From an optimization exercise on the open Yosys and OpenROAD flow, aimed at small area, a short achievable clock period and few clock cycles per item; shortcuts taken in it are not production practice. Where RTL was checked, it was by simulation tests only, not by an equivalence proof against the original. Not every run is shown, and edits may drop behaviour that the tests do not exercise. No functional check of the RTL was part of runs 1 to 7. Power figures rest on the tool's default switching activity, not on a simulated workload.

File: design.v
module atanh (
  input                     clk,
  input                     rstn,
  input                     trig,
  input  signed       [8:0] tanha,
  output logic              vld,
  output logic signed [8:0] a2_latch
);
  wire        s = tanha[8];
  wire  [7:0] l = tanha[7:0];
  wire  [7:0] m = (l ^ {8{s}}) + {7'd0, s};   
  wire        z = ~|l;                        
  wire  [0:7] mr = m;                         
  wire  [0:7] gr;                             
  wire  [7:0] g = gr;
  logic [8:0] a2;
  wire nnew_n17, nnew_n18, nnew_n19, nnew_n20, nnew_n22, nnew_n23, nnew_n25, nnew_n26, nnew_n27, nnew_n28, nnew_n29, nnew_n30, nnew_n31, nnew_n32, nnew_n33, nnew_n34, nnew_n35, nnew_n36, nnew_n37, nnew_n38, nnew_n39, nnew_n40, nnew_n41, nnew_n42, nnew_n43, nnew_n44, nnew_n45, nnew_n46, nnew_n47, nnew_n48, nnew_n49, nnew_n50, nnew_n51, nnew_n52, nnew_n53, nnew_n54, nnew_n55, nnew_n56, nnew_n57, nnew_n58, nnew_n59, nnew_n60, nnew_n61, nnew_n62, nnew_n63, nnew_n64, nnew_n65, nnew_n66, nnew_n67, nnew_n68, nnew_n69, nnew_n70, nnew_n71, nnew_n72, nnew_n73, nnew_n74, nnew_n75, nnew_n76, nnew_n77, nnew_n78, nnew_n79, nnew_n80, nnew_n81, nnew_n82, nnew_n83, nnew_n84, nnew_n85, nnew_n86, nnew_n87, nnew_n88, nnew_n89, nnew_n90, nnew_n91, nnew_n92, nnew_n93, nnew_n94, nnew_n95, nnew_n96, nnew_n97, nnew_n98, nnew_n99, nnew_n100, nnew_n101, nnew_n102, nnew_n103, nnew_n104, nnew_n105, nnew_n106, nnew_n107, nnew_n108, nnew_n109, nnew_n110, nnew_n111, nnew_n112, nnew_n113, nnew_n114, nnew_n115, nnew_n116, nnew_n117, nnew_n118, nnew_n119, nnew_n120, nnew_n121, nnew_n122, nnew_n123, nnew_n124, nnew_n125, nnew_n126, nnew_n127, nnew_n128, nnew_n129, nnew_n130, nnew_n131, nnew_n132, nnew_n133, nnew_n134, nnew_n135, nnew_n136, nnew_n137, nnew_n138, nnew_n139, nnew_n140, nnew_n141, nnew_n142, nnew_n143, nnew_n144, nnew_n145, nnew_n146, nnew_n147, nnew_n148, nnew_n149, nnew_n150, nnew_n151, nnew_n152, nnew_n153, nnew_n154, nnew_n155, nnew_n156, nnew_n157, nnew_n158, nnew_n159, nnew_n160, nnew_n161, nnew_n162, nnew_n163, nnew_n164, nnew_n165, nnew_n166, nnew_n167, nnew_n168, nnew_n169, nnew_n170, nnew_n171, nnew_n172, nnew_n173, nnew_n174, nnew_n175, nnew_n176, nnew_n177, nnew_n178, nnew_n179, nnew_n180, nnew_n182, nnew_n183, nnew_n184, nnew_n185, nnew_n186, nnew_n187, nnew_n188, nnew_n189, nnew_n190, nnew_n191, nnew_n192, nnew_n193, nnew_n194, nnew_n195, nnew_n196, nnew_n197, nnew_n198, nnew_n199, nnew_n200, nnew_n201, nnew_n202, nnew_n203, nnew_n204, nnew_n206, nnew_n207, nnew_n208, nnew_n209, nnew_n210, nnew_n211, nnew_n212, nnew_n213, nnew_n214, nnew_n216, nnew_n217, nnew_n218, nnew_n219, nnew_n220, nnew_n221, nnew_n222, nnew_n223, nnew_n224, nnew_n225, nnew_n226, nnew_n227, nnew_n228, nnew_n229, nnew_n230, nnew_n231, nnew_n232, nnew_n233, nnew_n234, nnew_n235, nnew_n236, nnew_n237, nnew_n238, nnew_n240, nnew_n241, nnew_n242, nnew_n243, nnew_n244, nnew_n245, nnew_n246, nnew_n247, nnew_n248, nnew_n249, nnew_n250, nnew_n252, nnew_n253, nnew_n254, nnew_n255, nnew_n256, nnew_n257, nnew_n258, nnew_n259, nnew_n260, nnew_n261, nnew_n262, nnew_n263, nnew_n264, nnew_n265, nnew_n266, nnew_n267, nnew_n268, nnew_n269, nnew_n270, nnew_n271, nnew_n272, nnew_n273, nnew_n274, nnew_n275, nnew_n276, nnew_n277, nnew_n278, nnew_n279, nnew_n280, nnew_n281, nnew_n282, nnew_n283, nnew_n284, nnew_n285, nnew_n286, nnew_n287, nnew_n288, nnew_n289, nnew_n290, nnew_n291, nnew_n292, nnew_n293, nnew_n294, nnew_n295, nnew_n296, nnew_n297, nnew_n298, nnew_n299, nnew_n300, nnew_n301, nnew_n302, nnew_n303, nnew_n304, nnew_n305, nnew_n306, nnew_n307, nnew_n308, nnew_n309, nnew_n310, nnew_n311, nnew_n312, nnew_n313, nnew_n314;
  assign nnew_n17 = mr[0] & ~mr[1];
  assign nnew_n18 = ~mr[3] & ~mr[4];
  assign nnew_n19 = mr[2] & ~nnew_n18;
  assign nnew_n20 = nnew_n17 & ~nnew_n19;
  assign gr[0] = mr[0] & ~nnew_n20;
  assign nnew_n22 = ~mr[0] & mr[2];
  assign nnew_n23 = mr[1] & nnew_n22;
  assign gr[1] = nnew_n20 | nnew_n23;
  assign nnew_n25 = ~mr[0] & ~mr[1];
  assign nnew_n26 = mr[0] & mr[1];
  assign nnew_n27 = ~mr[2] & mr[5];
  assign nnew_n28 = mr[4] & mr[7];
  assign nnew_n29 = ~mr[2] & ~nnew_n28;
  assign nnew_n30 = ~nnew_n27 & ~nnew_n29;
  assign nnew_n31 = ~mr[6] & ~mr[7];
  assign nnew_n32 = ~mr[4] & nnew_n31;
  assign nnew_n33 = ~nnew_n30 & ~nnew_n32;
  assign nnew_n34 = nnew_n26 & ~nnew_n33;
  assign nnew_n35 = ~mr[2] & ~mr[4];
  assign nnew_n36 = mr[2] & ~mr[6];
  assign nnew_n37 = ~mr[4] & mr[5];
  assign nnew_n38 = ~nnew_n36 & nnew_n37;
  assign nnew_n39 = ~nnew_n35 & ~nnew_n38;
  assign nnew_n40 = mr[2] & mr[4];
  assign nnew_n41 = ~mr[5] & nnew_n40;
  assign nnew_n42 = nnew_n27 & ~nnew_n31;
  assign nnew_n43 = ~nnew_n41 & ~nnew_n42;
  assign nnew_n44 = nnew_n39 & nnew_n43;
  assign nnew_n45 = nnew_n25 & ~nnew_n44;
  assign nnew_n46 = ~mr[5] & ~mr[6];
  assign nnew_n47 = mr[4] & nnew_n46;
  assign nnew_n48 = mr[1] & ~nnew_n38;
  assign nnew_n49 = ~nnew_n47 & nnew_n48;
  assign nnew_n50 = ~nnew_n45 & ~nnew_n49;
  assign nnew_n51 = mr[6] & mr[7];
  assign nnew_n52 = mr[5] & ~nnew_n51;
  assign nnew_n53 = ~mr[7] & nnew_n36;
  assign nnew_n54 = mr[2] & mr[5];
  assign nnew_n55 = ~nnew_n53 & ~nnew_n54;
  assign nnew_n56 = ~nnew_n52 & nnew_n55;
  assign nnew_n57 = mr[4] & ~nnew_n52;
  assign nnew_n58 = nnew_n37 & nnew_n53;
  assign nnew_n59 = ~nnew_n57 & ~nnew_n58;
  assign nnew_n60 = ~nnew_n56 & nnew_n59;
  assign nnew_n61 = mr[0] & ~nnew_n60;
  assign nnew_n62 = nnew_n50 & ~nnew_n61;
  assign nnew_n63 = ~nnew_n34 & ~nnew_n62;
  assign nnew_n64 = ~mr[3] & ~nnew_n63;
  assign nnew_n65 = mr[2] & mr[7];
  assign nnew_n66 = mr[0] & ~nnew_n65;
  assign nnew_n67 = mr[3] & ~nnew_n40;
  assign nnew_n68 = ~nnew_n66 & nnew_n67;
  assign nnew_n69 = ~mr[3] & mr[7];
  assign nnew_n70 = nnew_n35 & nnew_n69;
  assign nnew_n71 = ~mr[1] & ~nnew_n70;
  assign nnew_n72 = ~nnew_n68 & nnew_n71;
  assign nnew_n73 = mr[1] & ~mr[2];
  assign nnew_n74 = mr[0] & ~nnew_n73;
  assign nnew_n75 = nnew_n69 & ~nnew_n74;
  assign nnew_n76 = mr[1] & ~mr[4];
  assign nnew_n77 = ~mr[0] & nnew_n76;
  assign nnew_n78 = ~nnew_n75 & ~nnew_n77;
  assign nnew_n79 = ~nnew_n72 & nnew_n78;
  assign nnew_n80 = ~mr[5] & ~nnew_n79;
  assign nnew_n81 = mr[0] & mr[4];
  assign nnew_n82 = ~mr[1] & mr[7];
  assign nnew_n83 = ~mr[4] & nnew_n82;
  assign nnew_n84 = ~nnew_n81 & ~nnew_n83;
  assign nnew_n85 = ~mr[2] & ~nnew_n84;
  assign nnew_n86 = ~nnew_n41 & ~nnew_n85;
  assign nnew_n87 = mr[6] & ~nnew_n86;
  assign nnew_n88 = ~nnew_n80 & nnew_n87;
  assign nnew_n89 = ~nnew_n64 & ~nnew_n88;
  assign nnew_n90 = mr[5] & mr[7];
  assign nnew_n91 = ~mr[1] & ~mr[2];
  assign nnew_n92 = mr[3] & ~nnew_n91;
  assign nnew_n93 = ~nnew_n35 & ~nnew_n40;
  assign nnew_n94 = nnew_n92 & ~nnew_n93;
  assign nnew_n95 = nnew_n90 & ~nnew_n94;
  assign nnew_n96 = ~mr[1] & mr[4];
  assign nnew_n97 = ~nnew_n76 & ~nnew_n96;
  assign nnew_n98 = ~mr[0] & nnew_n97;
  assign nnew_n99 = mr[2] & ~nnew_n28;
  assign nnew_n100 = nnew_n98 & ~nnew_n99;
  assign nnew_n101 = ~mr[5] & ~nnew_n100;
  assign nnew_n102 = ~nnew_n95 & ~nnew_n101;
  assign nnew_n103 = ~mr[3] & mr[4];
  assign nnew_n104 = mr[5] & nnew_n89;
  assign nnew_n105 = mr[4] & nnew_n104;
  assign nnew_n106 = mr[6] & ~nnew_n105;
  assign nnew_n107 = ~mr[2] & ~mr[7];
  assign nnew_n108 = mr[5] & ~nnew_n107;
  assign nnew_n109 = ~nnew_n65 & nnew_n108;
  assign nnew_n110 = ~mr[2] & ~mr[5];
  assign nnew_n111 = ~mr[1] & mr[3];
  assign nnew_n112 = ~nnew_n110 & nnew_n111;
  assign nnew_n113 = ~nnew_n109 & nnew_n112;
  assign nnew_n114 = nnew_n90 & nnew_n113;
  assign nnew_n115 = ~nnew_n40 & ~nnew_n73;
  assign nnew_n116 = ~mr[3] & ~nnew_n115;
  assign nnew_n117 = ~mr[5] & mr[7];
  assign nnew_n118 = ~mr[0] & nnew_n117;
  assign nnew_n119 = nnew_n116 & nnew_n118;
  assign nnew_n120 = ~nnew_n114 & ~nnew_n119;
  assign nnew_n121 = ~nnew_n106 & nnew_n120;
  assign nnew_n122 = ~nnew_n67 & ~nnew_n116;
  assign nnew_n123 = ~nnew_n28 & ~nnew_n122;
  assign nnew_n124 = ~mr[0] & ~nnew_n123;
  assign nnew_n125 = ~mr[4] & ~mr[7];
  assign nnew_n126 = mr[3] & ~nnew_n25;
  assign nnew_n127 = nnew_n125 & nnew_n126;
  assign nnew_n128 = nnew_n26 & ~nnew_n107;
  assign nnew_n129 = mr[5] & ~nnew_n128;
  assign nnew_n130 = ~nnew_n127 & nnew_n129;
  assign nnew_n131 = ~nnew_n124 & nnew_n130;
  assign nnew_n132 = ~nnew_n80 & ~nnew_n131;
  assign nnew_n133 = ~nnew_n121 & nnew_n132;
  assign nnew_n134 = mr[7] & ~nnew_n133;
  assign nnew_n135 = ~nnew_n103 & ~nnew_n134;
  assign nnew_n136 = ~nnew_n102 & ~nnew_n135;
  assign nnew_n137 = mr[0] & mr[3];
  assign nnew_n138 = ~mr[2] & ~nnew_n137;
  assign nnew_n139 = nnew_n26 & ~nnew_n138;
  assign nnew_n140 = mr[6] & ~nnew_n139;
  assign nnew_n141 = ~nnew_n136 & nnew_n140;
  assign nnew_n142 = ~nnew_n81 & nnew_n138;
  assign nnew_n143 = ~nnew_n19 & ~nnew_n142;
  assign nnew_n144 = ~nnew_n47 & ~nnew_n143;
  assign nnew_n145 = ~nnew_n103 & ~nnew_n144;
  assign nnew_n146 = mr[0] & ~mr[7];
  assign nnew_n147 = nnew_n145 & nnew_n146;
  assign nnew_n148 = nnew_n69 & nnew_n96;
  assign nnew_n149 = nnew_n132 & ~nnew_n148;
  assign nnew_n150 = ~nnew_n147 & ~nnew_n149;
  assign nnew_n151 = nnew_n121 & nnew_n150;
  assign nnew_n152 = ~nnew_n141 & ~nnew_n151;
  assign nnew_n153 = ~nnew_n27 & ~nnew_n41;
  assign nnew_n154 = ~mr[7] & nnew_n153;
  assign nnew_n155 = nnew_n152 & nnew_n154;
  assign nnew_n156 = nnew_n36 & ~nnew_n37;
  assign nnew_n157 = ~nnew_n47 & ~nnew_n156;
  assign nnew_n158 = ~nnew_n38 & nnew_n65;
  assign nnew_n159 = nnew_n157 & nnew_n158;
  assign nnew_n160 = nnew_n17 & ~nnew_n159;
  assign nnew_n161 = ~nnew_n152 & ~nnew_n153;
  assign nnew_n162 = nnew_n160 & ~nnew_n161;
  assign nnew_n163 = ~nnew_n155 & nnew_n162;
  assign nnew_n164 = ~nnew_n41 & nnew_n157;
  assign nnew_n165 = ~mr[1] & ~nnew_n164;
  assign nnew_n166 = ~mr[2] & nnew_n51;
  assign nnew_n167 = mr[4] & ~mr[6];
  assign nnew_n168 = nnew_n91 & ~nnew_n167;
  assign nnew_n169 = ~nnew_n166 & ~nnew_n168;
  assign nnew_n170 = ~mr[4] & ~mr[5];
  assign nnew_n171 = nnew_n97 & ~nnew_n170;
  assign nnew_n172 = ~nnew_n169 & nnew_n171;
  assign nnew_n173 = ~nnew_n31 & nnew_n37;
  assign nnew_n174 = mr[1] & ~nnew_n173;
  assign nnew_n175 = ~nnew_n57 & nnew_n174;
  assign nnew_n176 = ~nnew_n172 & ~nnew_n175;
  assign nnew_n177 = ~nnew_n165 & nnew_n176;
  assign nnew_n178 = mr[3] & ~nnew_n177;
  assign nnew_n179 = ~nnew_n137 & ~nnew_n178;
  assign nnew_n180 = ~nnew_n163 & ~nnew_n179;
  assign gr[5] = ~nnew_n89 | nnew_n180;
  assign nnew_n182 = mr[0] & mr[7];
  assign nnew_n183 = nnew_n46 & ~nnew_n182;
  assign nnew_n184 = gr[5] & nnew_n183;
  assign nnew_n185 = mr[4] & ~nnew_n184;
  assign nnew_n186 = mr[3] & ~nnew_n54;
  assign nnew_n187 = ~nnew_n180 & ~nnew_n186;
  assign nnew_n188 = ~mr[1] & ~nnew_n22;
  assign nnew_n189 = ~nnew_n23 & ~nnew_n188;
  assign nnew_n190 = ~nnew_n187 & ~nnew_n189;
  assign nnew_n191 = ~nnew_n185 & nnew_n190;
  assign nnew_n192 = nnew_n170 & gr[5];
  assign nnew_n193 = mr[4] & ~nnew_n46;
  assign nnew_n194 = mr[0] & ~mr[5];
  assign nnew_n195 = nnew_n73 & ~nnew_n194;
  assign nnew_n196 = nnew_n193 & nnew_n195;
  assign nnew_n197 = ~mr[3] & ~nnew_n196;
  assign nnew_n198 = nnew_n74 & ~nnew_n96;
  assign nnew_n199 = ~mr[1] & nnew_n22;
  assign nnew_n200 = ~nnew_n198 & ~nnew_n199;
  assign nnew_n201 = nnew_n197 & nnew_n200;
  assign nnew_n202 = mr[3] & nnew_n199;
  assign nnew_n203 = ~nnew_n201 & ~nnew_n202;
  assign nnew_n204 = ~nnew_n192 & ~nnew_n203;
  assign gr[3] = ~nnew_n191 & ~nnew_n204;
  assign nnew_n206 = mr[2] & ~gr[3];
  assign nnew_n207 = nnew_n25 & ~nnew_n206;
  assign nnew_n208 = ~nnew_n26 & ~nnew_n197;
  assign nnew_n209 = gr[3] & ~nnew_n208;
  assign nnew_n210 = mr[2] & ~nnew_n25;
  assign nnew_n211 = ~nnew_n209 & nnew_n210;
  assign nnew_n212 = ~mr[2] & nnew_n197;
  assign nnew_n213 = gr[3] & nnew_n212;
  assign nnew_n214 = ~nnew_n211 & ~nnew_n213;
  assign gr[2] = ~nnew_n207 & nnew_n214;
  assign nnew_n216 = ~mr[4] & ~nnew_n89;
  assign nnew_n217 = mr[3] & mr[4];
  assign nnew_n218 = ~mr[1] & ~nnew_n217;
  assign nnew_n219 = ~nnew_n216 & nnew_n218;
  assign nnew_n220 = gr[3] & nnew_n219;
  assign nnew_n221 = ~gr[5] & nnew_n193;
  assign nnew_n222 = ~mr[0] & ~nnew_n73;
  assign nnew_n223 = ~nnew_n221 & nnew_n222;
  assign nnew_n224 = ~nnew_n92 & ~nnew_n197;
  assign nnew_n225 = ~mr[4] & nnew_n180;
  assign nnew_n226 = ~nnew_n224 & ~nnew_n225;
  assign nnew_n227 = ~nnew_n223 & nnew_n226;
  assign nnew_n228 = ~nnew_n191 & ~nnew_n227;
  assign nnew_n229 = ~nnew_n139 & ~nnew_n228;
  assign nnew_n230 = mr[3] & nnew_n229;
  assign nnew_n231 = nnew_n220 & nnew_n230;
  assign nnew_n232 = ~nnew_n220 & ~nnew_n229;
  assign nnew_n233 = ~nnew_n97 & nnew_n184;
  assign nnew_n234 = nnew_n97 & ~nnew_n184;
  assign nnew_n235 = mr[0] & ~nnew_n104;
  assign nnew_n236 = ~nnew_n234 & nnew_n235;
  assign nnew_n237 = ~nnew_n233 & nnew_n236;
  assign nnew_n238 = ~nnew_n232 & ~nnew_n237;
  assign gr[4] = ~nnew_n231 & nnew_n238;
  assign nnew_n240 = ~mr[0] & ~nnew_n103;
  assign nnew_n241 = nnew_n149 & ~nnew_n240;
  assign nnew_n242 = ~mr[0] & nnew_n50;
  assign nnew_n243 = mr[6] & ~mr[7];
  assign nnew_n244 = mr[3] & ~mr[4];
  assign nnew_n245 = ~mr[5] & ~nnew_n244;
  assign nnew_n246 = nnew_n222 & nnew_n245;
  assign nnew_n247 = nnew_n243 & ~nnew_n246;
  assign nnew_n248 = ~nnew_n143 & nnew_n247;
  assign nnew_n249 = ~nnew_n242 & nnew_n248;
  assign nnew_n250 = ~nnew_n241 & nnew_n249;
  assign gr[6] = nnew_n152 | nnew_n250;
  assign nnew_n252 = ~mr[6] & gr[1];
  assign nnew_n253 = ~nnew_n63 & ~nnew_n252;
  assign nnew_n254 = mr[5] & ~mr[7];
  assign nnew_n255 = ~nnew_n117 & ~nnew_n254;
  assign nnew_n256 = mr[2] & ~nnew_n96;
  assign nnew_n257 = ~nnew_n255 & ~nnew_n256;
  assign nnew_n258 = ~nnew_n81 & nnew_n188;
  assign nnew_n259 = ~nnew_n98 & nnew_n258;
  assign nnew_n260 = nnew_n257 & ~nnew_n259;
  assign nnew_n261 = ~mr[0] & nnew_n256;
  assign nnew_n262 = mr[0] & nnew_n35;
  assign nnew_n263 = ~nnew_n261 & ~nnew_n262;
  assign nnew_n264 = nnew_n255 & ~nnew_n263;
  assign nnew_n265 = ~nnew_n260 & ~nnew_n264;
  assign nnew_n266 = ~mr[3] & ~nnew_n265;
  assign nnew_n267 = mr[3] & ~nnew_n160;
  assign nnew_n268 = nnew_n182 & ~nnew_n267;
  assign nnew_n269 = ~nnew_n266 & nnew_n268;
  assign nnew_n270 = ~nnew_n253 & nnew_n269;
  assign nnew_n271 = mr[6] & ~nnew_n113;
  assign nnew_n272 = ~nnew_n96 & ~nnew_n108;
  assign nnew_n273 = ~mr[6] & ~nnew_n125;
  assign nnew_n274 = nnew_n92 & nnew_n273;
  assign nnew_n275 = ~nnew_n28 & ~nnew_n274;
  assign nnew_n276 = ~nnew_n272 & nnew_n275;
  assign nnew_n277 = ~nnew_n271 & nnew_n276;
  assign nnew_n278 = mr[3] & ~mr[6];
  assign nnew_n279 = nnew_n110 & ~nnew_n278;
  assign nnew_n280 = nnew_n36 & nnew_n82;
  assign nnew_n281 = ~nnew_n117 & ~nnew_n280;
  assign nnew_n282 = ~nnew_n279 & nnew_n281;
  assign nnew_n283 = ~nnew_n46 & ~nnew_n217;
  assign nnew_n284 = nnew_n69 & nnew_n76;
  assign nnew_n285 = ~nnew_n283 & ~nnew_n284;
  assign nnew_n286 = nnew_n169 & nnew_n285;
  assign nnew_n287 = ~nnew_n282 & nnew_n286;
  assign nnew_n288 = ~nnew_n277 & ~nnew_n287;
  assign nnew_n289 = mr[2] & nnew_n257;
  assign nnew_n290 = ~mr[0] & ~nnew_n289;
  assign nnew_n291 = ~nnew_n288 & nnew_n290;
  assign nnew_n292 = ~nnew_n69 & ~nnew_n170;
  assign nnew_n293 = ~mr[0] & ~nnew_n243;
  assign nnew_n294 = ~nnew_n292 & ~nnew_n293;
  assign nnew_n295 = ~nnew_n159 & ~nnew_n294;
  assign nnew_n296 = ~nnew_n145 & nnew_n295;
  assign nnew_n297 = nnew_n188 & ~nnew_n296;
  assign nnew_n298 = ~nnew_n31 & ~nnew_n51;
  assign nnew_n299 = nnew_n138 & ~nnew_n298;
  assign nnew_n300 = nnew_n22 & nnew_n243;
  assign nnew_n301 = ~nnew_n299 & ~nnew_n300;
  assign nnew_n302 = mr[1] & mr[5];
  assign nnew_n303 = ~nnew_n301 & nnew_n302;
  assign nnew_n304 = ~nnew_n201 & nnew_n303;
  assign nnew_n305 = ~nnew_n297 & ~nnew_n304;
  assign nnew_n306 = ~nnew_n291 & nnew_n305;
  assign nnew_n307 = mr[4] & ~nnew_n107;
  assign nnew_n308 = ~nnew_n41 & nnew_n307;
  assign nnew_n309 = nnew_n188 & nnew_n308;
  assign nnew_n310 = ~nnew_n266 & ~nnew_n309;
  assign nnew_n311 = mr[6] & ~nnew_n310;
  assign nnew_n312 = nnew_n306 & ~nnew_n311;
  assign nnew_n313 = ~nnew_n270 & nnew_n312;
  assign nnew_n314 = nnew_n270 & ~nnew_n306;
  assign gr[7] = ~nnew_n313 & ~nnew_n314;
  always_comb begin
    if (z) a2 = s ? 9'h149 : 9'h1ff;   
    else if (s) a2 = ~{1'b0, g};
    else a2 = {1'b0, g};
  end
  always_ff @(posedge clk or negedge rstn) begin
    if (!rstn) vld <= 1'b0;
    else vld <= trig;
  end
  always_ff @(posedge clk or negedge rstn) begin
    if (!rstn) a2_latch <= 9'd0;
    else if (trig) a2_latch <= a2;
  end
endmodule
File: run.sh
#!/bin/bash
# synth_recipe.tcl (not shown) runs the flow's synth.tcl, then flattens the netlist and writes it again
# the make line also repeats each setting of config.mk as NAME=value (left out here)
make -C /OpenROAD-flow-scripts/flow DESIGN_CONFIG=/design/flow/config.mk WORK_HOME=/design/flow/orfs CLKGATE_MAP_FILE= SYNTH_SCRIPT=/design/flow/synth_recipe.tcl finish
File: config.mk
export PLATFORM = sky130hd
export DESIGN_NAME = atanh
export DESIGN_NICKNAME = atanh
export VERILOG_FILES = /design/flow/design.v
export SDC_FILE = /design/flow/constraint.sdc
export NUM_CORES = 4
export LEC_CHECK = 0
export CAP_MARGIN = 20
export CORE_MARGIN = 2
export CORE_UTILIZATION = 40
export PLACE_DENSITY = 0.6
export SLEW_MARGIN = 20
File: constraint.sdc
create_clock -name core_clock -period 7.5 [get_ports {clk}]
set_input_delay 1.5000 -clock core_clock [delete_from_list [all_inputs] [get_ports {clk}]]
set_output_delay 1.5000 -clock core_clock [all_outputs]
set_load 0.01 [all_outputs]
### Supply network, run 1

Pins as bars on the die edge. Tap cells in gray.
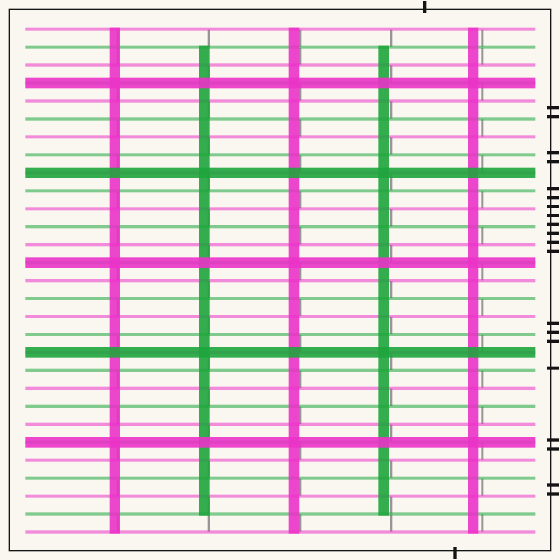
- VSS: magenta
- VDD: green
- tap cells: 75
- rows: 28
- met1 rails: 29
die width: 81.8 um
Peak VDD IR: 0.0995 mV
core area: 0.00589 mm^2
Die Y: 81.8 um

### Cells colored by class, run 1

Scale bar: 20 um.
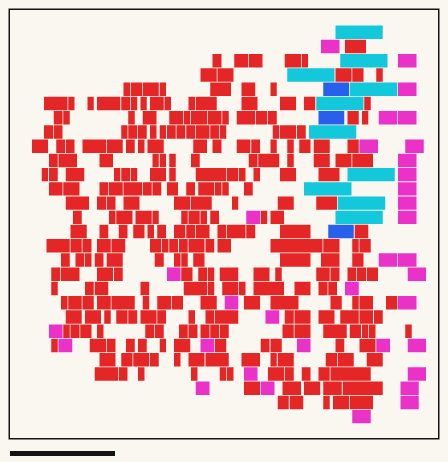
- remaining buffers and delay cells: magenta (cells 34; share of their area 12%)
- clock drivers: blue (cells 3; share of their area 1.6%)
- combinational and other logic: red (cells 304; share of their area 77%)
- sequential cells: cyan (cells 10; share of their area 9.5%)
final instance area: 0.00274 mm^2
Util after Layout: 0.466

==> flow_summary_export.csv, run 1 <==
group,metric,value,unit
synthesis,yosys_warnings,1,
finish,fin_nets,375,
min_path,worstHoldStart,"a2_latch[4]$_DFFE_PN0P_",
power_and_ir_drop,comb-power,0.000370,W
power_and_ir_drop,comb_power_share,0.740,
grt,grt_pass1_wl,12900,um
clock_network,cts_buffers,3,
setup_path,r2r_cells,2,
synthesis,synth_xor_area_frac,0.0827,
placed_design,port_buffers,21,
synthesis,synth_compound_area_frac,0.420,
grt,grt_max_degree,30,
grt,grt_use_met3,0.0374,
route,wl_met2,3380,um
power_and_ir_drop,p_total,0.000499,W
placed_design,dp.cells,423,
synthesis,synth_top_area_share,0.103,
finish,largest_reg_flops,9,
setup_path,crit_start,"tanha[8]",
grt,grt_pass1_vias,2588,
grt,grt-busiest-layer,"met2",
grt,grt_usage,0.241,
finish,syn_to_final_growth,13.3,%
synthesis,synth-edff-count,0,
die,rows,28,
power_and_ir_drop,powerSeq,0.0000769,W
grt,grt_use_met1,0.334,
finish,final_cells,426,
clock_network,cts_tree,"done",
synthesis,synth-seq-cells,10,
route,wl,7740,um
finish,reg_top3,"a2_latch (9), vld (1)",
setup_path,endpoint_kind,"flop",
grt,antenna_found_initial,0,
min_path,hold_path_class,"flop to flop",
placed_design,hpwl,5490,um
setup_path,path_cells,"clkdlybuf4s50_1 -> buf_4 -> and4b_1 -> a32o_4 -> xnor2_2 -> a21oi_1 -> o31ai_2 -> a41o_1 -> o22ai_1 -> a32oi_1 -> a31o_1 -> a211oi_1 -> o2bb2ai_1 -> mux2_2 -> or3_1 -> a31o_1",
clock_network,cts-root-buf,"clkbuf_8",
flow_run,drv_cap,0,
setup_path,crit_arrival,6.51,ns
finish,buf_share,0.112,
finish,clock_area_frac,0.0151,
finish,top_register,"a2_latch",
finish,drive_above_1_share,0.105,
synthesis,yosysUniqueCellTypes,71,
finish,multi_input_area,0.00202,mm^2
synthesis,yosys.area_share.adder,0.0517,
finish,final_cell_mix,"nor2_1, nand2_1, a21oi_1",
min_path,min_to,"a2_latch[4]$_DFFE_PN0P_",
setup_path,crit_path_start_kind,"input port",
grt,use_met2,0.381,
finish,buffers_excl_clock,34,
setup_path,worst_path_most_repeated_cell,"a31o_1",
route,wl_per_cell,18.2,um
synthesis,synth.most_common_cell,"nor2_1",
synthesis,synthTopCellsByArea,"dfrtp_1, a21oi_1, ha_1, nor2_1, o21ai_0",
setup_path,cp_slowest_cell,"xnor2_2",
setup_path,r2r_slack,6.71,ns
finish,seq_share,0.0913,
finish,multi_input_area_share,0.736,
route,drc,0,
finish,seq_cells,10,
setup_path,crit_end,"a2_latch[5]$_DFFE_PN0P_",
synthesis,synthMuxAreaShare,0.0315,
finish,clock_buffers,3,
synthesis,synth_top_family_by_area,"compound AO/OA/AOI/OAI gates",
synthesis,synth_top_area_cell,"dfrtp_1",
clock_network,ctsHtreeMaxLevel,1,
finish,num_antenna_cells,0,
min_path,holdPathStages,1,
route,via_per_inst,6.59,
die,die_area,0.00669,mm^2
sta,setup_tns,0,ns
power_and_ir_drop,p_int,0.000259,W
status,status,"finished clean",
power_and_ir_drop,sequentialPowerShare,0.154,
synthesis,synthSimpleGateAreaFrac,0.245,
power_and_ir_drop,top_power_group,"combinational cells",
finish,fillers,604,
synthesis,avgSynthCellArea,7.01,um^2
synthesis,asyncSetResetFlopFracSynth,1.00,
clock_network,post_cts_resized,0,
clock_network,cts_buffer_depth,2,
placed_design,gp_congestion,0.927,
synthesis,syn_nets,367,
finish,largestClassByArea,"multi-input combinational cells",
sta,fmax,156,MHz
clock_network,insertion_delay,0.23,ns
power_and_ir_drop,powerDensity,182,mW/mm^2
placed_design,place_area,0.00269,mm^2
finish,regArea,250,um^2
setup_path,crit_buf_inv,2,
setup_path,reg2reg_from,"a2_latch[5]$_DFFE_PN0P_",
power_and_ir_drop,p_switching,0.000240,W
sta,finalSetupViolCount,0,
setup_path,max_stage_delay,0.61,ns
sta,hold_viol_final,0,
sta,finalCritPeriodShare,0.853,
sta,finClkSkew,0,ns
### Routed clock nets over the placement, run 1

Scale bar: 20 um.
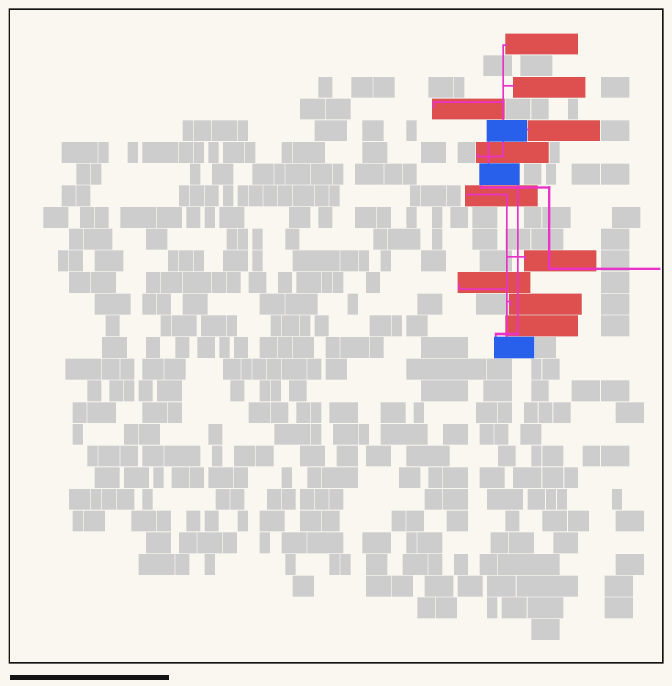
- clock drivers: blue (count 3)
- flip-flops: red (count 10)
- clock wires: magenta (length 136 um)
- routed clock nets: 4
clk pwr: 0.0000526 W
Clock power frac: 0.105

### The clock tree on the layout, run 1

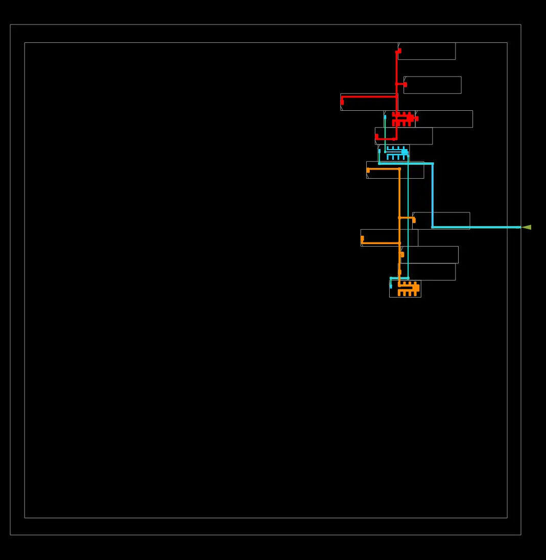

## Run 2: what changed since run 1
--- a/config.mk
+++ b/config.mk
@@ -5,6 +5,7 @@
 export SDC_FILE = /design/flow/constraint.sdc
 export NUM_CORES = 4
 export LEC_CHECK = 0
+export ABC_AREA = 1
 export CAP_MARGIN = 20
 export CORE_MARGIN = 2
 export CORE_UTILIZATION = 40
### The clock tree on the layout, run 2

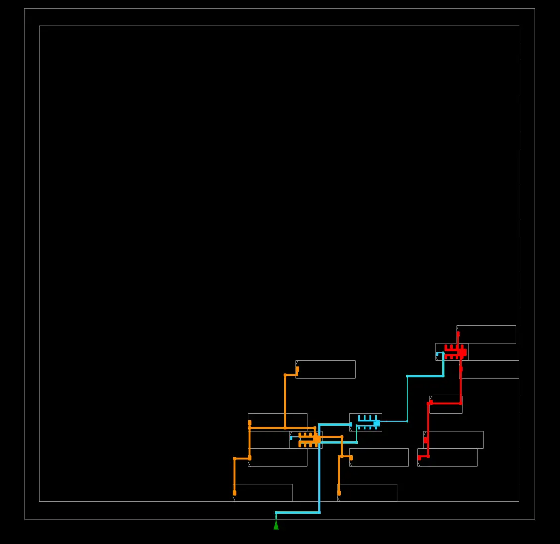
number of CTS-inserted buffers: 3
CTS H-tree lvls: 1
clk sinks: 10

### Clock wiring as the flow saved it, run 2

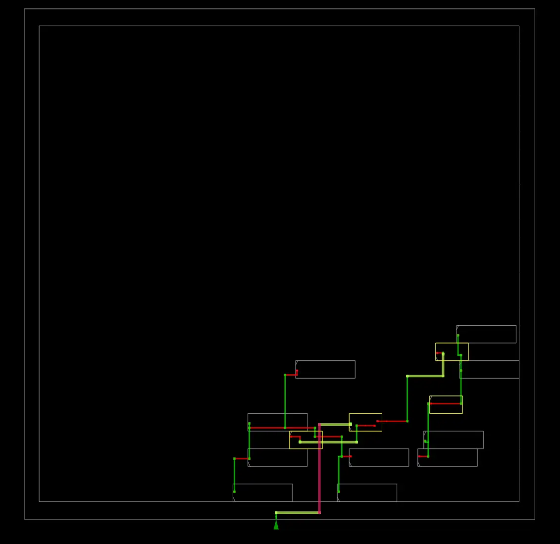
clk pwr: 0.0000664 W
Skew-Pair Late Insertion Delay: 0.23 ns
Clock Skew: 0 ns

### Routed clock nets over the placement, run 2

Scale bar: 20 um.
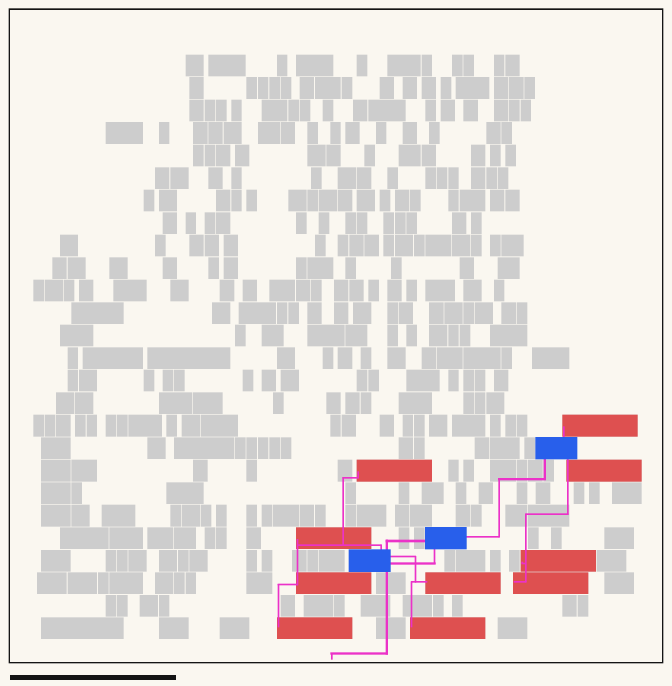
- clock wires: magenta (length 140 um)
- flip-flops: red (count 10)
- clock drivers: blue (count 3)
- routed clock nets: 4
Clock power frac: 0.158

### Supply network, run 2

Pins as bars on the die edge. Tap cells in gray.
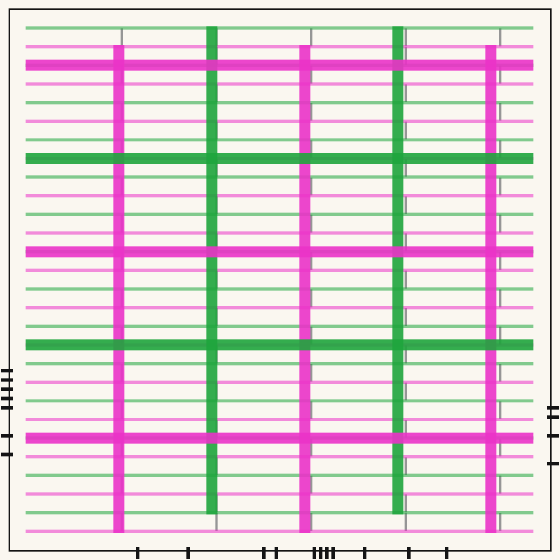
- VDD: green
- VSS: magenta
- met1 rails: 28
- met5 straps: 5
- rows: 27
- met4 straps: 5
core area: 0.00544 mm^2
Die Y: 78.8 um
Peak VDD IR: 0.0869 mV

==> run 2 against run 1 <==
- clock power rose by 26%
- setup slack improved by 0.11 ns
- global-route usage fell by 1.2 points
- total power fell by 16%
- sequential cell count did not move
- die area fell by 7.2%
- still clean on timing, DRC and antenna
- critical path type unchanged
- clock skew did not move
==> flow_summary_export.csv, run 2 <==
group,metric,value,unit
finish,multi_input_area,0.00170,mm^2
finish,seq_cells,10,
setup_path,cp_slowest_cell,"clkdlybuf4s50_1",
clock_network,cts_setup_buffers,0,
route,wl,6730,um
route,wl_per_cell,15.0,um
grt,use_met2,0.361,
setup_path,worstSetupPathType,"input port to flop",
clock_network,cts_hold_buf,0,
clock_network,cts-root-buf,"clkbuf_8",
sta,drv_slew,0,
synthesis,synthSimpleGateAreaFrac,0.467,
sta,finalSetupViolCount,0,
finish,final_cells,449,
placed_design,dp_slack,1.09,ns
power_and_ir_drop,sequentialPowerShare,0.167,
sta,hold_slack,0.475,ns
synthesis,yosys.area_share.adder,0.0559,
synthesis,syn_area,0.00224,mm^2
finish,buffers_excl_clock,22,
synthesis,synth.most_common_cell,"nand2_1",
power_and_ir_drop,swShare,0.501,
grt,grt_pass1_wl,11400,um
synthesis,synth_top_family_by_area,"simple AND/OR/NAND/NOR gates",
setup_path,path_delay_family,"simple AND/OR/NAND/NOR gates",
sta,worstMarginPinSlew,0.932,ns
die,fp.dieW,78.8,um
die,initial_core_util,0.411,
power_and_ir_drop,p_leak,1.23,nW
clock_network,clk_pin_slew,0.05,ns
clock_network,post_cts_resized,0,
finish,largest_reg_flops,9,
finish,buf_share,0.0870,
placed_design,port_buffers,21,
setup_path,r2r_cells,2,
synthesis,yosysUniqueCellTypes,46,
min_path,holdPathStages,2,
placed_design,dp.cells,445,
power_and_ir_drop,powerDensity,168,mW/mm^2
power_and_ir_drop,p_total,0.000420,W
setup_path,max_stage_delay,1.08,ns
synthesis,synthTopCellsByArea,"nand2_1, dfrtp_1, inv_1, nand3_1, o21ai_0",
finish,clock_area_frac,0.0220,
finish,final_cell_mix,"nand2_1, inv_1, nor2_1",
finish,syn_to_final_growth,11.8,%
grt,overflow,0,
sta,setup_slack,1.22,ns
route,via_per_inst,5.64,
finish,clock_buffers,4,
finish,multi_input_area_share,0.678,
grt,grt_use_met3,0.0375,
flow_run,drv_cap,0,
sta,rsz0062_at_grt,"no",
power_and_ir_drop,powerSeq,0.0000703,W
finish,num_antenna_cells,0,
power_and_ir_drop,top_power_group,"combinational cells",
finish,inverters,48,
route,drtAntennaViolNets,0,
synthesis,syn_inst,364,
grt,grt_pass1_vias,2352,
clock_network,cts_tree,"done",
min_path,worstHoldStart,"a2_latch[1]$_DFFE_PN0P_",
finish,fillers,607,
die,rows,27,
sta,final.min_clock_period,6.28,ns
min_path,min_to,"a2_latch[1]$_DFFE_PN0P_",
grt,grt-busiest-layer,"met2",
setup_path,r2r_slack,6.83,ns
die,tap_cells,72,
synthesis,synthMuxAreaShare,0,
setup_path,crit_start,"tanha[8]",
sta,slew-limit-headroom,0.377,
sta,setup_tns,0,ns
setup_path,crit_arrival,6.41,ns
sta,finalCritPeriodShare,0.838,
synthesis,avgSynthCellArea,6.15,um^2
route,routedLengthMet1,3040,um
finish,fin_nets,400,
min_path,hold_path_class,"flop to flop",
finish,regArea,250,um^2
synthesis,synth-seq-cells,10,
route,first_pass_iters,7,
setup_path,worst_path_most_repeated_cell,"nand2_1",
setup_path,crit_path_start_kind,"input port",
power_and_ir_drop,p_switching,0.000211,W
finish,largestClassByArea,"multi-input combinational cells",
synthesis,synth-edff-count,0,
setup_path,r2r_end,"a2_latch[8]$_DFFE_PN0P_",
finish,top_register,"a2_latch",
placed_design,hpwl,5170,um
route,top_layer,"met4",
die,design.portCount,22,
setup_path,cp.required,7.63,ns
power_and_ir_drop,p_int,0.000210,W
placed_design,place_area,0.00245,mm^2
synthesis,yosys_warnings,1,
finish,drive_above_1_share,0.154,
setup_path,reg2reg_from,"a2_latch[8]$_DFFE_PN0P_",
route,wl_met2,3040,um
finish,multi_input_gates,293,
power_and_ir_drop,comb-power,0.000284,W
grt,grt_use_met1,0.313,
synthesis,synth_top_area_share,0.159,
setup_path,crit_cells,39,
setup_path,crit_buf_inv,4,
status,status,"finished clean",
grt,grt_max_degree,20,
sta,hold_viol_final,0,
finish,stdcell_area,0.00250,mm^2
grt,grt_usage,0.228,
route,vias,2532,
die,die_area,0.00621,mm^2
synthesis,asyncSetResetFlopFracSynth,1.00,
finish,reg_top3,"a2_latch (9), vld (1)",
setup_path,endpoint_kind,"flop",
route,dr_wl_met3,481,um
sta,fmax,159,MHz
power_and_ir_drop,comb_power_share,0.675,
setup_path,cp_max_fo,17,
route,drt_iter0_drc,288,
setup_path,crit_end,"a2_latch[5]$_DFFE_PN0P_",
synthesis,ys_top_cells_by_count,"nand2_1, inv_1, nor2_1",
synthesis,synth_seq_area_share,0.112,
synthesis,synth_xor_area_frac,0.0475,
synthesis,synth_compound_area_frac,0.187,
finish,seq_share,0.100,
grt,antenna_found_initial,0,
synthesis,syn_nets,386,
route,drc,0,
synthesis,synth_top_area_cell,"nand2_1",
synthesis,synth_flop_cell,"dfrtp_1",
placed_design,gp_congestion,1.06,
finish,layout.cells.most_common,"nand2_1",
clock_network,cts_buffer_depth,2,
finish,final_core_util,0.460,
### Metal layers overlaid, run 2

Scale bar: 20 um. Only two layers are drawn.
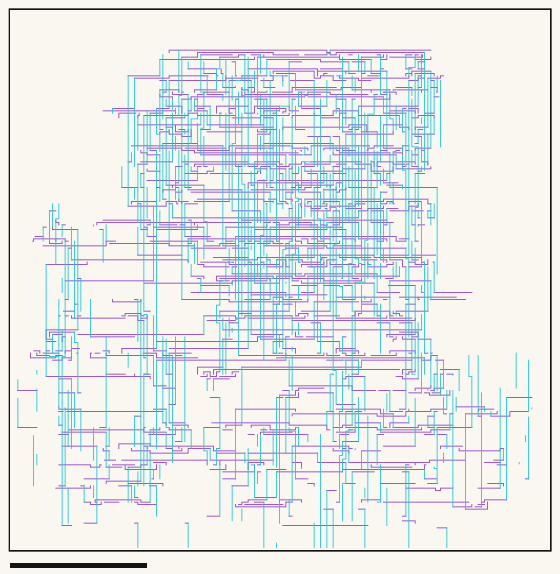

## Run 3: what changed since run 2
--- a/config.mk
+++ b/config.mk
@@ -10,4 +10,5 @@
 export CORE_MARGIN = 2
 export CORE_UTILIZATION = 40
 export PLACE_DENSITY = 0.6
+export SETUP_SLACK_MARGIN = 3
 export SLEW_MARGIN = 20
### Metal layers overlaid, run 3

Scale bar: 20 um. Only two layers are drawn.
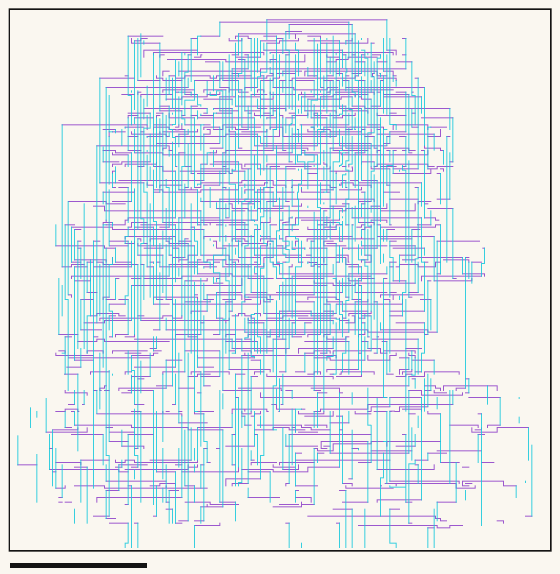
- metal 1: purple (wire length 3380 um)
- metal 2: cyan (wire length 4090 um)
total track usage: 0.270
Vias: 3048

### The clock tree on the layout, run 3

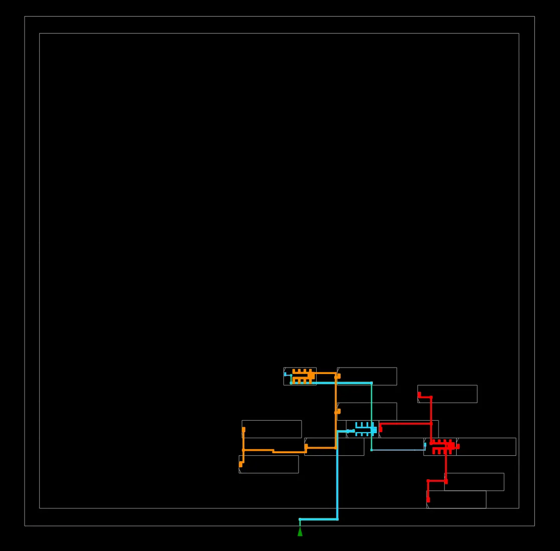
seq_cells: 10
root buffer cell: clkbuf_8

### Clock wiring as the flow saved it, run 3

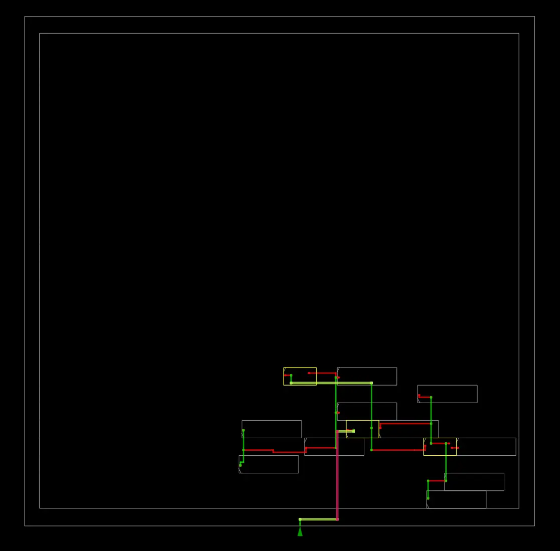
clk pwr: 0.0000533 W
clkbuf count: 3

### Cells colored by class, run 3

Scale bar: 20 um.
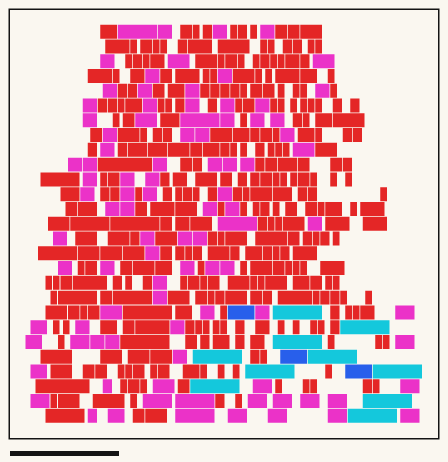
- sequential cells: cyan (cells 10; share of their area 7.3%)
- remaining buffers and delay cells: magenta (cells 93; share of their area 24%)
- clock drivers: blue (cells 3; share of their area 1.2%)
- combinational and other logic: red (cells 344; share of their area 68%)
final instance area: 0.00353 mm^2
sequential cell area share: 0.0709

==> run 3 against run 2 <==
- utilization rose by 19 points
- clock-buffer cell count fell by 1
- final cell count rose by 16%
- still clean on timing, DRC and antenna
- area after synthesis did not move
- final area rose by 41%
- clock skew did not move
- clock power fell by about 20%
- fmax rose by 32%
==> flow_summary_export.csv, run 3 <==
group,metric,value,unit
status,status,"finished clean",
power_and_ir_drop,p_total,0.000551,W
synthesis,synth-seq-cells,10,
setup_path,crit_end,"a2_latch[3]$_DFFE_PN0P_",
synthesis,synth_compound_area_frac,0.187,
finish,largest_reg_flops,9,
grt,overflow,0,
route,dr_wl_met3,928,um
finish,final_core_util,0.649,
finish,buffers_excl_clock,93,
power_and_ir_drop,pwr-share-clk,0.097,
finish,multi_input_area_share,0.596,
grt,grt-busiest-layer,"met2",
route,drc,0,
sta,rsz0062_at_grt,"yes",
clock_network,ctsHtreeMaxLevel,1,
flow_run,drv_cap,0,
sta,finClkSkew,0,ns
die,initial_core_util,0.411,
clock_network,cts_setup_buffers,54,
route,wl,8930,um
clock_network,post_cts_resized,91,
finish,multi_input_area,0.00210,mm^2
power_and_ir_drop,top_power_group,"combinational cells",
synthesis,synth_flop_cell,"dfrtp_1",
synthesis,asyncSetResetFlopFracSynth,1.00,
finish,clock_area_frac,0.0117,
grt,grt_max_degree,15,
min_path,hold_path_class,"flop to flop",
die,fp.dieW,78.8,um
finish,regArea,250,um^2
route,drtAntennaViolNets,0,
synthesis,synthMuxAreaShare,0,
power_and_ir_drop,p_leak,1.70,nW
power_and_ir_drop,sequentialPowerShare,0.129,
setup_path,path_delay_family,"simple AND/OR/NAND/NOR gates",
sta,hold_slack,0.478,ns
clock_network,cts_hold_buf,0,
setup_path,cp_slowest_cell,"nand4_1",
setup_path,r2r_slack,6.85,ns
die,die_h,78.8,um
finish,fin_nets,474,
route,wl_met2,4090,um
grt,use_met2,0.452,
route,via_per_inst,5.84,
synthesis,syn_nets,386,
setup_path,cp.required,7.62,ns
setup_path,max_stage_delay,0.26,ns
synthesis,synth_xor_area_frac,0.0475,
finish,final_cell_mix,"nand2_1, buf_4, nand2_2",
synthesis,syn_area,0.00224,mm^2
setup_path,crit_start,"tanha[8]",
route,first_pass_iters,6,
sta,fmax,211,MHz
synthesis,synth_top_family_by_area,"simple AND/OR/NAND/NOR gates",
placed_design,place_area,0.00247,mm^2
clock_network,insertion_delay,0.23,ns
finish,drive_above_1_share,0.438,
sta,worstMarginPinSlew,0.813,ns
route,routedLengthMet1,3380,um
setup_path,r2r_cells,2,
clock_network,cts_buffers,3,
synthesis,synth_top_area_share,0.159,
setup_path,crit_path_start_kind,"input port",
min_path,holdPathStages,2,
sta,finalSetupViolCount,0,
clock_network,clock-sinks,10,
synthesis,yosys.area_share.adder,0.0559,
route,wl_per_cell,17.1,um
power_and_ir_drop,powerSeq,0.0000708,W
setup_path,r2r_end,"a2_latch[7]$_DFFE_PN0P_",
setup_path,endpoint_kind,"flop",
sta,setup_slack,2.76,ns
grt,grt_pass1_vias,2875,
die,core,0.00544,mm^2
synthesis,synth-edff-count,0,
### Supply network, run 3

Pins as bars on the die edge. Tap cells in gray.
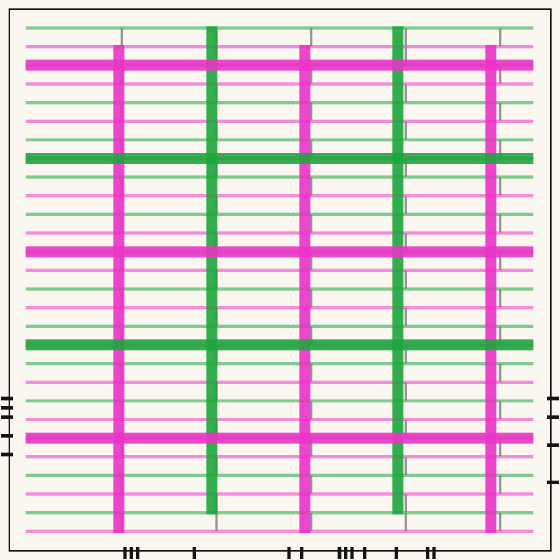

## Run 4: what changed since run 3
--- a/config.mk
+++ b/config.mk
@@ -10,5 +10,5 @@
 export CORE_MARGIN = 2
 export CORE_UTILIZATION = 40
 export PLACE_DENSITY = 0.6
-export SETUP_SLACK_MARGIN = 3
+export SETUP_SLACK_MARGIN = 4.5
 export SLEW_MARGIN = 20
### Supply network, run 4

Pins as bars on the die edge. Tap cells in gray.
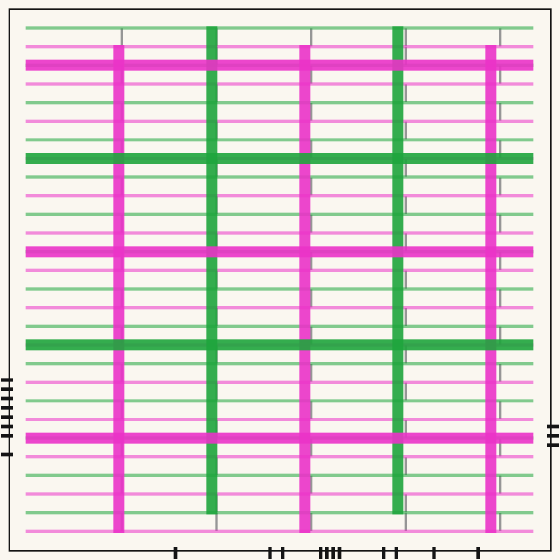
- VDD: green
- VSS: magenta
- rows: 27
- met1 rails: 28
- met5 straps: 5
- signal pins: 22
- tap cells: 72
die width: 78.8 um
Peak VDD IR: 0.110 mV

### The clock tree on the layout, run 4

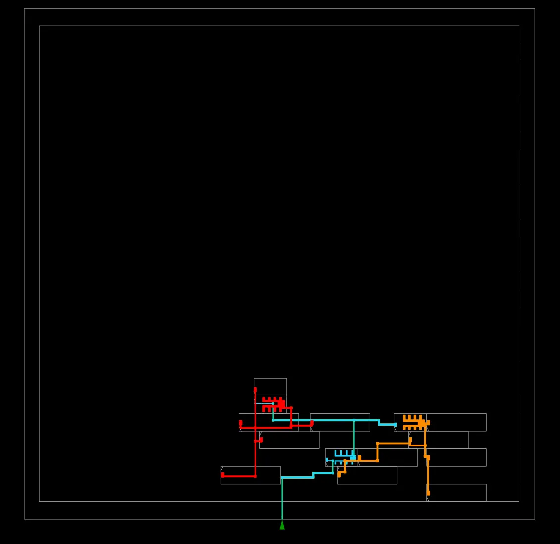

==> run 4 against run 3 <==
- largest cell class unchanged
- via count fell by 2.0%
- global-route usage grew 1.2 points
- highest routed layer unchanged
- critical path type unchanged
- setup slack improved by 0.0022 ns
- largest power group unchanged
- non-clock buffer count shrank 9
- first-iteration DRC count shrank 35%
==> flow_summary_export.csv, run 4 <==
group,metric,value,unit
clock_network,cts-root-buf,"clkbuf_8",
power_and_ir_drop,p_int,0.000291,W
finish,buf_share,0.217,
route,wl_met2,3950,um
clock_network,cts_hold_buf,0,
sta,slew-limit-headroom,0.662,
finish,largest_reg_flops,9,
setup_path,r2r_end,"a2_latch[4]$_DFFE_PN0P_",
power_and_ir_drop,sequentialPowerShare,0.127,
grt,overflow,0,
grt,antenna_found_initial,0,
min_path,hold_path_class,"flop to flop",
setup_path,crit_end,"a2_latch[3]$_DFFE_PN0P_",
finish,clock_buffers,4,
route,dr_wl_met3,872,um
setup_path,crit_arrival,4.86,ns
grt,grt-busiest-layer,"met2",
grt,grt_use_met1,0.334,
synthesis,synth_compound_area_frac,0.187,
power_and_ir_drop,top_power_group,"combinational cells",
route,wl,8510,um
finish,num_antenna_cells,0,
setup_path,path_delay_family,"simple AND/OR/NAND/NOR gates",
sta,drv_slew,0,
route,drc,0,
route,vias,2988,
power_and_ir_drop,p_leak,1.62,nW
min_path,holdPathStages,2,
placed_design,hpwl,5040,um
clock_network,post_cts_resized,87,
finish,regArea,250,um^2
placed_design,dp.cells,445,
die,initial_core_util,0.411,
setup_path,r2r_slack,6.86,ns
synthesis,synth_top_family_by_area,"simple AND/OR/NAND/NOR gates",
route,top_layer,"met4",
die,die_area,0.00621,mm^2
finish,layout.cells.most_common,"nand2_1",
power_and_ir_drop,p_total,0.000556,W
finish,multi_input_area_share,0.602,
grt,grt_use_met3,0.0568,
synthesis,syn_nets,386,
setup_path,endpoint_kind,"flop",
synthesis,yosysUniqueCellTypes,46,
clock_network,ctsHtreeMaxLevel,1,
synthesis,asyncSetResetFlopFracSynth,1.00,
sta,fmax,211,MHz
finish,largestClassByArea,"multi-input combinational cells",
finish,drive_above_1_share,0.425,
setup_path,cp_slowest_cell,"ha_4",
sta,hold_slack,0.473,ns
synthesis,synth_top_area_share,0.159,
route,via_per_inst,5.84,
synthesis,ys_top_cells_by_count,"nand2_1, inv_1, nor2_1",
sta,rsz0062_at_grt,"yes",
placed_design,place_area,0.00258,mm^2
min_path,min_to,"a2_latch[3]$_DFFE_PN0P_",
finish,fin_nets,463,
setup_path,crit_cells,34,
grt,grt_pass1_vias,2929,
setup_path,crit_start,"tanha[8]",
grt,grt_usage,0.283,
synthesis,synth_xor_area_frac,0.0475,
setup_path,cp.required,7.62,ns
finish,seq_cells,10,
route,routedLengthMet1,3120,um
route,drtAntennaViolNets,0,
sta,finalSetupViolCount,0,
synthesis,synthTopCellsByArea,"nand2_1, dfrtp_1, inv_1, nand3_1, o21ai_0",
synthesis,yosys.area_share.adder,0.0559,
status,status,"finished clean",
route,drt_iter0_drc,428,
clock_network,cts_setup_buffers,56,
synthesis,synth_top_area_cell,"nand2_1",
finish,buffers_excl_clock,84,
route,first_pass_iters,8,
sta,finalCritPeriodShare,0.632,
clock_network,cts_buffers,3,
finish,final_cell_mix,"nand2_1, buf_4, nand2_2",
setup_path,crit_path_start_kind,"input port",
sta,worstMarginPinSlew,0.502,ns
grt,use_met2,0.474,
power_and_ir_drop,comb-power,0.000420,W
sta,final.min_clock_period,4.74,ns
power_and_ir_drop,powerSeq,0.0000706,W
die,core,0.00544,mm^2
clock_network,clock-sinks,10,
setup_path,worstSetupPathType,"input port to flop",
route,wl_per_cell,16.6,um
power_and_ir_drop,comb_power_share,0.755,
synthesis,syn_inst,364,
synthesis,syn_area,0.00224,mm^2
placed_design,dp_slack,1.30,ns
sta,setup_slack,2.76,ns
finish,top_register,"a2_latch",
clock_network,insertion_delay,0.23,ns
flow_run,drv_cap,0,
synthesis,synth-seq-cells,10,
finish,multi_input_area,0.00205,mm^2
setup_path,max_stage_delay,0.27,ns
power_and_ir_drop,p_switching,0.000266,W
setup_path,crit_buf_inv,4,
sta,hold_viol_final,0,
synthesis,synthMuxAreaShare,0,
synthesis,synth.most_common_cell,"nand2_1",
placed_design,port_buffers,21,
setup_path,r2r_cells,2,
synthesis,synth_flop_cell,"dfrtp_1",
synthesis,yosys_warnings,1,
synthesis,synth-edff-count,0,
finish,clock_area_frac,0.0162,
sta,finClkSkew,0,ns
grt,grt_max_degree,15,
die,tap_cells,72,
### Routed clock nets over the placement, run 4

Scale bar: 20 um.
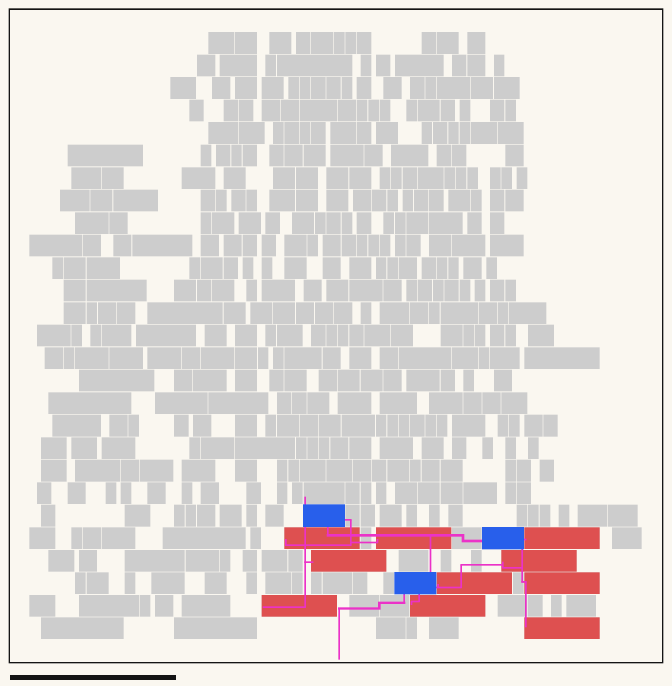
- flip-flops: red (count 10)
- clock wires: magenta (length 116 um)
- clock drivers: blue (count 3)
- routed clock nets: 4
Clock power frac: 0.118
clk pwr: 0.0000659 W

### Cells colored by class, run 4

Scale bar: 20 um.
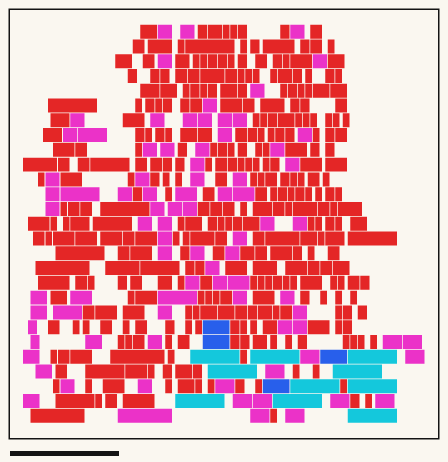
- clock drivers and dummy loads: blue (cells 4; share of their area 1.7%)
- sequential cells: cyan (cells 10; share of their area 7.5%)
- remaining buffers and delay cells: magenta (cells 84; share of their area 22%)
- combinational and other logic: red (cells 342; share of their area 69%)
sequential cell area share: 0.0734
Util after Layout: 0.626
Placement Rows: 27
final instance area: 0.00341 mm^2

### Metal layers overlaid, run 4

Scale bar: 20 um. Only two layers are drawn.
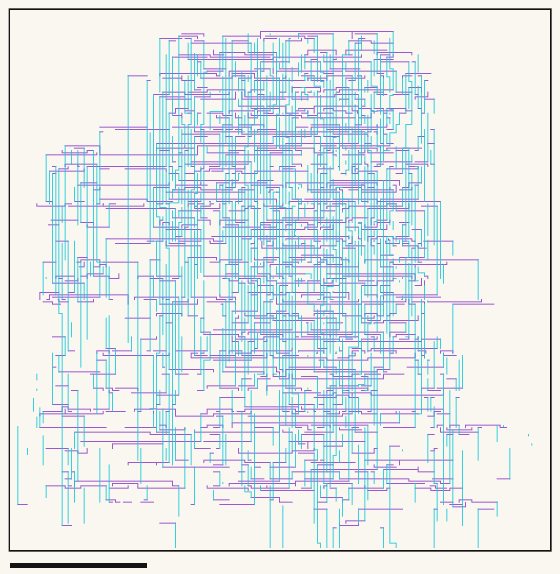

## Run 5: files that changed since run 4, shown whole
removed: run.sh
==> design.v <==
module atanh (
  input                     clk,
  input                     rstn,
  input                     trig,
  input  signed       [8:0] tanha,
  output logic              vld,
  output logic signed [8:0] a2_latch
);
  wire        s = tanha[8];
  wire  [7:0] l = tanha[7:0];
  wire  [7:0] below;                          
  assign below[0] = 1'b0;
  genvar i;
  for (i = 1; i < 8; i = i + 1) begin : g_below
    assign below[i] = |l[i-1:0];
  end
  wire  [7:0] m = l ^ ({8{s}} & below);
  wire        z = ~|l;                        
  wire  [0:7] mr = m;                         
  wire  [0:7] gr;                             
  wire  [7:0] g = gr;
  wire  [8:0] a2;
  wire nnew_n17, nnew_n18, nnew_n19, nnew_n20, nnew_n21, nnew_n22, nnew_n23, nnew_n24, nnew_n25, nnew_n26, nnew_n27, nnew_n28, nnew_n29, nnew_n30, nnew_n31, nnew_n32, nnew_n33, nnew_n34, nnew_n35, nnew_n36, nnew_n37, nnew_n38, nnew_n39, nnew_n40, nnew_n41, nnew_n42, nnew_n43, nnew_n44, nnew_n45, nnew_n46, nnew_n47, nnew_n48, nnew_n49, nnew_n50, nnew_n51, nnew_n52, nnew_n53, nnew_n54, nnew_n55, nnew_n56, nnew_n57, nnew_n58, nnew_n59, nnew_n60, nnew_n61, nnew_n62, nnew_n63, nnew_n64, nnew_n65, nnew_n66, nnew_n67, nnew_n68, nnew_n69, nnew_n70, nnew_n71, nnew_n72, nnew_n73, nnew_n74, nnew_n75, nnew_n76, nnew_n77, nnew_n79, nnew_n80, nnew_n82, nnew_n83, nnew_n84, nnew_n85, nnew_n86, nnew_n87, nnew_n88, nnew_n89, nnew_n90, nnew_n91, nnew_n92, nnew_n93, nnew_n95, nnew_n96, nnew_n97, nnew_n98, nnew_n99, nnew_n100, nnew_n101, nnew_n102, nnew_n103, nnew_n104, nnew_n105, nnew_n106, nnew_n107, nnew_n108, nnew_n109, nnew_n110, nnew_n111, nnew_n113, nnew_n114, nnew_n115, nnew_n116, nnew_n117, nnew_n118, nnew_n119, nnew_n120, nnew_n121, nnew_n122, nnew_n123, nnew_n124, nnew_n125, nnew_n126, nnew_n127, nnew_n128, nnew_n129, nnew_n130, nnew_n131, nnew_n132, nnew_n133, nnew_n134, nnew_n135, nnew_n136, nnew_n137, nnew_n138, nnew_n139, nnew_n140, nnew_n141, nnew_n142, nnew_n143, nnew_n144, nnew_n145, nnew_n146, nnew_n147, nnew_n148, nnew_n149, nnew_n150, nnew_n151, nnew_n152, nnew_n153, nnew_n154, nnew_n155, nnew_n156, nnew_n157, nnew_n158, nnew_n159, nnew_n160, nnew_n161, nnew_n162, nnew_n163, nnew_n164, nnew_n165, nnew_n166, nnew_n167, nnew_n168, nnew_n169, nnew_n170, nnew_n171, nnew_n172, nnew_n173, nnew_n174, nnew_n175, nnew_n176, nnew_n177, nnew_n179, nnew_n180, nnew_n181, nnew_n182, nnew_n183, nnew_n184, nnew_n185, nnew_n186, nnew_n187, nnew_n188, nnew_n189, nnew_n190, nnew_n191, nnew_n193, nnew_n194, nnew_n195, nnew_n196, nnew_n197, nnew_n198, nnew_n199, nnew_n200, nnew_n201, nnew_n202, nnew_n203, nnew_n204, nnew_n205, nnew_n206, nnew_n207, nnew_n208, nnew_n209, nnew_n210, nnew_n211, nnew_n212, nnew_n213, nnew_n214, nnew_n215, nnew_n216, nnew_n217, nnew_n218, nnew_n219, nnew_n220, nnew_n221, nnew_n222, nnew_n223, nnew_n224, nnew_n225, nnew_n226, nnew_n227, nnew_n228, nnew_n229, nnew_n230, nnew_n231, nnew_n232, nnew_n233, nnew_n234, nnew_n235, nnew_n236, nnew_n237, nnew_n238, nnew_n239, nnew_n240, nnew_n241, nnew_n242, nnew_n243, nnew_n244, nnew_n245, nnew_n246, nnew_n247, nnew_n248, nnew_n249, nnew_n250, nnew_n251, nnew_n252, nnew_n253, nnew_n254, nnew_n255, nnew_n256, nnew_n257, nnew_n258, nnew_n259, nnew_n260, nnew_n261, nnew_n262, nnew_n263, nnew_n264, nnew_n265, nnew_n266, nnew_n267, nnew_n268, nnew_n269, nnew_n270, nnew_n271, nnew_n272, nnew_n273, nnew_n274, nnew_n275, nnew_n276, nnew_n278, nnew_n279, nnew_n280, nnew_n281, nnew_n282, nnew_n283, nnew_n284, nnew_n285, nnew_n286, nnew_n287, nnew_n288, nnew_n289, nnew_n290, nnew_n291, nnew_n292, nnew_n293, nnew_n294, nnew_n295, nnew_n296, nnew_n297, nnew_n298, nnew_n299, nnew_n300, nnew_n301, nnew_n302, nnew_n303, nnew_n304, nnew_n305, nnew_n306, nnew_n307, nnew_n308, nnew_n309, nnew_n310, nnew_n311, nnew_n312, nnew_n313;
  assign nnew_n17 = mr[3] & ~mr[4];
  assign nnew_n18 = mr[2] & ~nnew_n17;
  assign nnew_n19 = ~mr[2] & nnew_n17;
  assign nnew_n20 = ~nnew_n18 & ~nnew_n19;
  assign nnew_n21 = ~mr[0] & nnew_n20;
  assign nnew_n22 = mr[4] & ~mr[5];
  assign nnew_n23 = ~mr[6] & nnew_n22;
  assign nnew_n24 = mr[4] & ~nnew_n23;
  assign nnew_n25 = mr[5] & mr[6];
  assign nnew_n26 = ~mr[4] & ~nnew_n25;
  assign nnew_n27 = ~mr[2] & mr[5];
  assign nnew_n28 = nnew_n26 & ~nnew_n27;
  assign nnew_n29 = ~nnew_n24 & ~nnew_n28;
  assign nnew_n30 = ~mr[5] & ~mr[7];
  assign nnew_n31 = mr[3] & mr[7];
  assign nnew_n32 = ~nnew_n30 & ~nnew_n31;
  assign nnew_n33 = mr[2] & mr[4];
  assign nnew_n34 = ~nnew_n32 & nnew_n33;
  assign nnew_n35 = ~mr[3] & ~nnew_n34;
  assign nnew_n36 = ~nnew_n29 & nnew_n35;
  assign nnew_n37 = mr[1] & ~nnew_n36;
  assign nnew_n38 = ~mr[4] & mr[5];
  assign nnew_n39 = ~nnew_n22 & ~nnew_n38;
  assign nnew_n40 = mr[5] & mr[7];
  assign nnew_n41 = nnew_n39 & ~nnew_n40;
  assign nnew_n42 = nnew_n37 & nnew_n41;
  assign nnew_n43 = nnew_n21 & nnew_n42;
  assign nnew_n44 = ~mr[3] & nnew_n22;
  assign nnew_n45 = ~nnew_n38 & ~nnew_n44;
  assign nnew_n46 = ~mr[3] & ~mr[4];
  assign nnew_n47 = ~nnew_n45 & ~nnew_n46;
  assign nnew_n48 = mr[6] & nnew_n38;
  assign nnew_n49 = ~mr[1] & mr[2];
  assign nnew_n50 = ~nnew_n48 & nnew_n49;
  assign nnew_n51 = ~nnew_n47 & nnew_n50;
  assign nnew_n52 = ~nnew_n37 & ~nnew_n51;
  assign nnew_n53 = mr[2] & ~mr[5];
  assign nnew_n54 = ~mr[2] & ~nnew_n30;
  assign nnew_n55 = ~nnew_n53 & ~nnew_n54;
  assign nnew_n56 = mr[4] & mr[6];
  assign nnew_n57 = ~nnew_n55 & nnew_n56;
  assign nnew_n58 = mr[3] & ~nnew_n57;
  assign nnew_n59 = mr[7] & nnew_n38;
  assign nnew_n60 = ~nnew_n22 & ~nnew_n59;
  assign nnew_n61 = mr[1] & ~nnew_n60;
  assign nnew_n62 = ~mr[6] & ~nnew_n61;
  assign nnew_n63 = nnew_n58 & ~nnew_n62;
  assign nnew_n64 = nnew_n21 & ~nnew_n63;
  assign nnew_n65 = ~nnew_n52 & nnew_n64;
  assign nnew_n66 = ~nnew_n43 & ~nnew_n65;
  assign nnew_n67 = ~mr[6] & ~mr[7];
  assign nnew_n68 = ~nnew_n38 & nnew_n67;
  assign nnew_n69 = ~mr[3] & nnew_n68;
  assign nnew_n70 = ~mr[4] & nnew_n69;
  assign nnew_n71 = nnew_n66 & ~nnew_n70;
  assign nnew_n72 = ~mr[1] & ~mr[2];
  assign nnew_n73 = ~nnew_n71 & nnew_n72;
  assign nnew_n74 = ~mr[0] & ~nnew_n73;
  assign nnew_n75 = mr[2] & ~nnew_n46;
  assign nnew_n76 = mr[0] & ~mr[1];
  assign nnew_n77 = ~nnew_n75 & nnew_n76;
  assign gr[0] = ~nnew_n74 & ~nnew_n77;
  assign nnew_n79 = ~mr[0] & mr[2];
  assign nnew_n80 = mr[1] & nnew_n79;
  assign gr[1] = nnew_n77 | nnew_n80;
  assign nnew_n82 = mr[0] & ~mr[2];
  assign nnew_n83 = mr[1] & nnew_n82;
  assign nnew_n84 = mr[0] & mr[4];
  assign nnew_n85 = ~mr[3] & ~nnew_n84;
  assign nnew_n86 = ~nnew_n21 & nnew_n85;
  assign nnew_n87 = ~mr[1] & ~nnew_n86;
  assign nnew_n88 = ~nnew_n83 & ~nnew_n87;
  assign nnew_n89 = ~nnew_n70 & ~nnew_n88;
  assign nnew_n90 = nnew_n66 & nnew_n89;
  assign nnew_n91 = ~nnew_n79 & ~nnew_n82;
  assign nnew_n92 = nnew_n90 & ~nnew_n91;
  assign nnew_n93 = ~nnew_n90 & nnew_n91;
  assign gr[2] = nnew_n92 | nnew_n93;
  assign nnew_n95 = ~mr[0] & mr[1];
  assign nnew_n96 = ~nnew_n90 & ~nnew_n95;
  assign nnew_n97 = ~mr[2] & mr[4];
  assign nnew_n98 = ~mr[3] & ~nnew_n97;
  assign nnew_n99 = ~mr[3] & nnew_n82;
  assign nnew_n100 = ~mr[5] & nnew_n99;
  assign nnew_n101 = mr[1] & ~nnew_n100;
  assign nnew_n102 = ~nnew_n98 & nnew_n101;
  assign nnew_n103 = nnew_n66 & nnew_n102;
  assign nnew_n104 = nnew_n26 & nnew_n76;
  assign nnew_n105 = mr[7] & nnew_n84;
  assign nnew_n106 = nnew_n72 & ~nnew_n105;
  assign nnew_n107 = ~nnew_n24 & nnew_n106;
  assign nnew_n108 = ~nnew_n104 & ~nnew_n107;
  assign nnew_n109 = mr[3] & ~nnew_n79;
  assign nnew_n110 = nnew_n108 & nnew_n109;
  assign nnew_n111 = ~nnew_n103 & ~nnew_n110;
  assign gr[3] = nnew_n96 | ~nnew_n111;
  assign nnew_n113 = mr[3] & ~mr[5];
  assign nnew_n114 = ~mr[3] & mr[5];
  assign nnew_n115 = ~nnew_n113 & ~nnew_n114;
  assign nnew_n116 = mr[4] & ~nnew_n115;
  assign nnew_n117 = nnew_n20 & ~nnew_n116;
  assign nnew_n118 = ~nnew_n22 & ~nnew_n117;
  assign nnew_n119 = ~nnew_n49 & ~nnew_n83;
  assign nnew_n120 = nnew_n26 & ~nnew_n119;
  assign nnew_n121 = ~nnew_n87 & ~nnew_n120;
  assign nnew_n122 = nnew_n108 & ~nnew_n121;
  assign nnew_n123 = nnew_n71 & nnew_n122;
  assign nnew_n124 = nnew_n39 & nnew_n82;
  assign nnew_n125 = mr[3] & ~nnew_n124;
  assign nnew_n126 = ~mr[3] & nnew_n124;
  assign nnew_n127 = ~nnew_n125 & ~nnew_n126;
  assign nnew_n128 = ~nnew_n121 & nnew_n127;
  assign nnew_n129 = ~nnew_n123 & ~nnew_n128;
  assign nnew_n130 = ~nnew_n118 & ~nnew_n129;
  assign nnew_n131 = ~mr[6] & nnew_n55;
  assign nnew_n132 = ~nnew_n110 & nnew_n131;
  assign nnew_n133 = ~nnew_n103 & nnew_n132;
  assign nnew_n134 = ~nnew_n96 & nnew_n133;
  assign nnew_n135 = nnew_n27 & ~nnew_n67;
  assign nnew_n136 = nnew_n76 & ~nnew_n135;
  assign nnew_n137 = mr[6] & ~mr[7];
  assign nnew_n138 = ~nnew_n72 & ~nnew_n137;
  assign nnew_n139 = mr[5] & ~nnew_n138;
  assign nnew_n140 = ~mr[1] & ~nnew_n53;
  assign nnew_n141 = nnew_n67 & ~nnew_n140;
  assign nnew_n142 = mr[6] & mr[7];
  assign nnew_n143 = nnew_n72 & nnew_n142;
  assign nnew_n144 = ~nnew_n141 & ~nnew_n143;
  assign nnew_n145 = ~mr[4] & ~nnew_n144;
  assign nnew_n146 = ~nnew_n139 & ~nnew_n145;
  assign nnew_n147 = ~mr[3] & ~nnew_n146;
  assign nnew_n148 = nnew_n136 & ~nnew_n147;
  assign nnew_n149 = ~nnew_n134 & nnew_n148;
  assign nnew_n150 = ~nnew_n56 & nnew_n146;
  assign nnew_n151 = nnew_n99 & nnew_n150;
  assign nnew_n152 = ~nnew_n52 & ~nnew_n63;
  assign nnew_n153 = ~nnew_n42 & ~nnew_n152;
  assign nnew_n154 = ~nnew_n23 & ~nnew_n69;
  assign nnew_n155 = ~nnew_n47 & nnew_n154;
  assign nnew_n156 = ~nnew_n17 & ~nnew_n59;
  assign nnew_n157 = nnew_n142 & ~nnew_n156;
  assign nnew_n158 = nnew_n155 & ~nnew_n157;
  assign nnew_n159 = nnew_n72 & ~nnew_n158;
  assign nnew_n160 = ~mr[0] & ~nnew_n159;
  assign nnew_n161 = nnew_n153 & nnew_n160;
  assign nnew_n162 = ~nnew_n151 & ~nnew_n161;
  assign nnew_n163 = ~nnew_n129 & nnew_n162;
  assign nnew_n164 = ~nnew_n149 & nnew_n163;
  assign nnew_n165 = ~nnew_n130 & ~nnew_n164;
  assign nnew_n166 = ~nnew_n149 & nnew_n162;
  assign nnew_n167 = ~nnew_n39 & nnew_n152;
  assign nnew_n168 = ~nnew_n67 & ~nnew_n142;
  assign nnew_n169 = nnew_n167 & nnew_n168;
  assign nnew_n170 = mr[4] & ~nnew_n113;
  assign nnew_n171 = mr[2] & ~nnew_n170;
  assign nnew_n172 = nnew_n97 & ~nnew_n113;
  assign nnew_n173 = ~nnew_n171 & ~nnew_n172;
  assign nnew_n174 = ~nnew_n169 & nnew_n173;
  assign nnew_n175 = ~nnew_n166 & nnew_n174;
  assign nnew_n176 = nnew_n66 & nnew_n101;
  assign nnew_n177 = ~nnew_n175 & nnew_n176;
  assign gr[4] = nnew_n165 & ~nnew_n177;
  assign nnew_n179 = mr[5] & ~nnew_n56;
  assign nnew_n180 = mr[0] & ~nnew_n179;
  assign nnew_n181 = ~mr[7] & ~nnew_n22;
  assign nnew_n182 = nnew_n180 & nnew_n181;
  assign nnew_n183 = ~nnew_n114 & ~nnew_n180;
  assign nnew_n184 = ~nnew_n168 & ~nnew_n183;
  assign nnew_n185 = ~mr[3] & nnew_n180;
  assign nnew_n186 = nnew_n184 & ~nnew_n185;
  assign nnew_n187 = ~nnew_n182 & ~nnew_n186;
  assign nnew_n188 = mr[2] & mr[7];
  assign nnew_n189 = mr[0] & nnew_n188;
  assign nnew_n190 = ~nnew_n187 & nnew_n189;
  assign nnew_n191 = ~nnew_n169 & ~nnew_n190;
  assign gr[5] = nnew_n166 | ~nnew_n191;
  assign nnew_n193 = ~mr[1] & mr[3];
  assign nnew_n194 = ~mr[6] & ~nnew_n193;
  assign nnew_n195 = ~nnew_n39 & ~nnew_n115;
  assign nnew_n196 = ~mr[0] & nnew_n195;
  assign nnew_n197 = nnew_n22 & nnew_n31;
  assign nnew_n198 = nnew_n115 & nnew_n137;
  assign nnew_n199 = ~nnew_n197 & ~nnew_n198;
  assign nnew_n200 = nnew_n32 & ~nnew_n156;
  assign nnew_n201 = nnew_n199 & ~nnew_n200;
  assign nnew_n202 = ~nnew_n196 & nnew_n201;
  assign nnew_n203 = nnew_n194 & ~nnew_n202;
  assign nnew_n204 = mr[3] & mr[5];
  assign nnew_n205 = ~mr[0] & ~nnew_n168;
  assign nnew_n206 = ~nnew_n45 & nnew_n205;
  assign nnew_n207 = nnew_n49 & ~nnew_n206;
  assign nnew_n208 = nnew_n204 & nnew_n207;
  assign nnew_n209 = nnew_n72 & ~nnew_n204;
  assign nnew_n210 = ~mr[7] & nnew_n209;
  assign nnew_n211 = ~nnew_n44 & ~nnew_n210;
  assign nnew_n212 = ~mr[0] & ~nnew_n211;
  assign nnew_n213 = ~nnew_n208 & ~nnew_n212;
  assign nnew_n214 = ~nnew_n203 & nnew_n213;
  assign nnew_n215 = ~nnew_n80 & nnew_n111;
  assign nnew_n216 = nnew_n213 & nnew_n215;
  assign nnew_n217 = nnew_n165 & nnew_n216;
  assign nnew_n218 = ~nnew_n214 & ~nnew_n217;
  assign nnew_n219 = mr[6] & ~nnew_n31;
  assign nnew_n220 = ~nnew_n40 & ~nnew_n219;
  assign nnew_n221 = ~nnew_n38 & ~nnew_n76;
  assign nnew_n222 = ~mr[1] & ~mr[3];
  assign nnew_n223 = mr[0] & ~mr[7];
  assign nnew_n224 = ~nnew_n222 & ~nnew_n223;
  assign nnew_n225 = nnew_n221 & nnew_n224;
  assign nnew_n226 = mr[2] & ~nnew_n32;
  assign nnew_n227 = nnew_n225 & ~nnew_n226;
  assign nnew_n228 = ~nnew_n220 & nnew_n227;
  assign nnew_n229 = ~nnew_n218 & nnew_n228;
  assign nnew_n230 = ~nnew_n39 & nnew_n222;
  assign nnew_n231 = mr[6] & ~nnew_n230;
  assign nnew_n232 = ~mr[4] & ~mr[6];
  assign nnew_n233 = ~nnew_n27 & ~nnew_n232;
  assign nnew_n234 = ~nnew_n188 & nnew_n233;
  assign nnew_n235 = nnew_n150 & nnew_n234;
  assign nnew_n236 = ~nnew_n231 & ~nnew_n235;
  assign nnew_n237 = ~nnew_n167 & ~nnew_n236;
  assign nnew_n238 = nnew_n218 & ~nnew_n237;
  assign nnew_n239 = ~nnew_n229 & ~nnew_n238;
  assign nnew_n240 = ~mr[5] & ~nnew_n142;
  assign nnew_n241 = ~mr[3] & ~nnew_n240;
  assign nnew_n242 = ~mr[6] & ~nnew_n84;
  assign nnew_n243 = nnew_n241 & ~nnew_n242;
  assign nnew_n244 = ~nnew_n196 & ~nnew_n243;
  assign nnew_n245 = ~nnew_n205 & nnew_n244;
  assign nnew_n246 = ~mr[2] & nnew_n46;
  assign nnew_n247 = nnew_n39 & nnew_n75;
  assign nnew_n248 = ~nnew_n246 & ~nnew_n247;
  assign nnew_n249 = ~nnew_n223 & ~nnew_n248;
  assign nnew_n250 = mr[0] & ~nnew_n249;
  assign nnew_n251 = nnew_n245 & ~nnew_n250;
  assign nnew_n252 = ~nnew_n237 & nnew_n251;
  assign nnew_n253 = ~nnew_n166 & ~nnew_n252;
  assign nnew_n254 = nnew_n165 & ~nnew_n253;
  assign nnew_n255 = nnew_n215 & nnew_n254;
  assign nnew_n256 = mr[5] & nnew_n142;
  assign nnew_n257 = ~nnew_n240 & ~nnew_n256;
  assign nnew_n258 = ~nnew_n177 & nnew_n257;
  assign nnew_n259 = nnew_n255 & ~nnew_n258;
  assign nnew_n260 = ~mr[7] & nnew_n248;
  assign nnew_n261 = nnew_n245 & nnew_n260;
  assign nnew_n262 = ~nnew_n237 & nnew_n261;
  assign nnew_n263 = ~mr[1] & nnew_n48;
  assign nnew_n264 = ~mr[0] & ~nnew_n263;
  assign nnew_n265 = nnew_n150 & nnew_n233;
  assign nnew_n266 = nnew_n264 & ~nnew_n265;
  assign nnew_n267 = ~mr[0] & ~nnew_n53;
  assign nnew_n268 = ~mr[1] & ~nnew_n267;
  assign nnew_n269 = mr[3] & ~nnew_n268;
  assign nnew_n270 = ~nnew_n266 & nnew_n269;
  assign nnew_n271 = ~nnew_n249 & ~nnew_n260;
  assign nnew_n272 = mr[6] & nnew_n268;
  assign nnew_n273 = nnew_n271 & nnew_n272;
  assign nnew_n274 = ~nnew_n270 & ~nnew_n273;
  assign nnew_n275 = ~nnew_n262 & nnew_n274;
  assign nnew_n276 = ~nnew_n259 & nnew_n275;
  assign gr[6] = ~nnew_n239 | ~nnew_n276;
  assign nnew_n278 = ~mr[0] & ~mr[6];
  assign nnew_n279 = mr[3] & ~nnew_n278;
  assign nnew_n280 = ~nnew_n39 & ~nnew_n279;
  assign nnew_n281 = mr[7] & nnew_n280;
  assign nnew_n282 = mr[4] & nnew_n205;
  assign nnew_n283 = ~nnew_n281 & ~nnew_n282;
  assign nnew_n284 = mr[3] & nnew_n223;
  assign nnew_n285 = nnew_n72 & ~nnew_n284;
  assign nnew_n286 = ~nnew_n182 & nnew_n285;
  assign nnew_n287 = nnew_n283 & nnew_n286;
  assign nnew_n288 = mr[6] & ~nnew_n116;
  assign nnew_n289 = ~nnew_n162 & nnew_n288;
  assign nnew_n290 = nnew_n287 & ~nnew_n289;
  assign nnew_n291 = ~nnew_n166 & nnew_n187;
  assign nnew_n292 = ~mr[1] & nnew_n168;
  assign nnew_n293 = ~mr[6] & nnew_n116;
  assign nnew_n294 = nnew_n292 & ~nnew_n293;
  assign nnew_n295 = nnew_n166 & ~nnew_n294;
  assign nnew_n296 = ~nnew_n291 & ~nnew_n295;
  assign nnew_n297 = ~mr[7] & nnew_n108;
  assign nnew_n298 = ~mr[3] & ~nnew_n297;
  assign nnew_n299 = ~nnew_n165 & nnew_n298;
  assign nnew_n300 = nnew_n207 & ~nnew_n299;
  assign nnew_n301 = nnew_n79 & ~nnew_n201;
  assign nnew_n302 = ~mr[0] & mr[7];
  assign nnew_n303 = nnew_n240 & nnew_n302;
  assign nnew_n304 = mr[1] & ~nnew_n303;
  assign nnew_n305 = nnew_n46 & nnew_n302;
  assign nnew_n306 = ~nnew_n304 & ~nnew_n305;
  assign nnew_n307 = ~nnew_n301 & ~nnew_n306;
  assign nnew_n308 = ~nnew_n115 & ~nnew_n168;
  assign nnew_n309 = ~mr[2] & ~nnew_n308;
  assign nnew_n310 = ~nnew_n245 & nnew_n309;
  assign nnew_n311 = nnew_n307 & ~nnew_n310;
  assign nnew_n312 = ~nnew_n300 & ~nnew_n311;
  assign nnew_n313 = ~nnew_n296 & ~nnew_n312;
  assign gr[7] = ~nnew_n290 & ~nnew_n313;
  wire        zp = z & ~s;
  assign a2 = {s | zp, (g ^ {8{s}}) | {8{zp}}};
  always_ff @(posedge clk or negedge rstn) begin
    if (!rstn) vld <= 1'b0;
    else vld <= trig;
  end
  always_ff @(posedge clk or negedge rstn) begin
    if (!rstn) a2_latch <= 9'd0;
    else if (trig) a2_latch <= a2;
  end
endmodule
==> flow/run.sh <==
#!/bin/bash
# Standard layout, with plain buffers (buf_2) on the ports and an area-oriented
# abc script in synthesis (flow/my_synth.tcl swaps only the abc script).
export MY_ABC_SCRIPT=$PWD/flow/abc.script
bash standard.sh SYNTH_SCRIPT=$PWD/flow/my_synth.tcl BUFFER_PORTS_ARGS="-buffer_cell sky130_fd_sc_hd__buf_2" finish > standard.log 2>&1
==> flow/abc.script <==
strash
dch
map -B 0.9
topo
stime -c
upsize -c
dnsize -c
==> flow/my_synth.tcl <==
proc synth {args} { yosys synth -nofsm -noshare {*}$args }
proc abc {args} {
  set i [lsearch $args -script]
  if { $i >= 0 && [info exists ::env(MY_ABC_SCRIPT)] } { lset args [expr {$i + 1}] $::env(MY_ABC_SCRIPT) }
  yosys abc {*}$args
}
source $::env(SCRIPTS_DIR)/synth.tcl
# left out here: clear keep_hierarchy, flatten, clean up, hide names made inside functions, write 1_2_yosys.v
==> standard.sh <==
#!/bin/bash
# synth_recipe.tcl (not shown) runs the flow's synth.tcl, then flattens the netlist and writes it again
# the make line also repeats each setting of config.mk as NAME=value (left out here)
make -C /OpenROAD-flow-scripts/flow DESIGN_CONFIG=/design/flow/config.mk WORK_HOME=/design/flow/orfs CLKGATE_MAP_FILE= SYNTH_SCRIPT=/design/flow/synth_recipe.tcl "${@:-finish}"
==> config.mk <==
export PLATFORM = sky130hd
export DESIGN_NAME = atanh
export DESIGN_NICKNAME = atanh
export VERILOG_FILES = /design/flow/design.v
export SDC_FILE = /design/flow/constraint.sdc
export NUM_CORES = 4
export LEC_CHECK = 0
export ABC_AREA = 1
export CAP_MARGIN = 20
export CORE_MARGIN = 2
export CORE_UTILIZATION = 40
export PLACE_DENSITY = 0.6
export SLEW_MARGIN = 20
### Metal layers overlaid, run 5

Scale bar: 20 um. Only two layers are drawn.
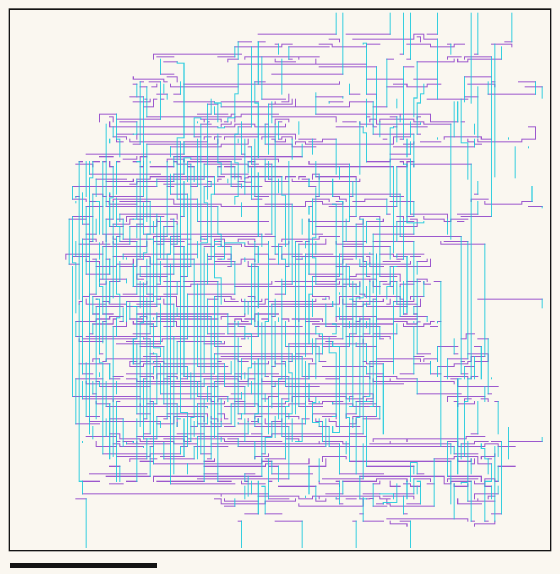
- metal 2: cyan (wire length 2980 um)
- metal 1: purple (wire length 3210 um)
Avg WL per Cell: 15.9 um
total track usage: 0.273

### Routed clock nets over the placement, run 5

Scale bar: 20 um.
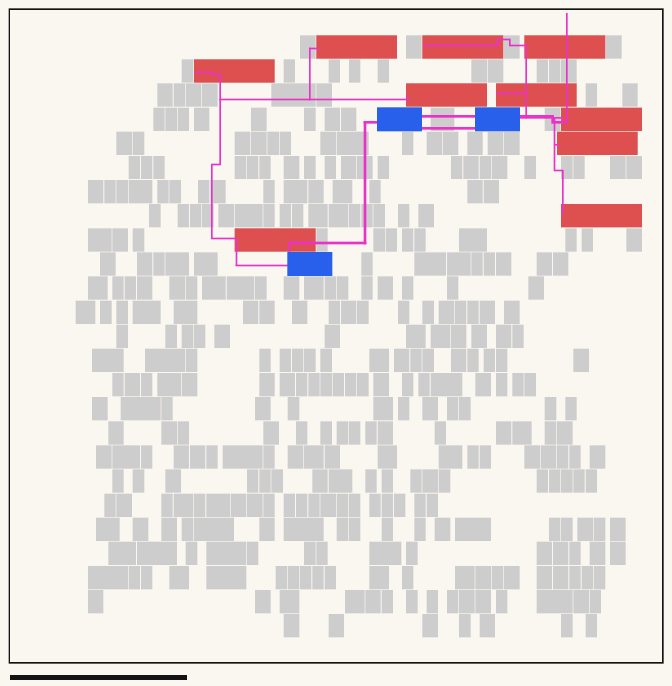
- clock drivers: blue (count 3)
- flip-flops: red (count 10)
- clock wires: magenta (length 183 um)
- routed clock nets: 4
clk pwr: 0.0000689 W
Clock power frac: 0.198
Skew-Pair Late Insertion Delay: 0.24 ns

==> run 5 against run 4 <==
- area after synthesis shrank 14%
- largest cell class unchanged
- sequential cell count is the same
- register-to-register slack is essentially flat
- fmax shrank 0.60%
- setup slack lost 0.029 ns
- via count shrank 15%
- clock skew is the same
- total power shrank 38%
- synthesized cell count shrank 1.9%
- routed wire length shrank 18%
- critical path type unchanged
- worst hold slack lost 0.0050 ns
- final area shrank 37%
==> flow_summary_export.csv, run 5 <==
group,metric,value,unit
placed_design,gp_congestion,0.973,
route,wl,6950,um
placed_design,dp_slack,2.62,ns
sta,finClkSkew,0,ns
finish,syn_to_final_growth,11.8,%
setup_path,crit_start,"tanha[0]",
finish,multi_input_area_share,0.701,
route,routedLengthMet1,3210,um
synthesis,syn_nets,378,
synthesis,synth_xor_area_frac,0.00906,
synthesis,synth_top_family_by_area,"simple AND/OR/NAND/NOR gates",
sta,finalCritPeriodShare,0.636,
grt,grt-busiest-layer,"met2",
setup_path,crit_cells,26,
setup_path,crit_end,"a2_latch[1]$_DFFE_PN0P_",
grt,overflow,0,
placed_design,dp.cells,432,
min_path,hold_path_class,"flop to flop",
finish,multi_input_gates,305,
sta,drv_slew,0,
synthesis,syn_area,0.00193,mm^2
die,core,0.00469,mm^2
sta,hold_slack,0.468,ns
placed_design,place_area,0.00211,mm^2
grt,grt_pass1_vias,2397,
power_and_ir_drop,p_total,0.000347,W
finish,largest_reg_flops,9,
clock_network,ctsHtreeMaxLevel,1,
power_and_ir_drop,powerDensity,161,mW/mm^2
synthesis,synthMuxAreaShare,0,
synthesis,synth.most_common_cell,"nand2_1",
grt,grt_use_met1,0.381,
synthesis,synth-edff-count,0,
setup_path,cp_max_fo,15,
finish,buffers_excl_clock,21,
route,drtAntennaViolNets,0,
sta,rsz0062_at_grt,"no",
setup_path,endpoint_kind,"flop",
power_and_ir_drop,p_switching,0.000172,W
clock_network,cts_tree,"done",
setup_path,r2r_slack,6.85,ns
synthesis,syn_inst,357,
finish,seq_share,0.116,
clock_network,cts_setup_buffers,0,
sta,finalSetupViolCount,0,
route,dr_wl_met3,604,um
sta,final.min_clock_period,4.77,ns
sta,slew-limit-headroom,0.536,
route,drt_iter0_drc,251,
sta,worstMarginPinSlew,0.679,ns
synthesis,synth_top_area_share,0.235,
power_and_ir_drop,top_power_group,"combinational cells",
route,first_pass_iters,5,
finish,final_core_util,0.461,
grt,grt_max_degree,24,
setup_path,max_stage_delay,0.37,ns
synthesis,synth_seq_area_share,0.129,
power_and_ir_drop,comb_power_share,0.606,
synthesis,asyncSetResetFlopFracSynth,1.00,
setup_path,r2r_cells,2,
clock_network,post_cts_resized,0,
die,design.portCount,22,
finish,buf_share,0.0486,
power_and_ir_drop,sequentialPowerShare,0.196,
setup_path,cp_slowest_cell,"o21ai_0",
setup_path,cp.required,7.63,ns
synthesis,synth_top_area_cell,"nand2_1",
grt,antenna_found_initial,0,
finish,stdcell_area,0.00216,mm^2
setup_path,reg2reg_from,"a2_latch[7]$_DFFE_PN0P_",
route,via_per_inst,5.83,
die,initial_core_util,0.412,
sta,hold_viol_final,0,
min_path,holdPathStages,2,
synthesis,synth_compound_area_frac,0.194,
finish,regArea,250,um^2
placed_design,hpwl,5350,um
sta,fmax,210,MHz
setup_path,worstSetupPathType,"input port to flop",
synthesis,yosys.area_share.adder,0.0583,
route,wl_met2,2980,um
setup_path,r2r_end,"a2_latch[7]$_DFFE_PN0P_",
synthesis,synth-seq-cells,10,
clock_network,clk_pin_slew,0.05,ns
route,top_layer,"met4",
die,rows,25,
finish,fin_nets,404,
synthesis,synthSimpleGateAreaFrac,0.523,
route,drc,0,
synthesis,yosys_warnings,1,
setup_path,crit_path_start_kind,"input port",
sta,setup_slack,2.73,ns
grt,use_met2,0.425,
finish,clock_area_frac,0.0255,
synthesis,synthTopCellsByArea,"nand2_1, dfrtp_1, nand3_1, o21ai_0, clkinv_1",
min_path,min_to,"a2_latch[6]$_DFFE_PN0P_",
power_and_ir_drop,swShare,0.494,
power_and_ir_drop,p_int,0.000176,W
status,status,"finished clean",
clock_network,cts-root-buf,"clkbuf_8",
synthesis,synth_flop_cell,"dfrtp_1",
setup_path,path_delay_family,"simple AND/OR/NAND/NOR gates",
finish,drive_above_1_share,0.131,
power_and_ir_drop,p_leak,1.05,nW
setup_path,crit_arrival,4.90,ns
die,die_area,0.00541,mm^2
die,tap_cells,54,
finish,layout.cells.most_common,"nand2_1",
min_path,worstHoldStart,"a2_latch[6]$_DFFE_PN0P_",
finish,final_cells,436,
clock_network,cts_buffers,3,
clock_network,clock-sinks,10,
finish,largestClassByArea,"multi-input combinational cells",
grt,grt_pass1_wl,11700,um
setup_path,worst_path_most_repeated_cell,"nand2_1",
finish,seq_cells,10,
sta,setup_tns,0,ns
route,vias,2540,
synthesis,ys_top_cells_by_count,"nand2_1, nand3_1, clkinv_1",
synthesis,yosysUniqueCellTypes,31,
finish,num_antenna_cells,0,
placed_design,port_buffers,21,
finish,top_register,"a2_latch",
synthesis,avgSynthCellArea,5.41,um^2
finish,inverters,42,
finish,clock_buffers,4,
finish,reg_top3,"a2_latch (9), vld (1)",
grt,grt_use_met3,0.0453,
power_and_ir_drop,powerSeq,0.0000679,W
finish,final_cell_mix,"nand2_1, nand3_1, clkinv_1",
clock_network,cts_hold_buf,0,
power_and_ir_drop,comb-power,0.000211,W
clock_network,cts_buffer_depth,2,
finish,fillers,527,
setup_path,crit_buf_inv,4,
finish,multi_input_area,0.00152,mm^2
flow_run,drv_cap,0,
### Supply network, run 5

Pins as bars on the die edge. Tap cells in gray.
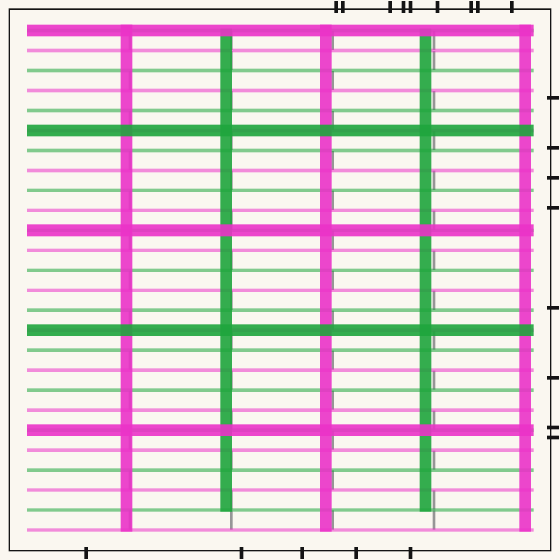
- VDD: green
- VSS: magenta
- met1 rails: 26
- tap cells: 54
Die Y: 73.5 um
die width: 73.5 um
Peak VDD IR: 0.0667 mV

### The clock tree on the layout, run 5

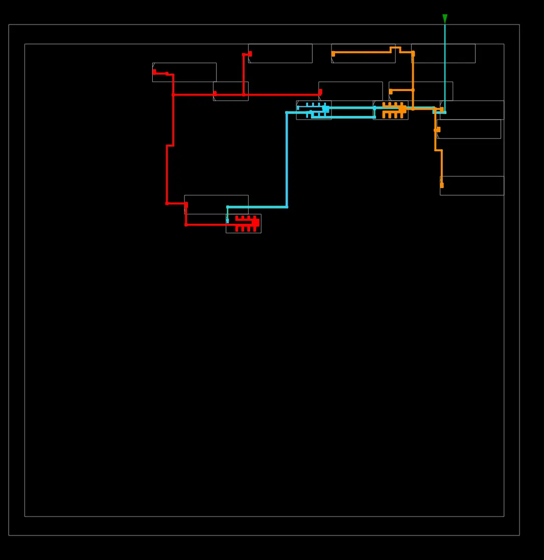

### Clock wiring as the flow saved it, run 5

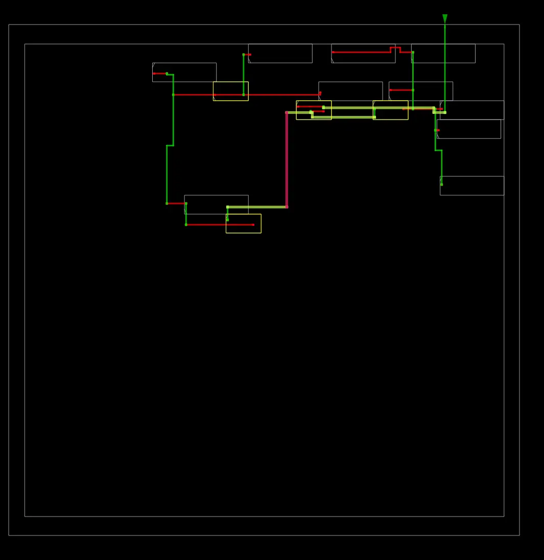

--- run 6: outline of the changes from run 5 ---
design.v: 332 -> 346 lines; modules unchanged: 0
  atanh: edited, 332 -> 346 lines
==> run.sh (new file) <==
#!/bin/bash
# synth_recipe.tcl (not shown) runs the flow's synth.tcl, then flattens the netlist and writes it again
# the make line also repeats each setting of config.mk as NAME=value (left out here)
make -C /OpenROAD-flow-scripts/flow DESIGN_CONFIG=/design/flow/config.mk WORK_HOME=/design/flow/orfs CLKGATE_MAP_FILE= SYNTH_SCRIPT=/design/flow/synth_recipe.tcl finish
removed: flow/run.sh
removed: flow/abc.script
removed: flow/my_synth.tcl
removed: standard.sh
### Clock wiring as the flow saved it, run 6

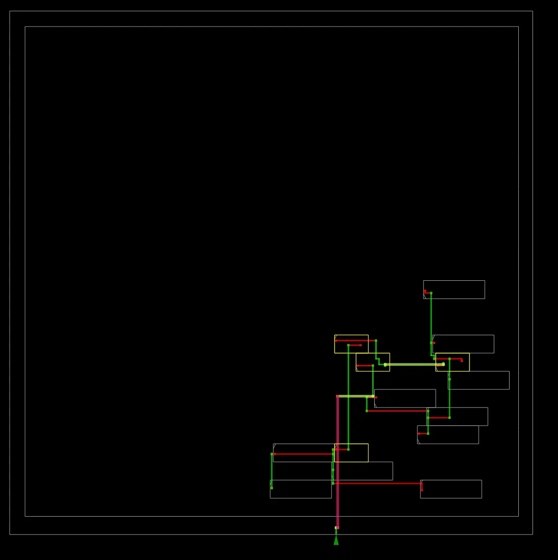
clkbuf count: 4
clk pwr: 0.0000676 W
Skew-Pair Late Insertion Delay: 0.23 ns

### Supply network, run 6

Pins as bars on the die edge. Tap cells in gray.
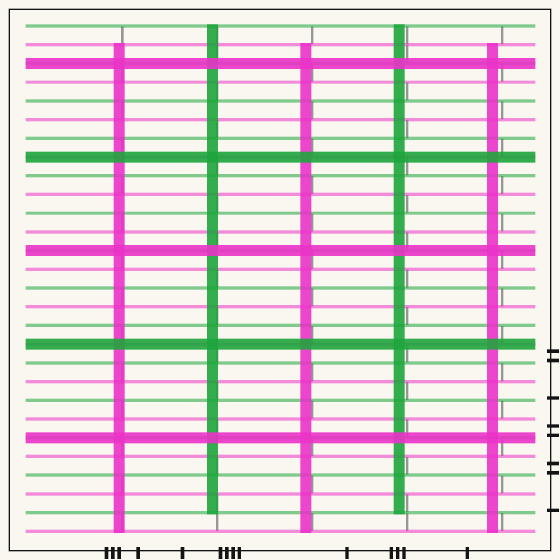
- VSS: magenta
- VDD: green
- met4 straps: 5
- met5 straps: 5
die width: 78.5 um
Peak VDD IR: 0.104 mV

==> run 6 against run 5 <==
- still clean on timing, DRC and antenna
- routed wire length is 1.9% lower
- first-iteration DRC count is 43% higher
- area after synthesis is 15% higher
- via count is 6.4% higher
- non-clock buffer count is 4 higher
- clock-buffer cell count stayed put
- final cell count is 11% higher
- critical endpoint is now a2_latch[3]$_DFFE_PN0P_
- largest cell class unchanged
==> flow_summary_export.csv, run 6 <==
group,metric,value,unit
clock_network,clk_pin_slew,0.05,ns
die,rows,27,
power_and_ir_drop,p_total,0.000446,W
synthesis,synth_seq_area_share,0.113,
synthesis,synth_flop_cell,"dfrtp_1",
route,wl_per_cell,14.1,um
finish,largest_reg_flops,9,
finish,final_cell_mix,"nand2_1, nand3_1, inv_1",
route,wl_met2,3060,um
route,via_per_inst,5.59,
setup_path,crit_path_start_kind,"input port",
power_and_ir_drop,swShare,0.506,
flow_run,drv_cap,0,
placed_design,gp_congestion,1.07,
sta,finalCritPeriodShare,0.772,
finish,reg_top3,"a2_latch (9), vld (1)",
synthesis,syn_area,0.00222,mm^2
setup_path,crit_start,"tanha[8]",
finish,drive_above_1_share,0.129,
clock_network,cts_hold_buf,0,
setup_path,cp_max_fo,16,
grt,grt-busiest-layer,"met2",
placed_design,port_buffers,21,
power_and_ir_drop,p_leak,1.28,nW
grt,grt_max_degree,18,
synthesis,synth-edff-count,0,
grt,grt_use_met3,0.0230,
route,drc,0,
finish,buf_share,0.0957,
synthesis,synth_top_area_cell,"nand2_1",
clock_network,cts_setup_buffers,0,
finish,multi_input_area,0.00170,mm^2
grt,grt_usage,0.230,
route,top_layer,"met4",
finish,inverters,46,
min_path,min_to,"a2_latch[6]$_DFFE_PN0P_",
synthesis,ys_top_cells_by_count,"nand2_1, nand3_1, inv_1",
finish,fillers,589,
route,dr_wl_met3,679,um
setup_path,path_delay_family,"simple AND/OR/NAND/NOR gates",
die,die_area,0.00616,mm^2
die,tap_cells,72,
power_and_ir_drop,top_power_group,"combinational cells",
setup_path,endpoint_kind,"flop",
synthesis,synth_top_family_by_area,"simple AND/OR/NAND/NOR gates",
clock_network,cts-root-buf,"clkbuf_8",
status,status,"finished clean",
sta,final.min_clock_period,5.79,ns
power_and_ir_drop,comb-power,0.000306,W
finish,final_cells,483,
power_and_ir_drop,powerSeq,0.0000726,W
synthesis,yosys_warnings,1,
finish,seq_cells,10,
setup_path,crit_buf_inv,4,
finish,multi_input_gates,326,
power_and_ir_drop,p_int,0.000220,W
min_path,holdPathStages,1,
finish,buffers_excl_clock,25,
clock_network,cts_buffer_depth,2,
route,routedLengthMet1,2870,um
synthesis,synthMuxAreaShare,0,
sta,drv_slew,0,
clock_network,post_cts_resized,0,
synthesis,syn_nets,417,
placed_design,dp_slack,1.54,ns
setup_path,cp_slowest_cell,"clkdlybuf4s50_1",
setup_path,cp.required,7.62,ns
setup_path,r2r_slack,6.85,ns
clock_network,cts_tree,"done",
grt,use_met2,0.379,
grt,grt_use_met1,0.316,
finish,top_register,"a2_latch",
sta,setup_tns,0,ns
synthesis,syn_inst,395,
### Metal layers overlaid, run 6

Scale bar: 20 um. Only two layers are drawn.
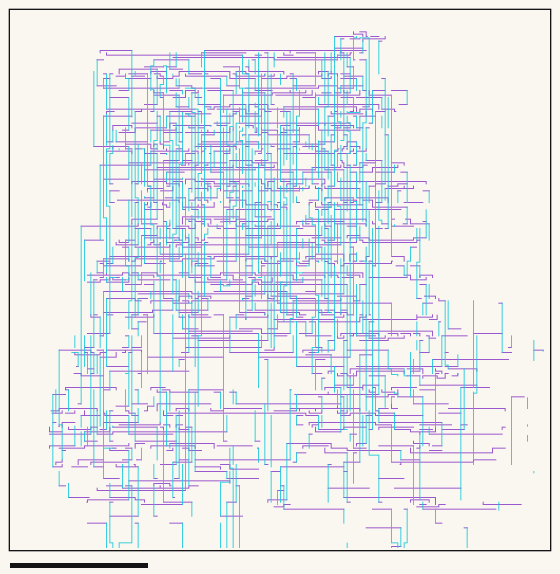
- metal 1: purple (wire length 2870 um)
- metal 2: cyan (wire length 3060 um)
Vias: 2702
WL final: 6820 um

### Cells colored by class, run 6

Scale bar: 20 um.
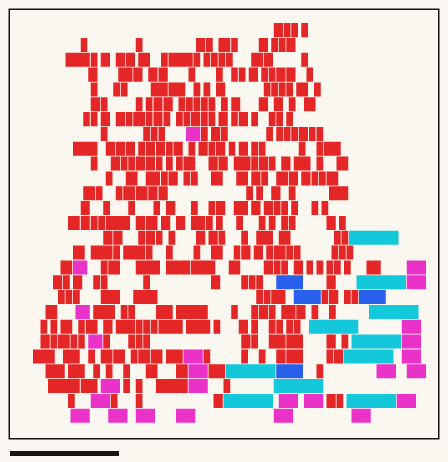
- combinational and other logic: red (cells 372; share of their area 77%)
- remaining buffers and delay cells: magenta (cells 25; share of their area 9.9%)
- clock drivers and dummy loads: blue (cells 4; share of their area 2.3%)
- sequential cells: cyan (cells 10; share of their area 10%)
final instance area: 0.00251 mm^2
sequential cell area share: 0.0997
Util after Layout: 0.462

### Routed clock nets over the placement, run 6

Scale bar: 20 um.
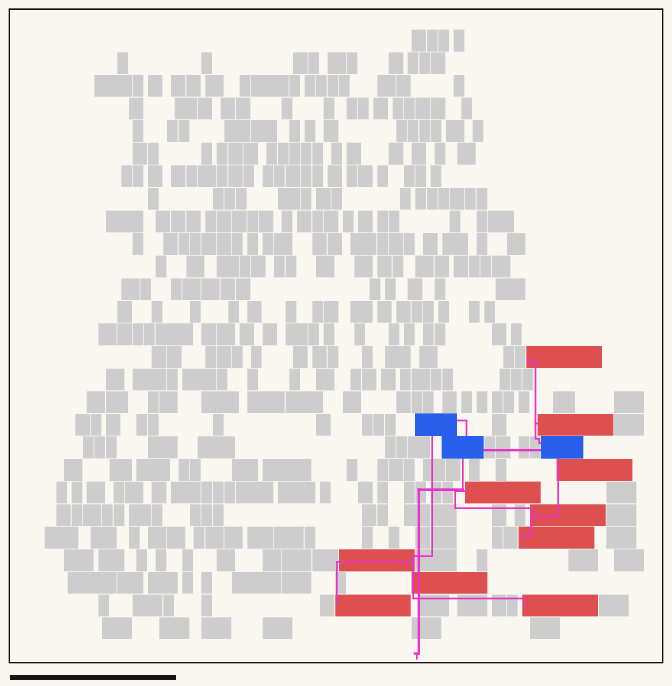

## Run 7: what changed since run 6
==> flow/run.sh (new file) <==
#!/bin/bash
# Standard layout, with plain buffers (buf_2) on the ports.
bash standard.sh BUFFER_PORTS_ARGS="-buffer_cell sky130_fd_sc_hd__buf_2" finish > standard.log 2>&1
==> standard.sh (new file) <==
#!/bin/bash
# synth_recipe.tcl (not shown) runs the flow's synth.tcl, then flattens the netlist and writes it again
# the make line also repeats each setting of config.mk as NAME=value (left out here)
make -C /OpenROAD-flow-scripts/flow DESIGN_CONFIG=/design/flow/config.mk WORK_HOME=/design/flow/orfs CLKGATE_MAP_FILE= SYNTH_SCRIPT=/design/flow/synth_recipe.tcl "${@:-finish}"
removed: run.sh
### Routed clock nets over the placement, run 7

Scale bar: 20 um.
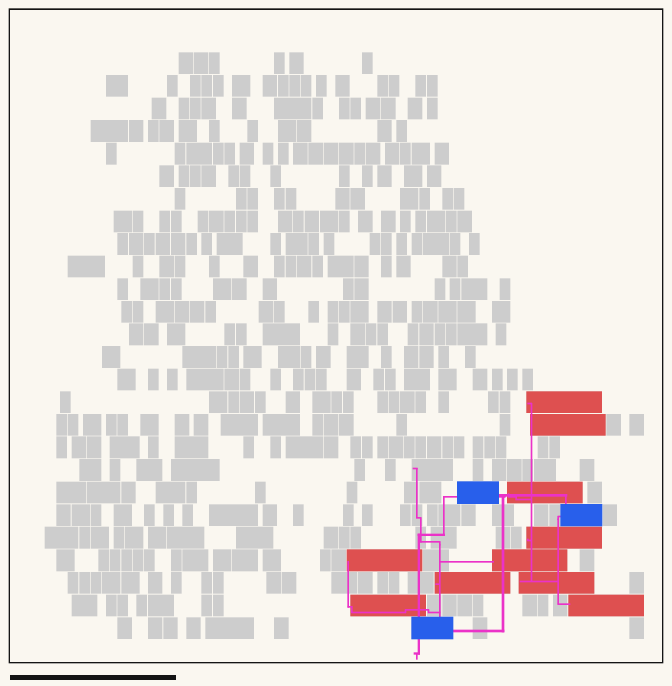
- clock wires: magenta (length 157 um)
- flip-flops: red (count 10)
- clock drivers: blue (count 3)
- flops lie: bottom right
Clock power frac: 0.159
clk pwr: 0.0000679 W
Skew-Pair Late Insertion Delay: 0.24 ns

### Clock wiring as the flow saved it, run 7

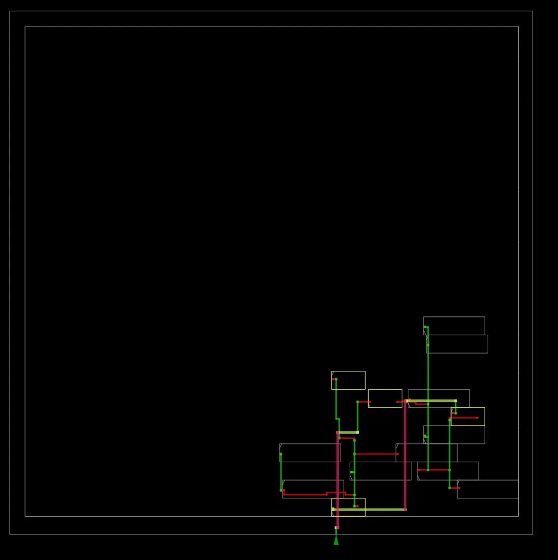

### Cells colored by class, run 7

Scale bar: 20 um.
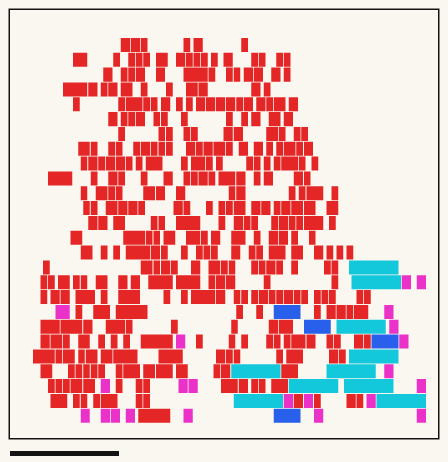
- clock drivers and dummy loads: blue (cells 4; share of their area 2.4%)
- remaining buffers and delay cells: magenta (cells 22; share of their area 4.9%)
- sequential cells: cyan (cells 10; share of their area 11%)
- combinational and other logic: red (cells 372; share of their area 82%)
final instance area: 0.00238 mm^2
Util after Layout: 0.438
sequential cell area share: 0.105

### The clock tree on the layout, run 7

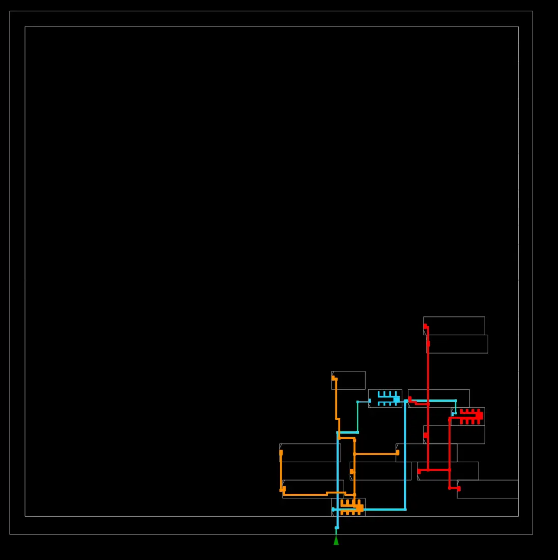

==> run 7 against run 6 <==
- still clean on timing, DRC and antenna
- setup slack improved by 0.27 ns
- total power down 4.1%
- sequential cell count unchanged
- clock-buffer cell count unchanged
- register-to-register slack about the same
- via count decreased by 0.89%
- final cell count shrank 0.62%
- routed wire length decreased by 1.1%
- critical path depth did not move
- fmax is 4.9% higher
- sequential power shrank 0.8%
- highest routed layer unchanged
==> flow_summary_export.csv, run 7 <==
group,metric,value,unit
status,status,"finished clean",
grt,grt_usage,0.227,
finish,drive_above_1_share,0.174,
power_and_ir_drop,peakVddDrop,0.102,mV
setup_path,crit_buf_inv,4,
clock_network,cts_buffer_depth,2,
placed_design,gp_congestion,1.06,
placed_design,port_buffers,21,
min_path,min_to,"a2_latch[3]$_DFFE_PN0P_",
finish,multi_input_gates,326,
power_and_ir_drop,top_power_group,"combinational cells",
clock_network,cts_hold_buf,0,
sta,setup_tns,0,ns
die,rows,27,
synthesis,synth_flop_cell,"dfrtp_1",
finish,seq_cells,10,
setup_path,crit_path_start_kind,"input port",
grt,grt_use_met1,0.314,
power_and_ir_drop,p_switching,0.000225,W
power_and_ir_drop,p_total,0.000428,W
finish,reg_top3,"a2_latch (9), vld (1)",
finish,inverters,46,
setup_path,path_delay_family,"simple AND/OR/NAND/NOR gates",
route,wl_per_cell,14.0,um
grt,grt_use_met3,0.0172,
synthesis,synthMuxAreaShare,0,
finish,fillers,607,
clock_network,cts_tree,"done",
die,tap_cells,72,
finish,clock_buffers,4,
clock_network,post_cts_resized,0,
synthesis,ys_top_cells_by_count,"nand2_1, nand3_1, inv_1",
synthesis,yosys_warnings,1,
power_and_ir_drop,p_int,0.000204,W
synthesis,syn_nets,417,
synthesis,syn_inst,395,
placed_design,dp_slack,1.81,ns
sta,final.min_clock_period,5.52,ns
route,drc,0,
setup_path,cp.required,7.63,ns
power_and_ir_drop,p_leak,1.27,nW
clock_network,cts_setup_buffers,0,
finish,buf_share,0.0472,
route,top_layer,"met4",
grt,use_met2,0.372,
synthesis,synth_top_family_by_area,"simple AND/OR/NAND/NOR gates",
grt,grt-busiest-layer,"met2",
setup_path,endpoint_kind,"flop",
synthesis,syn_area,0.00222,mm^2
route,wl_met2,3020,um
die,die_area,0.00616,mm^2
sta,finalCritPeriodShare,0.736,
setup_path,cp_max_fo,16,
synthesis,synth-edff-count,0,
route,dr_wl_met3,590,um
sta,drv_slew,0,
clock_network,clk_pin_slew,0.05,ns
setup_path,r2r_slack,6.84,ns
setup_path,crit_start,"tanha[8]",
synthesis,synth_seq_area_share,0.113,
finish,buffers_excl_clock,22,
route,vias,2678,
setup_path,cp_slowest_cell,"xor2_1",
route,routedLengthMet1,2920,um
route,wl,6740,um
finish,multi_input_area,0.00170,mm^2
finish,final_cells,480,
### Metal layers overlaid, run 7

Scale bar: 20 um. Only two layers are drawn.
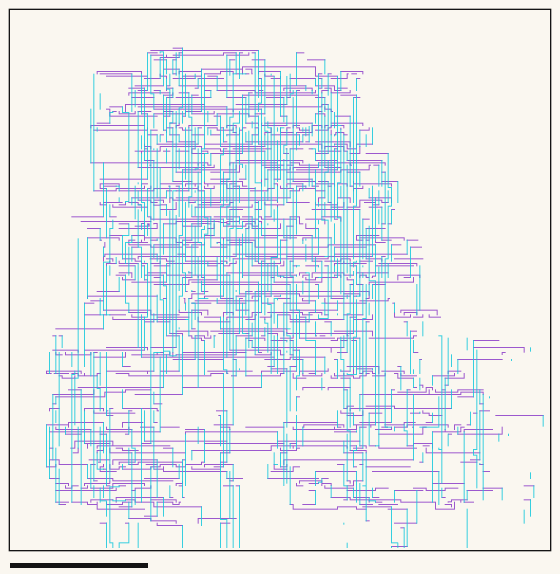

## Run 8: what changed since run 7
--- a/design.v
+++ b/design.v
@@ -8,7 +8,13 @@
 );
   wire        s = tanha[8];
   wire  [7:0] l = tanha[7:0];
-  wire  [7:0] m = (l ^ {8{s}}) + {7'd0, s};   
+  wire  [7:0] below;                          
+  assign below[0] = 1'b0;
+  genvar i;
+  for (i = 1; i < 8; i = i + 1) begin : g_below
+    assign below[i] = |l[i-1:0];
+  end
+  wire  [7:0] m = l ^ ({8{s}} & below);
   wire        z = ~|l;                        
   wire  [0:7] mr = m;                         
   wire  [0:7] gr;                             
### Metal layers overlaid, run 8

Scale bar: 20 um. Only two layers are drawn.
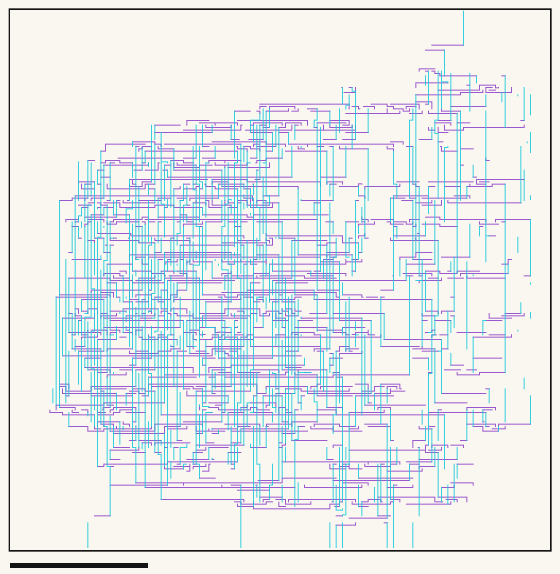
- metal 1: purple (wire length 2890 um)
- metal 2: cyan (wire length 2960 um)
total track usage: 0.223
WL final: 6640 um
Vias: 2534
Avg WL per Cell: 14.1 um

### Clock wiring as the flow saved it, run 8

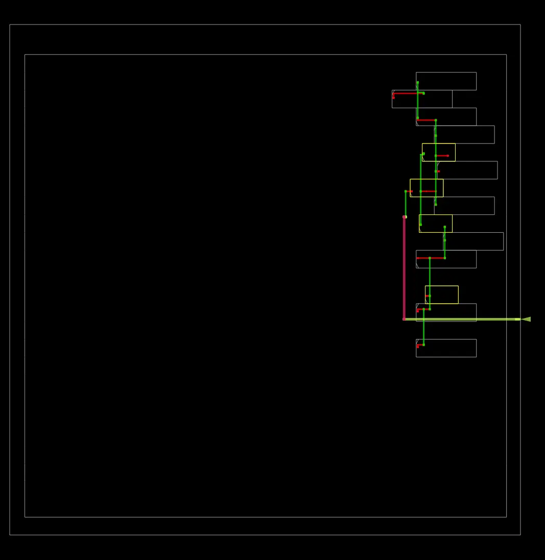
Skew-Pair Late Insertion Delay: 0.22 ns
clk pwr: 0.0000635 W

### Supply network, run 8

Pins as bars on the die edge. Tap cells in gray.
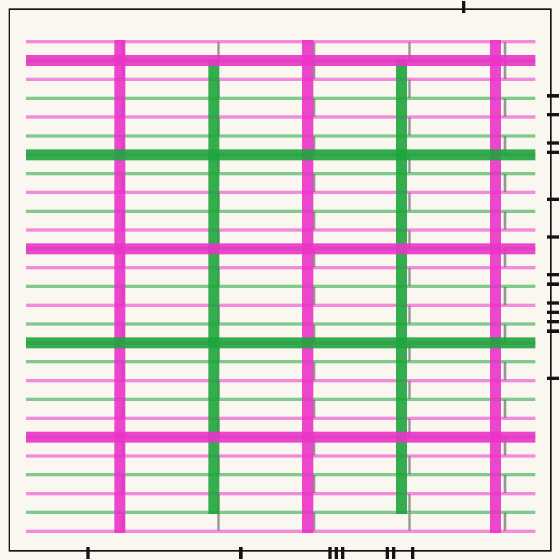
- VSS: magenta
- VDD: green
- tap cells: 70
- met1 rails: 27
- rows: 26
- signal pins: 22
- met4 straps: 5
Die Y: 78.0 um
Peak VDD IR: 0.0815 mV

### Cells colored by class, run 8

Scale bar: 20 um.
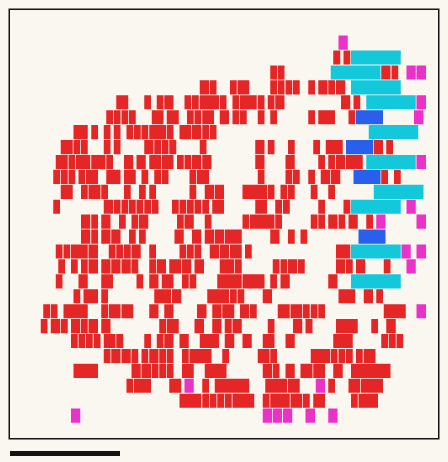
- combinational and other logic: red (cells 365; share of their area 82%)
- clock drivers and dummy loads: blue (cells 4; share of their area 2.4%)
- sequential cells: cyan (cells 10; share of their area 11%)
- remaining buffers and delay cells: magenta (cells 21; share of their area 4.7%)
final instance area: 0.00234 mm^2
Util after Layout: 0.449
core area: 0.00520 mm^2
Placement Rows: 26
sequential cell area share: 0.107

==> run 8 against run 7 <==
- still clean
- first-iteration DRC count is 32% lower
- setup slack gained 1.1 ns
- total power decreased by 20%
- die area down 1.2%
- clock skew is the same
- utilization up 1.1 points
- synthesized cell count down 2.0%
- largest cell class unchanged
- highest routed layer unchanged
==> flow_summary_export.csv, run 8 <==
group,metric,value,unit
status,status,"finished clean",
route,top_layer,"met4",
synthesis,synthSimpleGateAreaFrac,0.543,
route,drtAntennaViolNets,0,
finish,drive_above_1_share,0.215,
placed_design,gp_congestion,1.05,
grt,overflow,0,
synthesis,synth-seq-cells,10,
setup_path,endpoint_kind,"flop",
setup_path,r2r_end,"a2_latch[6]$_DFFE_PN0P_",
synthesis,syn_nets,404,
clock_network,clock-sinks,10,
synthesis,yosys_warnings,1,
clock_network,cts_tree,"done",
sta,finalCritPeriodShare,0.590,
synthesis,synth-edff-count,0,
clock_network,post_cts_resized,0,
synthesis,asyncSetResetFlopFracSynth,1.00,
setup_path,crit_arrival,4.54,ns
setup_path,reg2reg_from,"a2_latch[6]$_DFFE_PN0P_",
sta,drv_slew,0,
finish,fin_nets,418,
route,drc,0,
sta,finalSetupViolCount,0,
power_and_ir_drop,powerDensity,146,mW/mm^2
clock_network,cts-root-buf,"clkbuf_8",
synthesis,synthMuxAreaShare,0,
grt,grt_pass1_wl,11100,um
finish,buf_share,0.0450,
finish,multi_input_area,0.00164,mm^2
setup_path,worst_path_most_repeated_cell,"nand2_1",
grt,grt_use_met3,0.0207,
setup_path,crit_end,"a2_latch[5]$_DFFE_PN0P_",
finish,syn_to_final_growth,6.56,%
placed_design,dp.cells,466,
sta,fmax,226,MHz
route,dr_wl_met3,623,um
die,fp.dieW,78.0,um
synthesis,syn_inst,387,
finish,regArea,250,um^2
finish,largest_reg_flops,9,
placed_design,dp_slack,2.91,ns
route,drt_iter0_drc,156,
setup_path,r2r_cells,1,
grt,antenna_found_initial,0,
placed_design,port_buffers,21,
grt,grt_pass1_vias,2364,
synthesis,synth_top_area_share,0.219,
finish,seq_cells,10,
die,die_area,0.00609,mm^2
sta,final.min_clock_period,4.43,ns
clock_network,cts_hold_buf,0,
power_and_ir_drop,pwr-share-clk,0.186,
setup_path,crit_buf_inv,2,
sta,setup_slack,3.07,ns
grt,grt_max_degree,22,
clock_network,cts_buffer_depth,2,
synthesis,ys_top_cells_by_count,"nand2_1, nand3_1, inv_1",
synthesis,synthTopCellsByArea,"nand2_1, dfrtp_1, nand3_1, nand2_2, inv_1",
route,routedLengthMet1,2890,um
finish,final_cell_mix,"nand2_1, nand3_1, inv_1",
clock_network,ctsHtreeMaxLevel,1,
finish,num_antenna_cells,0,
finish,multi_input_area_share,0.704,
synthesis,synth.most_common_cell,"nand2_1",
setup_path,cp_slowest_cell,"nand2_2",
setup_path,cp_max_fo,15,
clock_network,cts_buffers,3,
finish,top_register,"a2_latch",
sta,finClkSkew,0,ns
finish,buffers_excl_clock,21,
power_and_ir_drop,swShare,0.484,
sta,rsz0062_at_grt,"no",
finish,fillers,588,
finish,layout.cells.most_common,"nand2_1",
flow_run,drv_cap,0,
sta,hold_viol_final,0,
synthesis,yosys.area_share.adder,0.0285,
min_path,hold_path_class,"flop to flop",
setup_path,crit_cells,29,
finish,reg_top3,"a2_latch (9), vld (1)",
finish,largestClassByArea,"multi-input combinational cells",
route,via_per_inst,5.39,
die,design.portCount,22,
power_and_ir_drop,p_leak,1.25,nW
grt,grt_use_met1,0.303,
grt,use_met2,0.366,
sta,worstMarginPinSlew,0.426,ns
setup_path,max_stage_delay,0.28,ns
sta,slew-limit-headroom,0.716,
synthesis,avgSynthCellArea,5.66,um^2
finish,final_cells,470,
placed_design,place_area,0.00228,mm^2
min_path,holdPathStages,2,
setup_path,r2r_slack,6.79,ns
route,wl_met2,2960,um
clock_network,clk_pin_slew,0.04,ns
die,tap_cells,70,
synthesis,synth_xor_area_frac,0.0120,
power_and_ir_drop,sequentialPowerShare,0.200,
synthesis,synth_top_family_by_area,"simple AND/OR/NAND/NOR gates",
power_and_ir_drop,p_switching,0.000165,W
power_and_ir_drop,comb-power,0.000210,W
placed_design,hpwl,5150,um
power_and_ir_drop,p_total,0.000341,W
grt,grt-busiest-layer,"met2",
finish,clock_buffers,4,
synthesis,synth_compound_area_frac,0.166,
finish,multi_input_gates,316,
power_and_ir_drop,p_int,0.000176,W
setup_path,worstSetupPathType,"input port to flop",
setup_path,crit_start,"tanha[0]",
setup_path,cp.required,7.61,ns
synthesis,synth_seq_area_share,0.114,
synthesis,synth_top_area_cell,"nand2_1",
min_path,min_to,"a2_latch[5]$_DFFE_PN0P_",
sta,hold_slack,0.474,ns
min_path,worstHoldStart,"a2_latch[5]$_DFFE_PN0P_",
setup_path,path_delay_family,"simple AND/OR/NAND/NOR gates",
power_and_ir_drop,top_power_group,"combinational cells",
sta,setup_tns,0,ns
clock_network,cts_setup_buffers,0,
die,initial_core_util,0.421,
synthesis,yosysUniqueCellTypes,42,
route,first_pass_iters,5,
setup_path,crit_path_start_kind,"input port",
power_and_ir_drop,powerSeq,0.0000683,W
finish,clock_area_frac,0.0236,
finish,inverters,49,
synthesis,syn_area,0.00219,mm^2
synthesis,synth_flop_cell,"dfrtp_1",
power_and_ir_drop,comb_power_share,0.614,
Testbench counts for the RTL of run 8, summed over its fixed seeds: cycles 2,048, ops 2,048.
### Routed clock nets over the placement, run 8

Scale bar: 20 um.
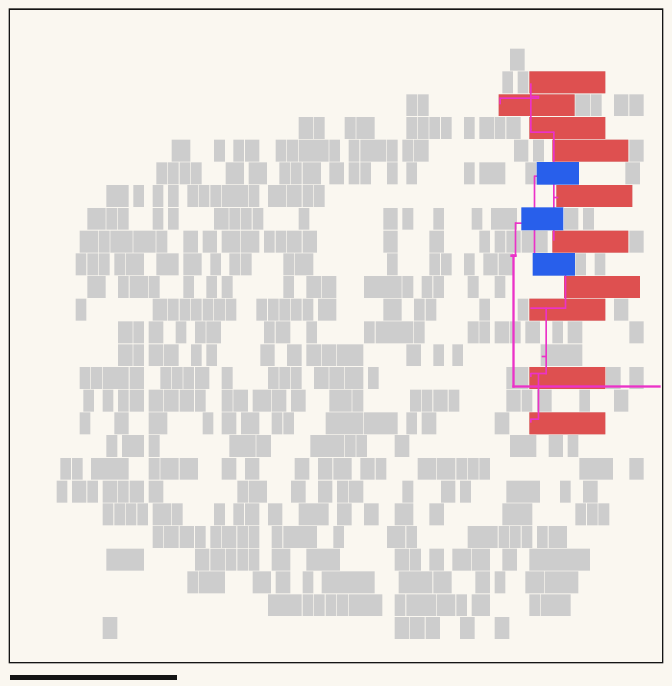

## Run 9: what changed since run 8
--- a/config.mk
+++ b/config.mk
@@ -8,6 +8,6 @@
 export ABC_AREA = 1
 export CAP_MARGIN = 20
 export CORE_MARGIN = 2
-export CORE_UTILIZATION = 40
-export PLACE_DENSITY = 0.6
+export CORE_UTILIZATION = 70
+export PLACE_DENSITY = 0.85
 export SLEW_MARGIN = 20
### Routed clock nets over the placement, run 9

Scale bar: 20 um.
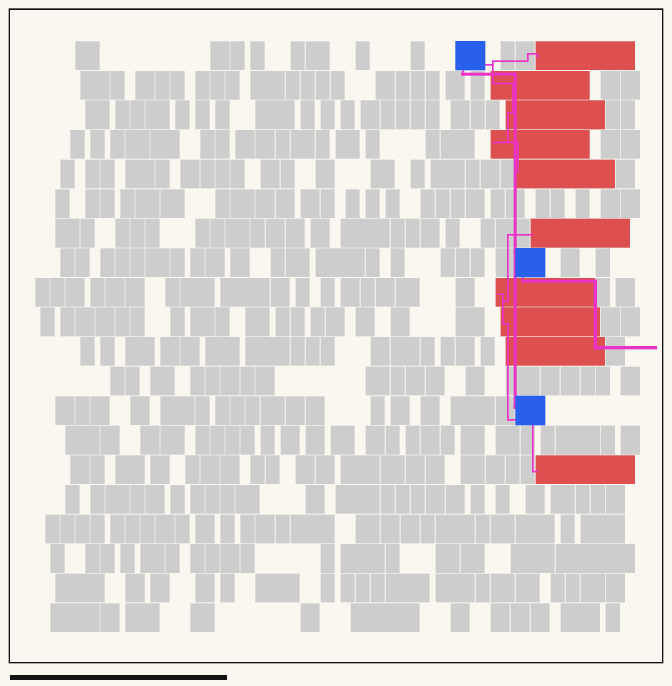
- clock drivers: blue (count 3)
- flip-flops: red (count 10)
- clock wires: magenta (length 111 um)
- routed clock nets: 4
clk pwr: 0.0000348 W
Skew-Pair Late Insertion Delay: 0.26 ns
Clock power frac: 0.111

### Metal layers overlaid, run 9

Scale bar: 20 um. Only two layers are drawn.
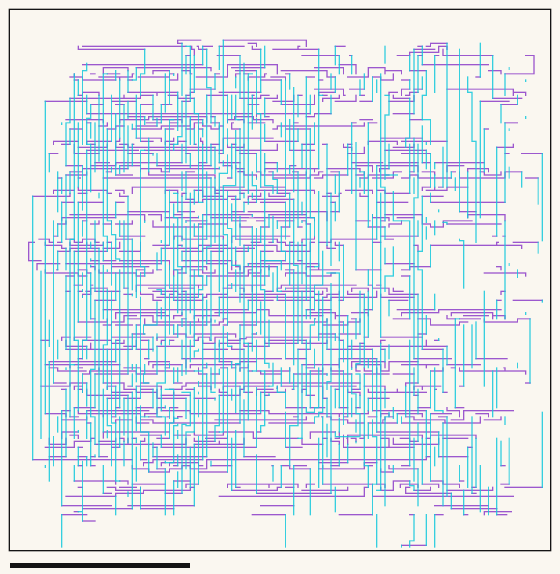
- metal 1: purple (wire length 2460 um)
- metal 2: cyan (wire length 2790 um)
total track usage: 0.370
WL final: 6320 um
Avg WL per Cell: 14.3 um

### The clock tree on the layout, run 9

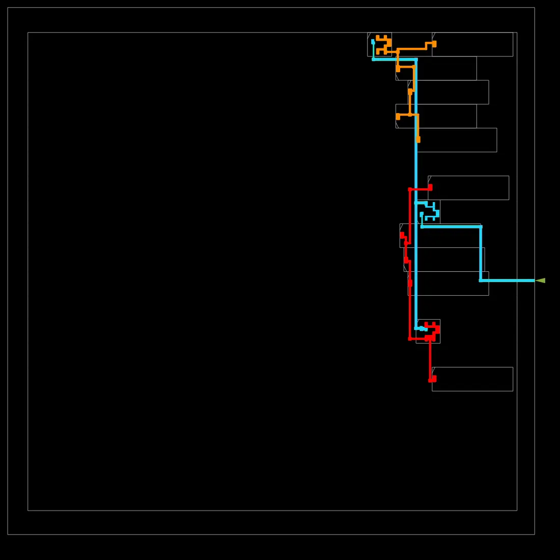
root buffer cell: clkbuf_4

### Clock wiring as the flow saved it, run 9

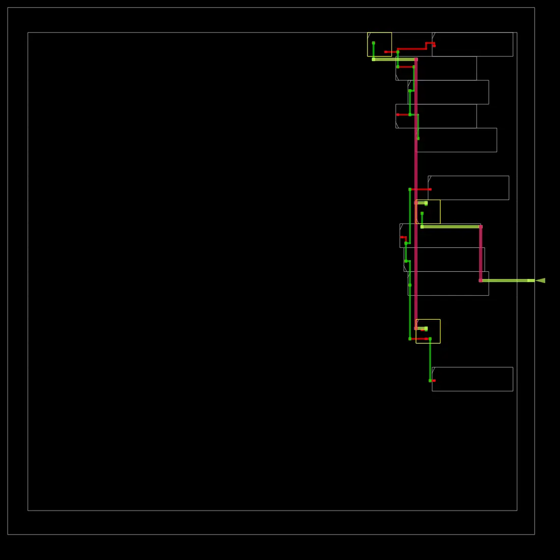
clkbuf count: 3

==> run 9 against run 8 <==
- register-to-register slack barely moved
- synthesized cell count did not move
- highest routed layer unchanged
- still clean
- via count rose by 4.2%
==> flow_summary_export.csv, run 9 <==
group,metric,value,unit
synthesis,synth_xor_area_frac,0.0120,
sta,hold_viol_final,0,
power_and_ir_drop,p_leak,1.24,nW
die,tap_cells,44,
synthesis,synth.most_common_cell,"nand2_1",
placed_design,gp_congestion,1.10,
power_and_ir_drop,comb-power,0.000210,W
sta,final.min_clock_period,4.44,ns
setup_path,path_delay_family,"simple AND/OR/NAND/NOR gates",
sta,hold_slack,0.477,ns
finish,top_register,"a2_latch",
finish,final_cells,443,
synthesis,synth_top_family_by_area,"simple AND/OR/NAND/NOR gates",
finish,drive_above_1_share,0.213,
min_path,holdPathStages,2,
placed_design,hpwl,4860,um
finish,regArea,250,um^2
die,initial_core_util,0.724,
finish,final_cell_mix,"nand2_1, nand3_1, inv_1",
sta,rsz0062_at_grt,"no",
grt,antenna_found_initial,0,
finish,largest_reg_flops,9,
synthesis,synth_top_area_cell,"nand2_1",
route,drc,0,
sta,fmax,225,MHz
status,status,"finished clean",
finish,fillers,264,
synthesis,synth-edff-count,0,
setup_path,crit_arrival,4.60,ns
clock_network,cts_buffers,3,
power_and_ir_drop,top_power_group,"combinational cells",
clock_network,clock-sinks,10,
synthesis,synth_seq_area_share,0.114,
setup_path,worst_path_most_repeated_cell,"nand2_1",
route,first_pass_iters,5,
grt,grt_use_met3,0.0606,
finish,final_core_util,0.750,
power_and_ir_drop,p_int,0.000148,W
sta,slew-limit-headroom,0.702,
clock_network,post_cts_resized,0,
synthesis,syn_nets,404,
grt,grt_pass1_vias,2246,
synthesis,asyncSetResetFlopFracSynth,1.00,
power_and_ir_drop,swShare,0.524,
finish,layout.cells.most_common,"nand2_1",
setup_path,r2r_end,"a2_latch[6]$_DFFE_PN0P_",
die,design.portCount,22,
sta,worstMarginPinSlew,0.445,ns
clock_network,ctsHtreeMaxLevel,1,
placed_design,dp.cells,440,
sta,finalSetupViolCount,0,
placed_design,port_buffers,21,
route,wl_met2,2790,um
die,die_area,0.00360,mm^2

Check on run 9: ideal ports give 3.056 ns setup slack; a clkbuf_16 on the clock port and buf_2 on the inputs give 3.050 ns; moving port delays by the midpoint clock arrival (0.279 ns) as well gives 2.772 ns.
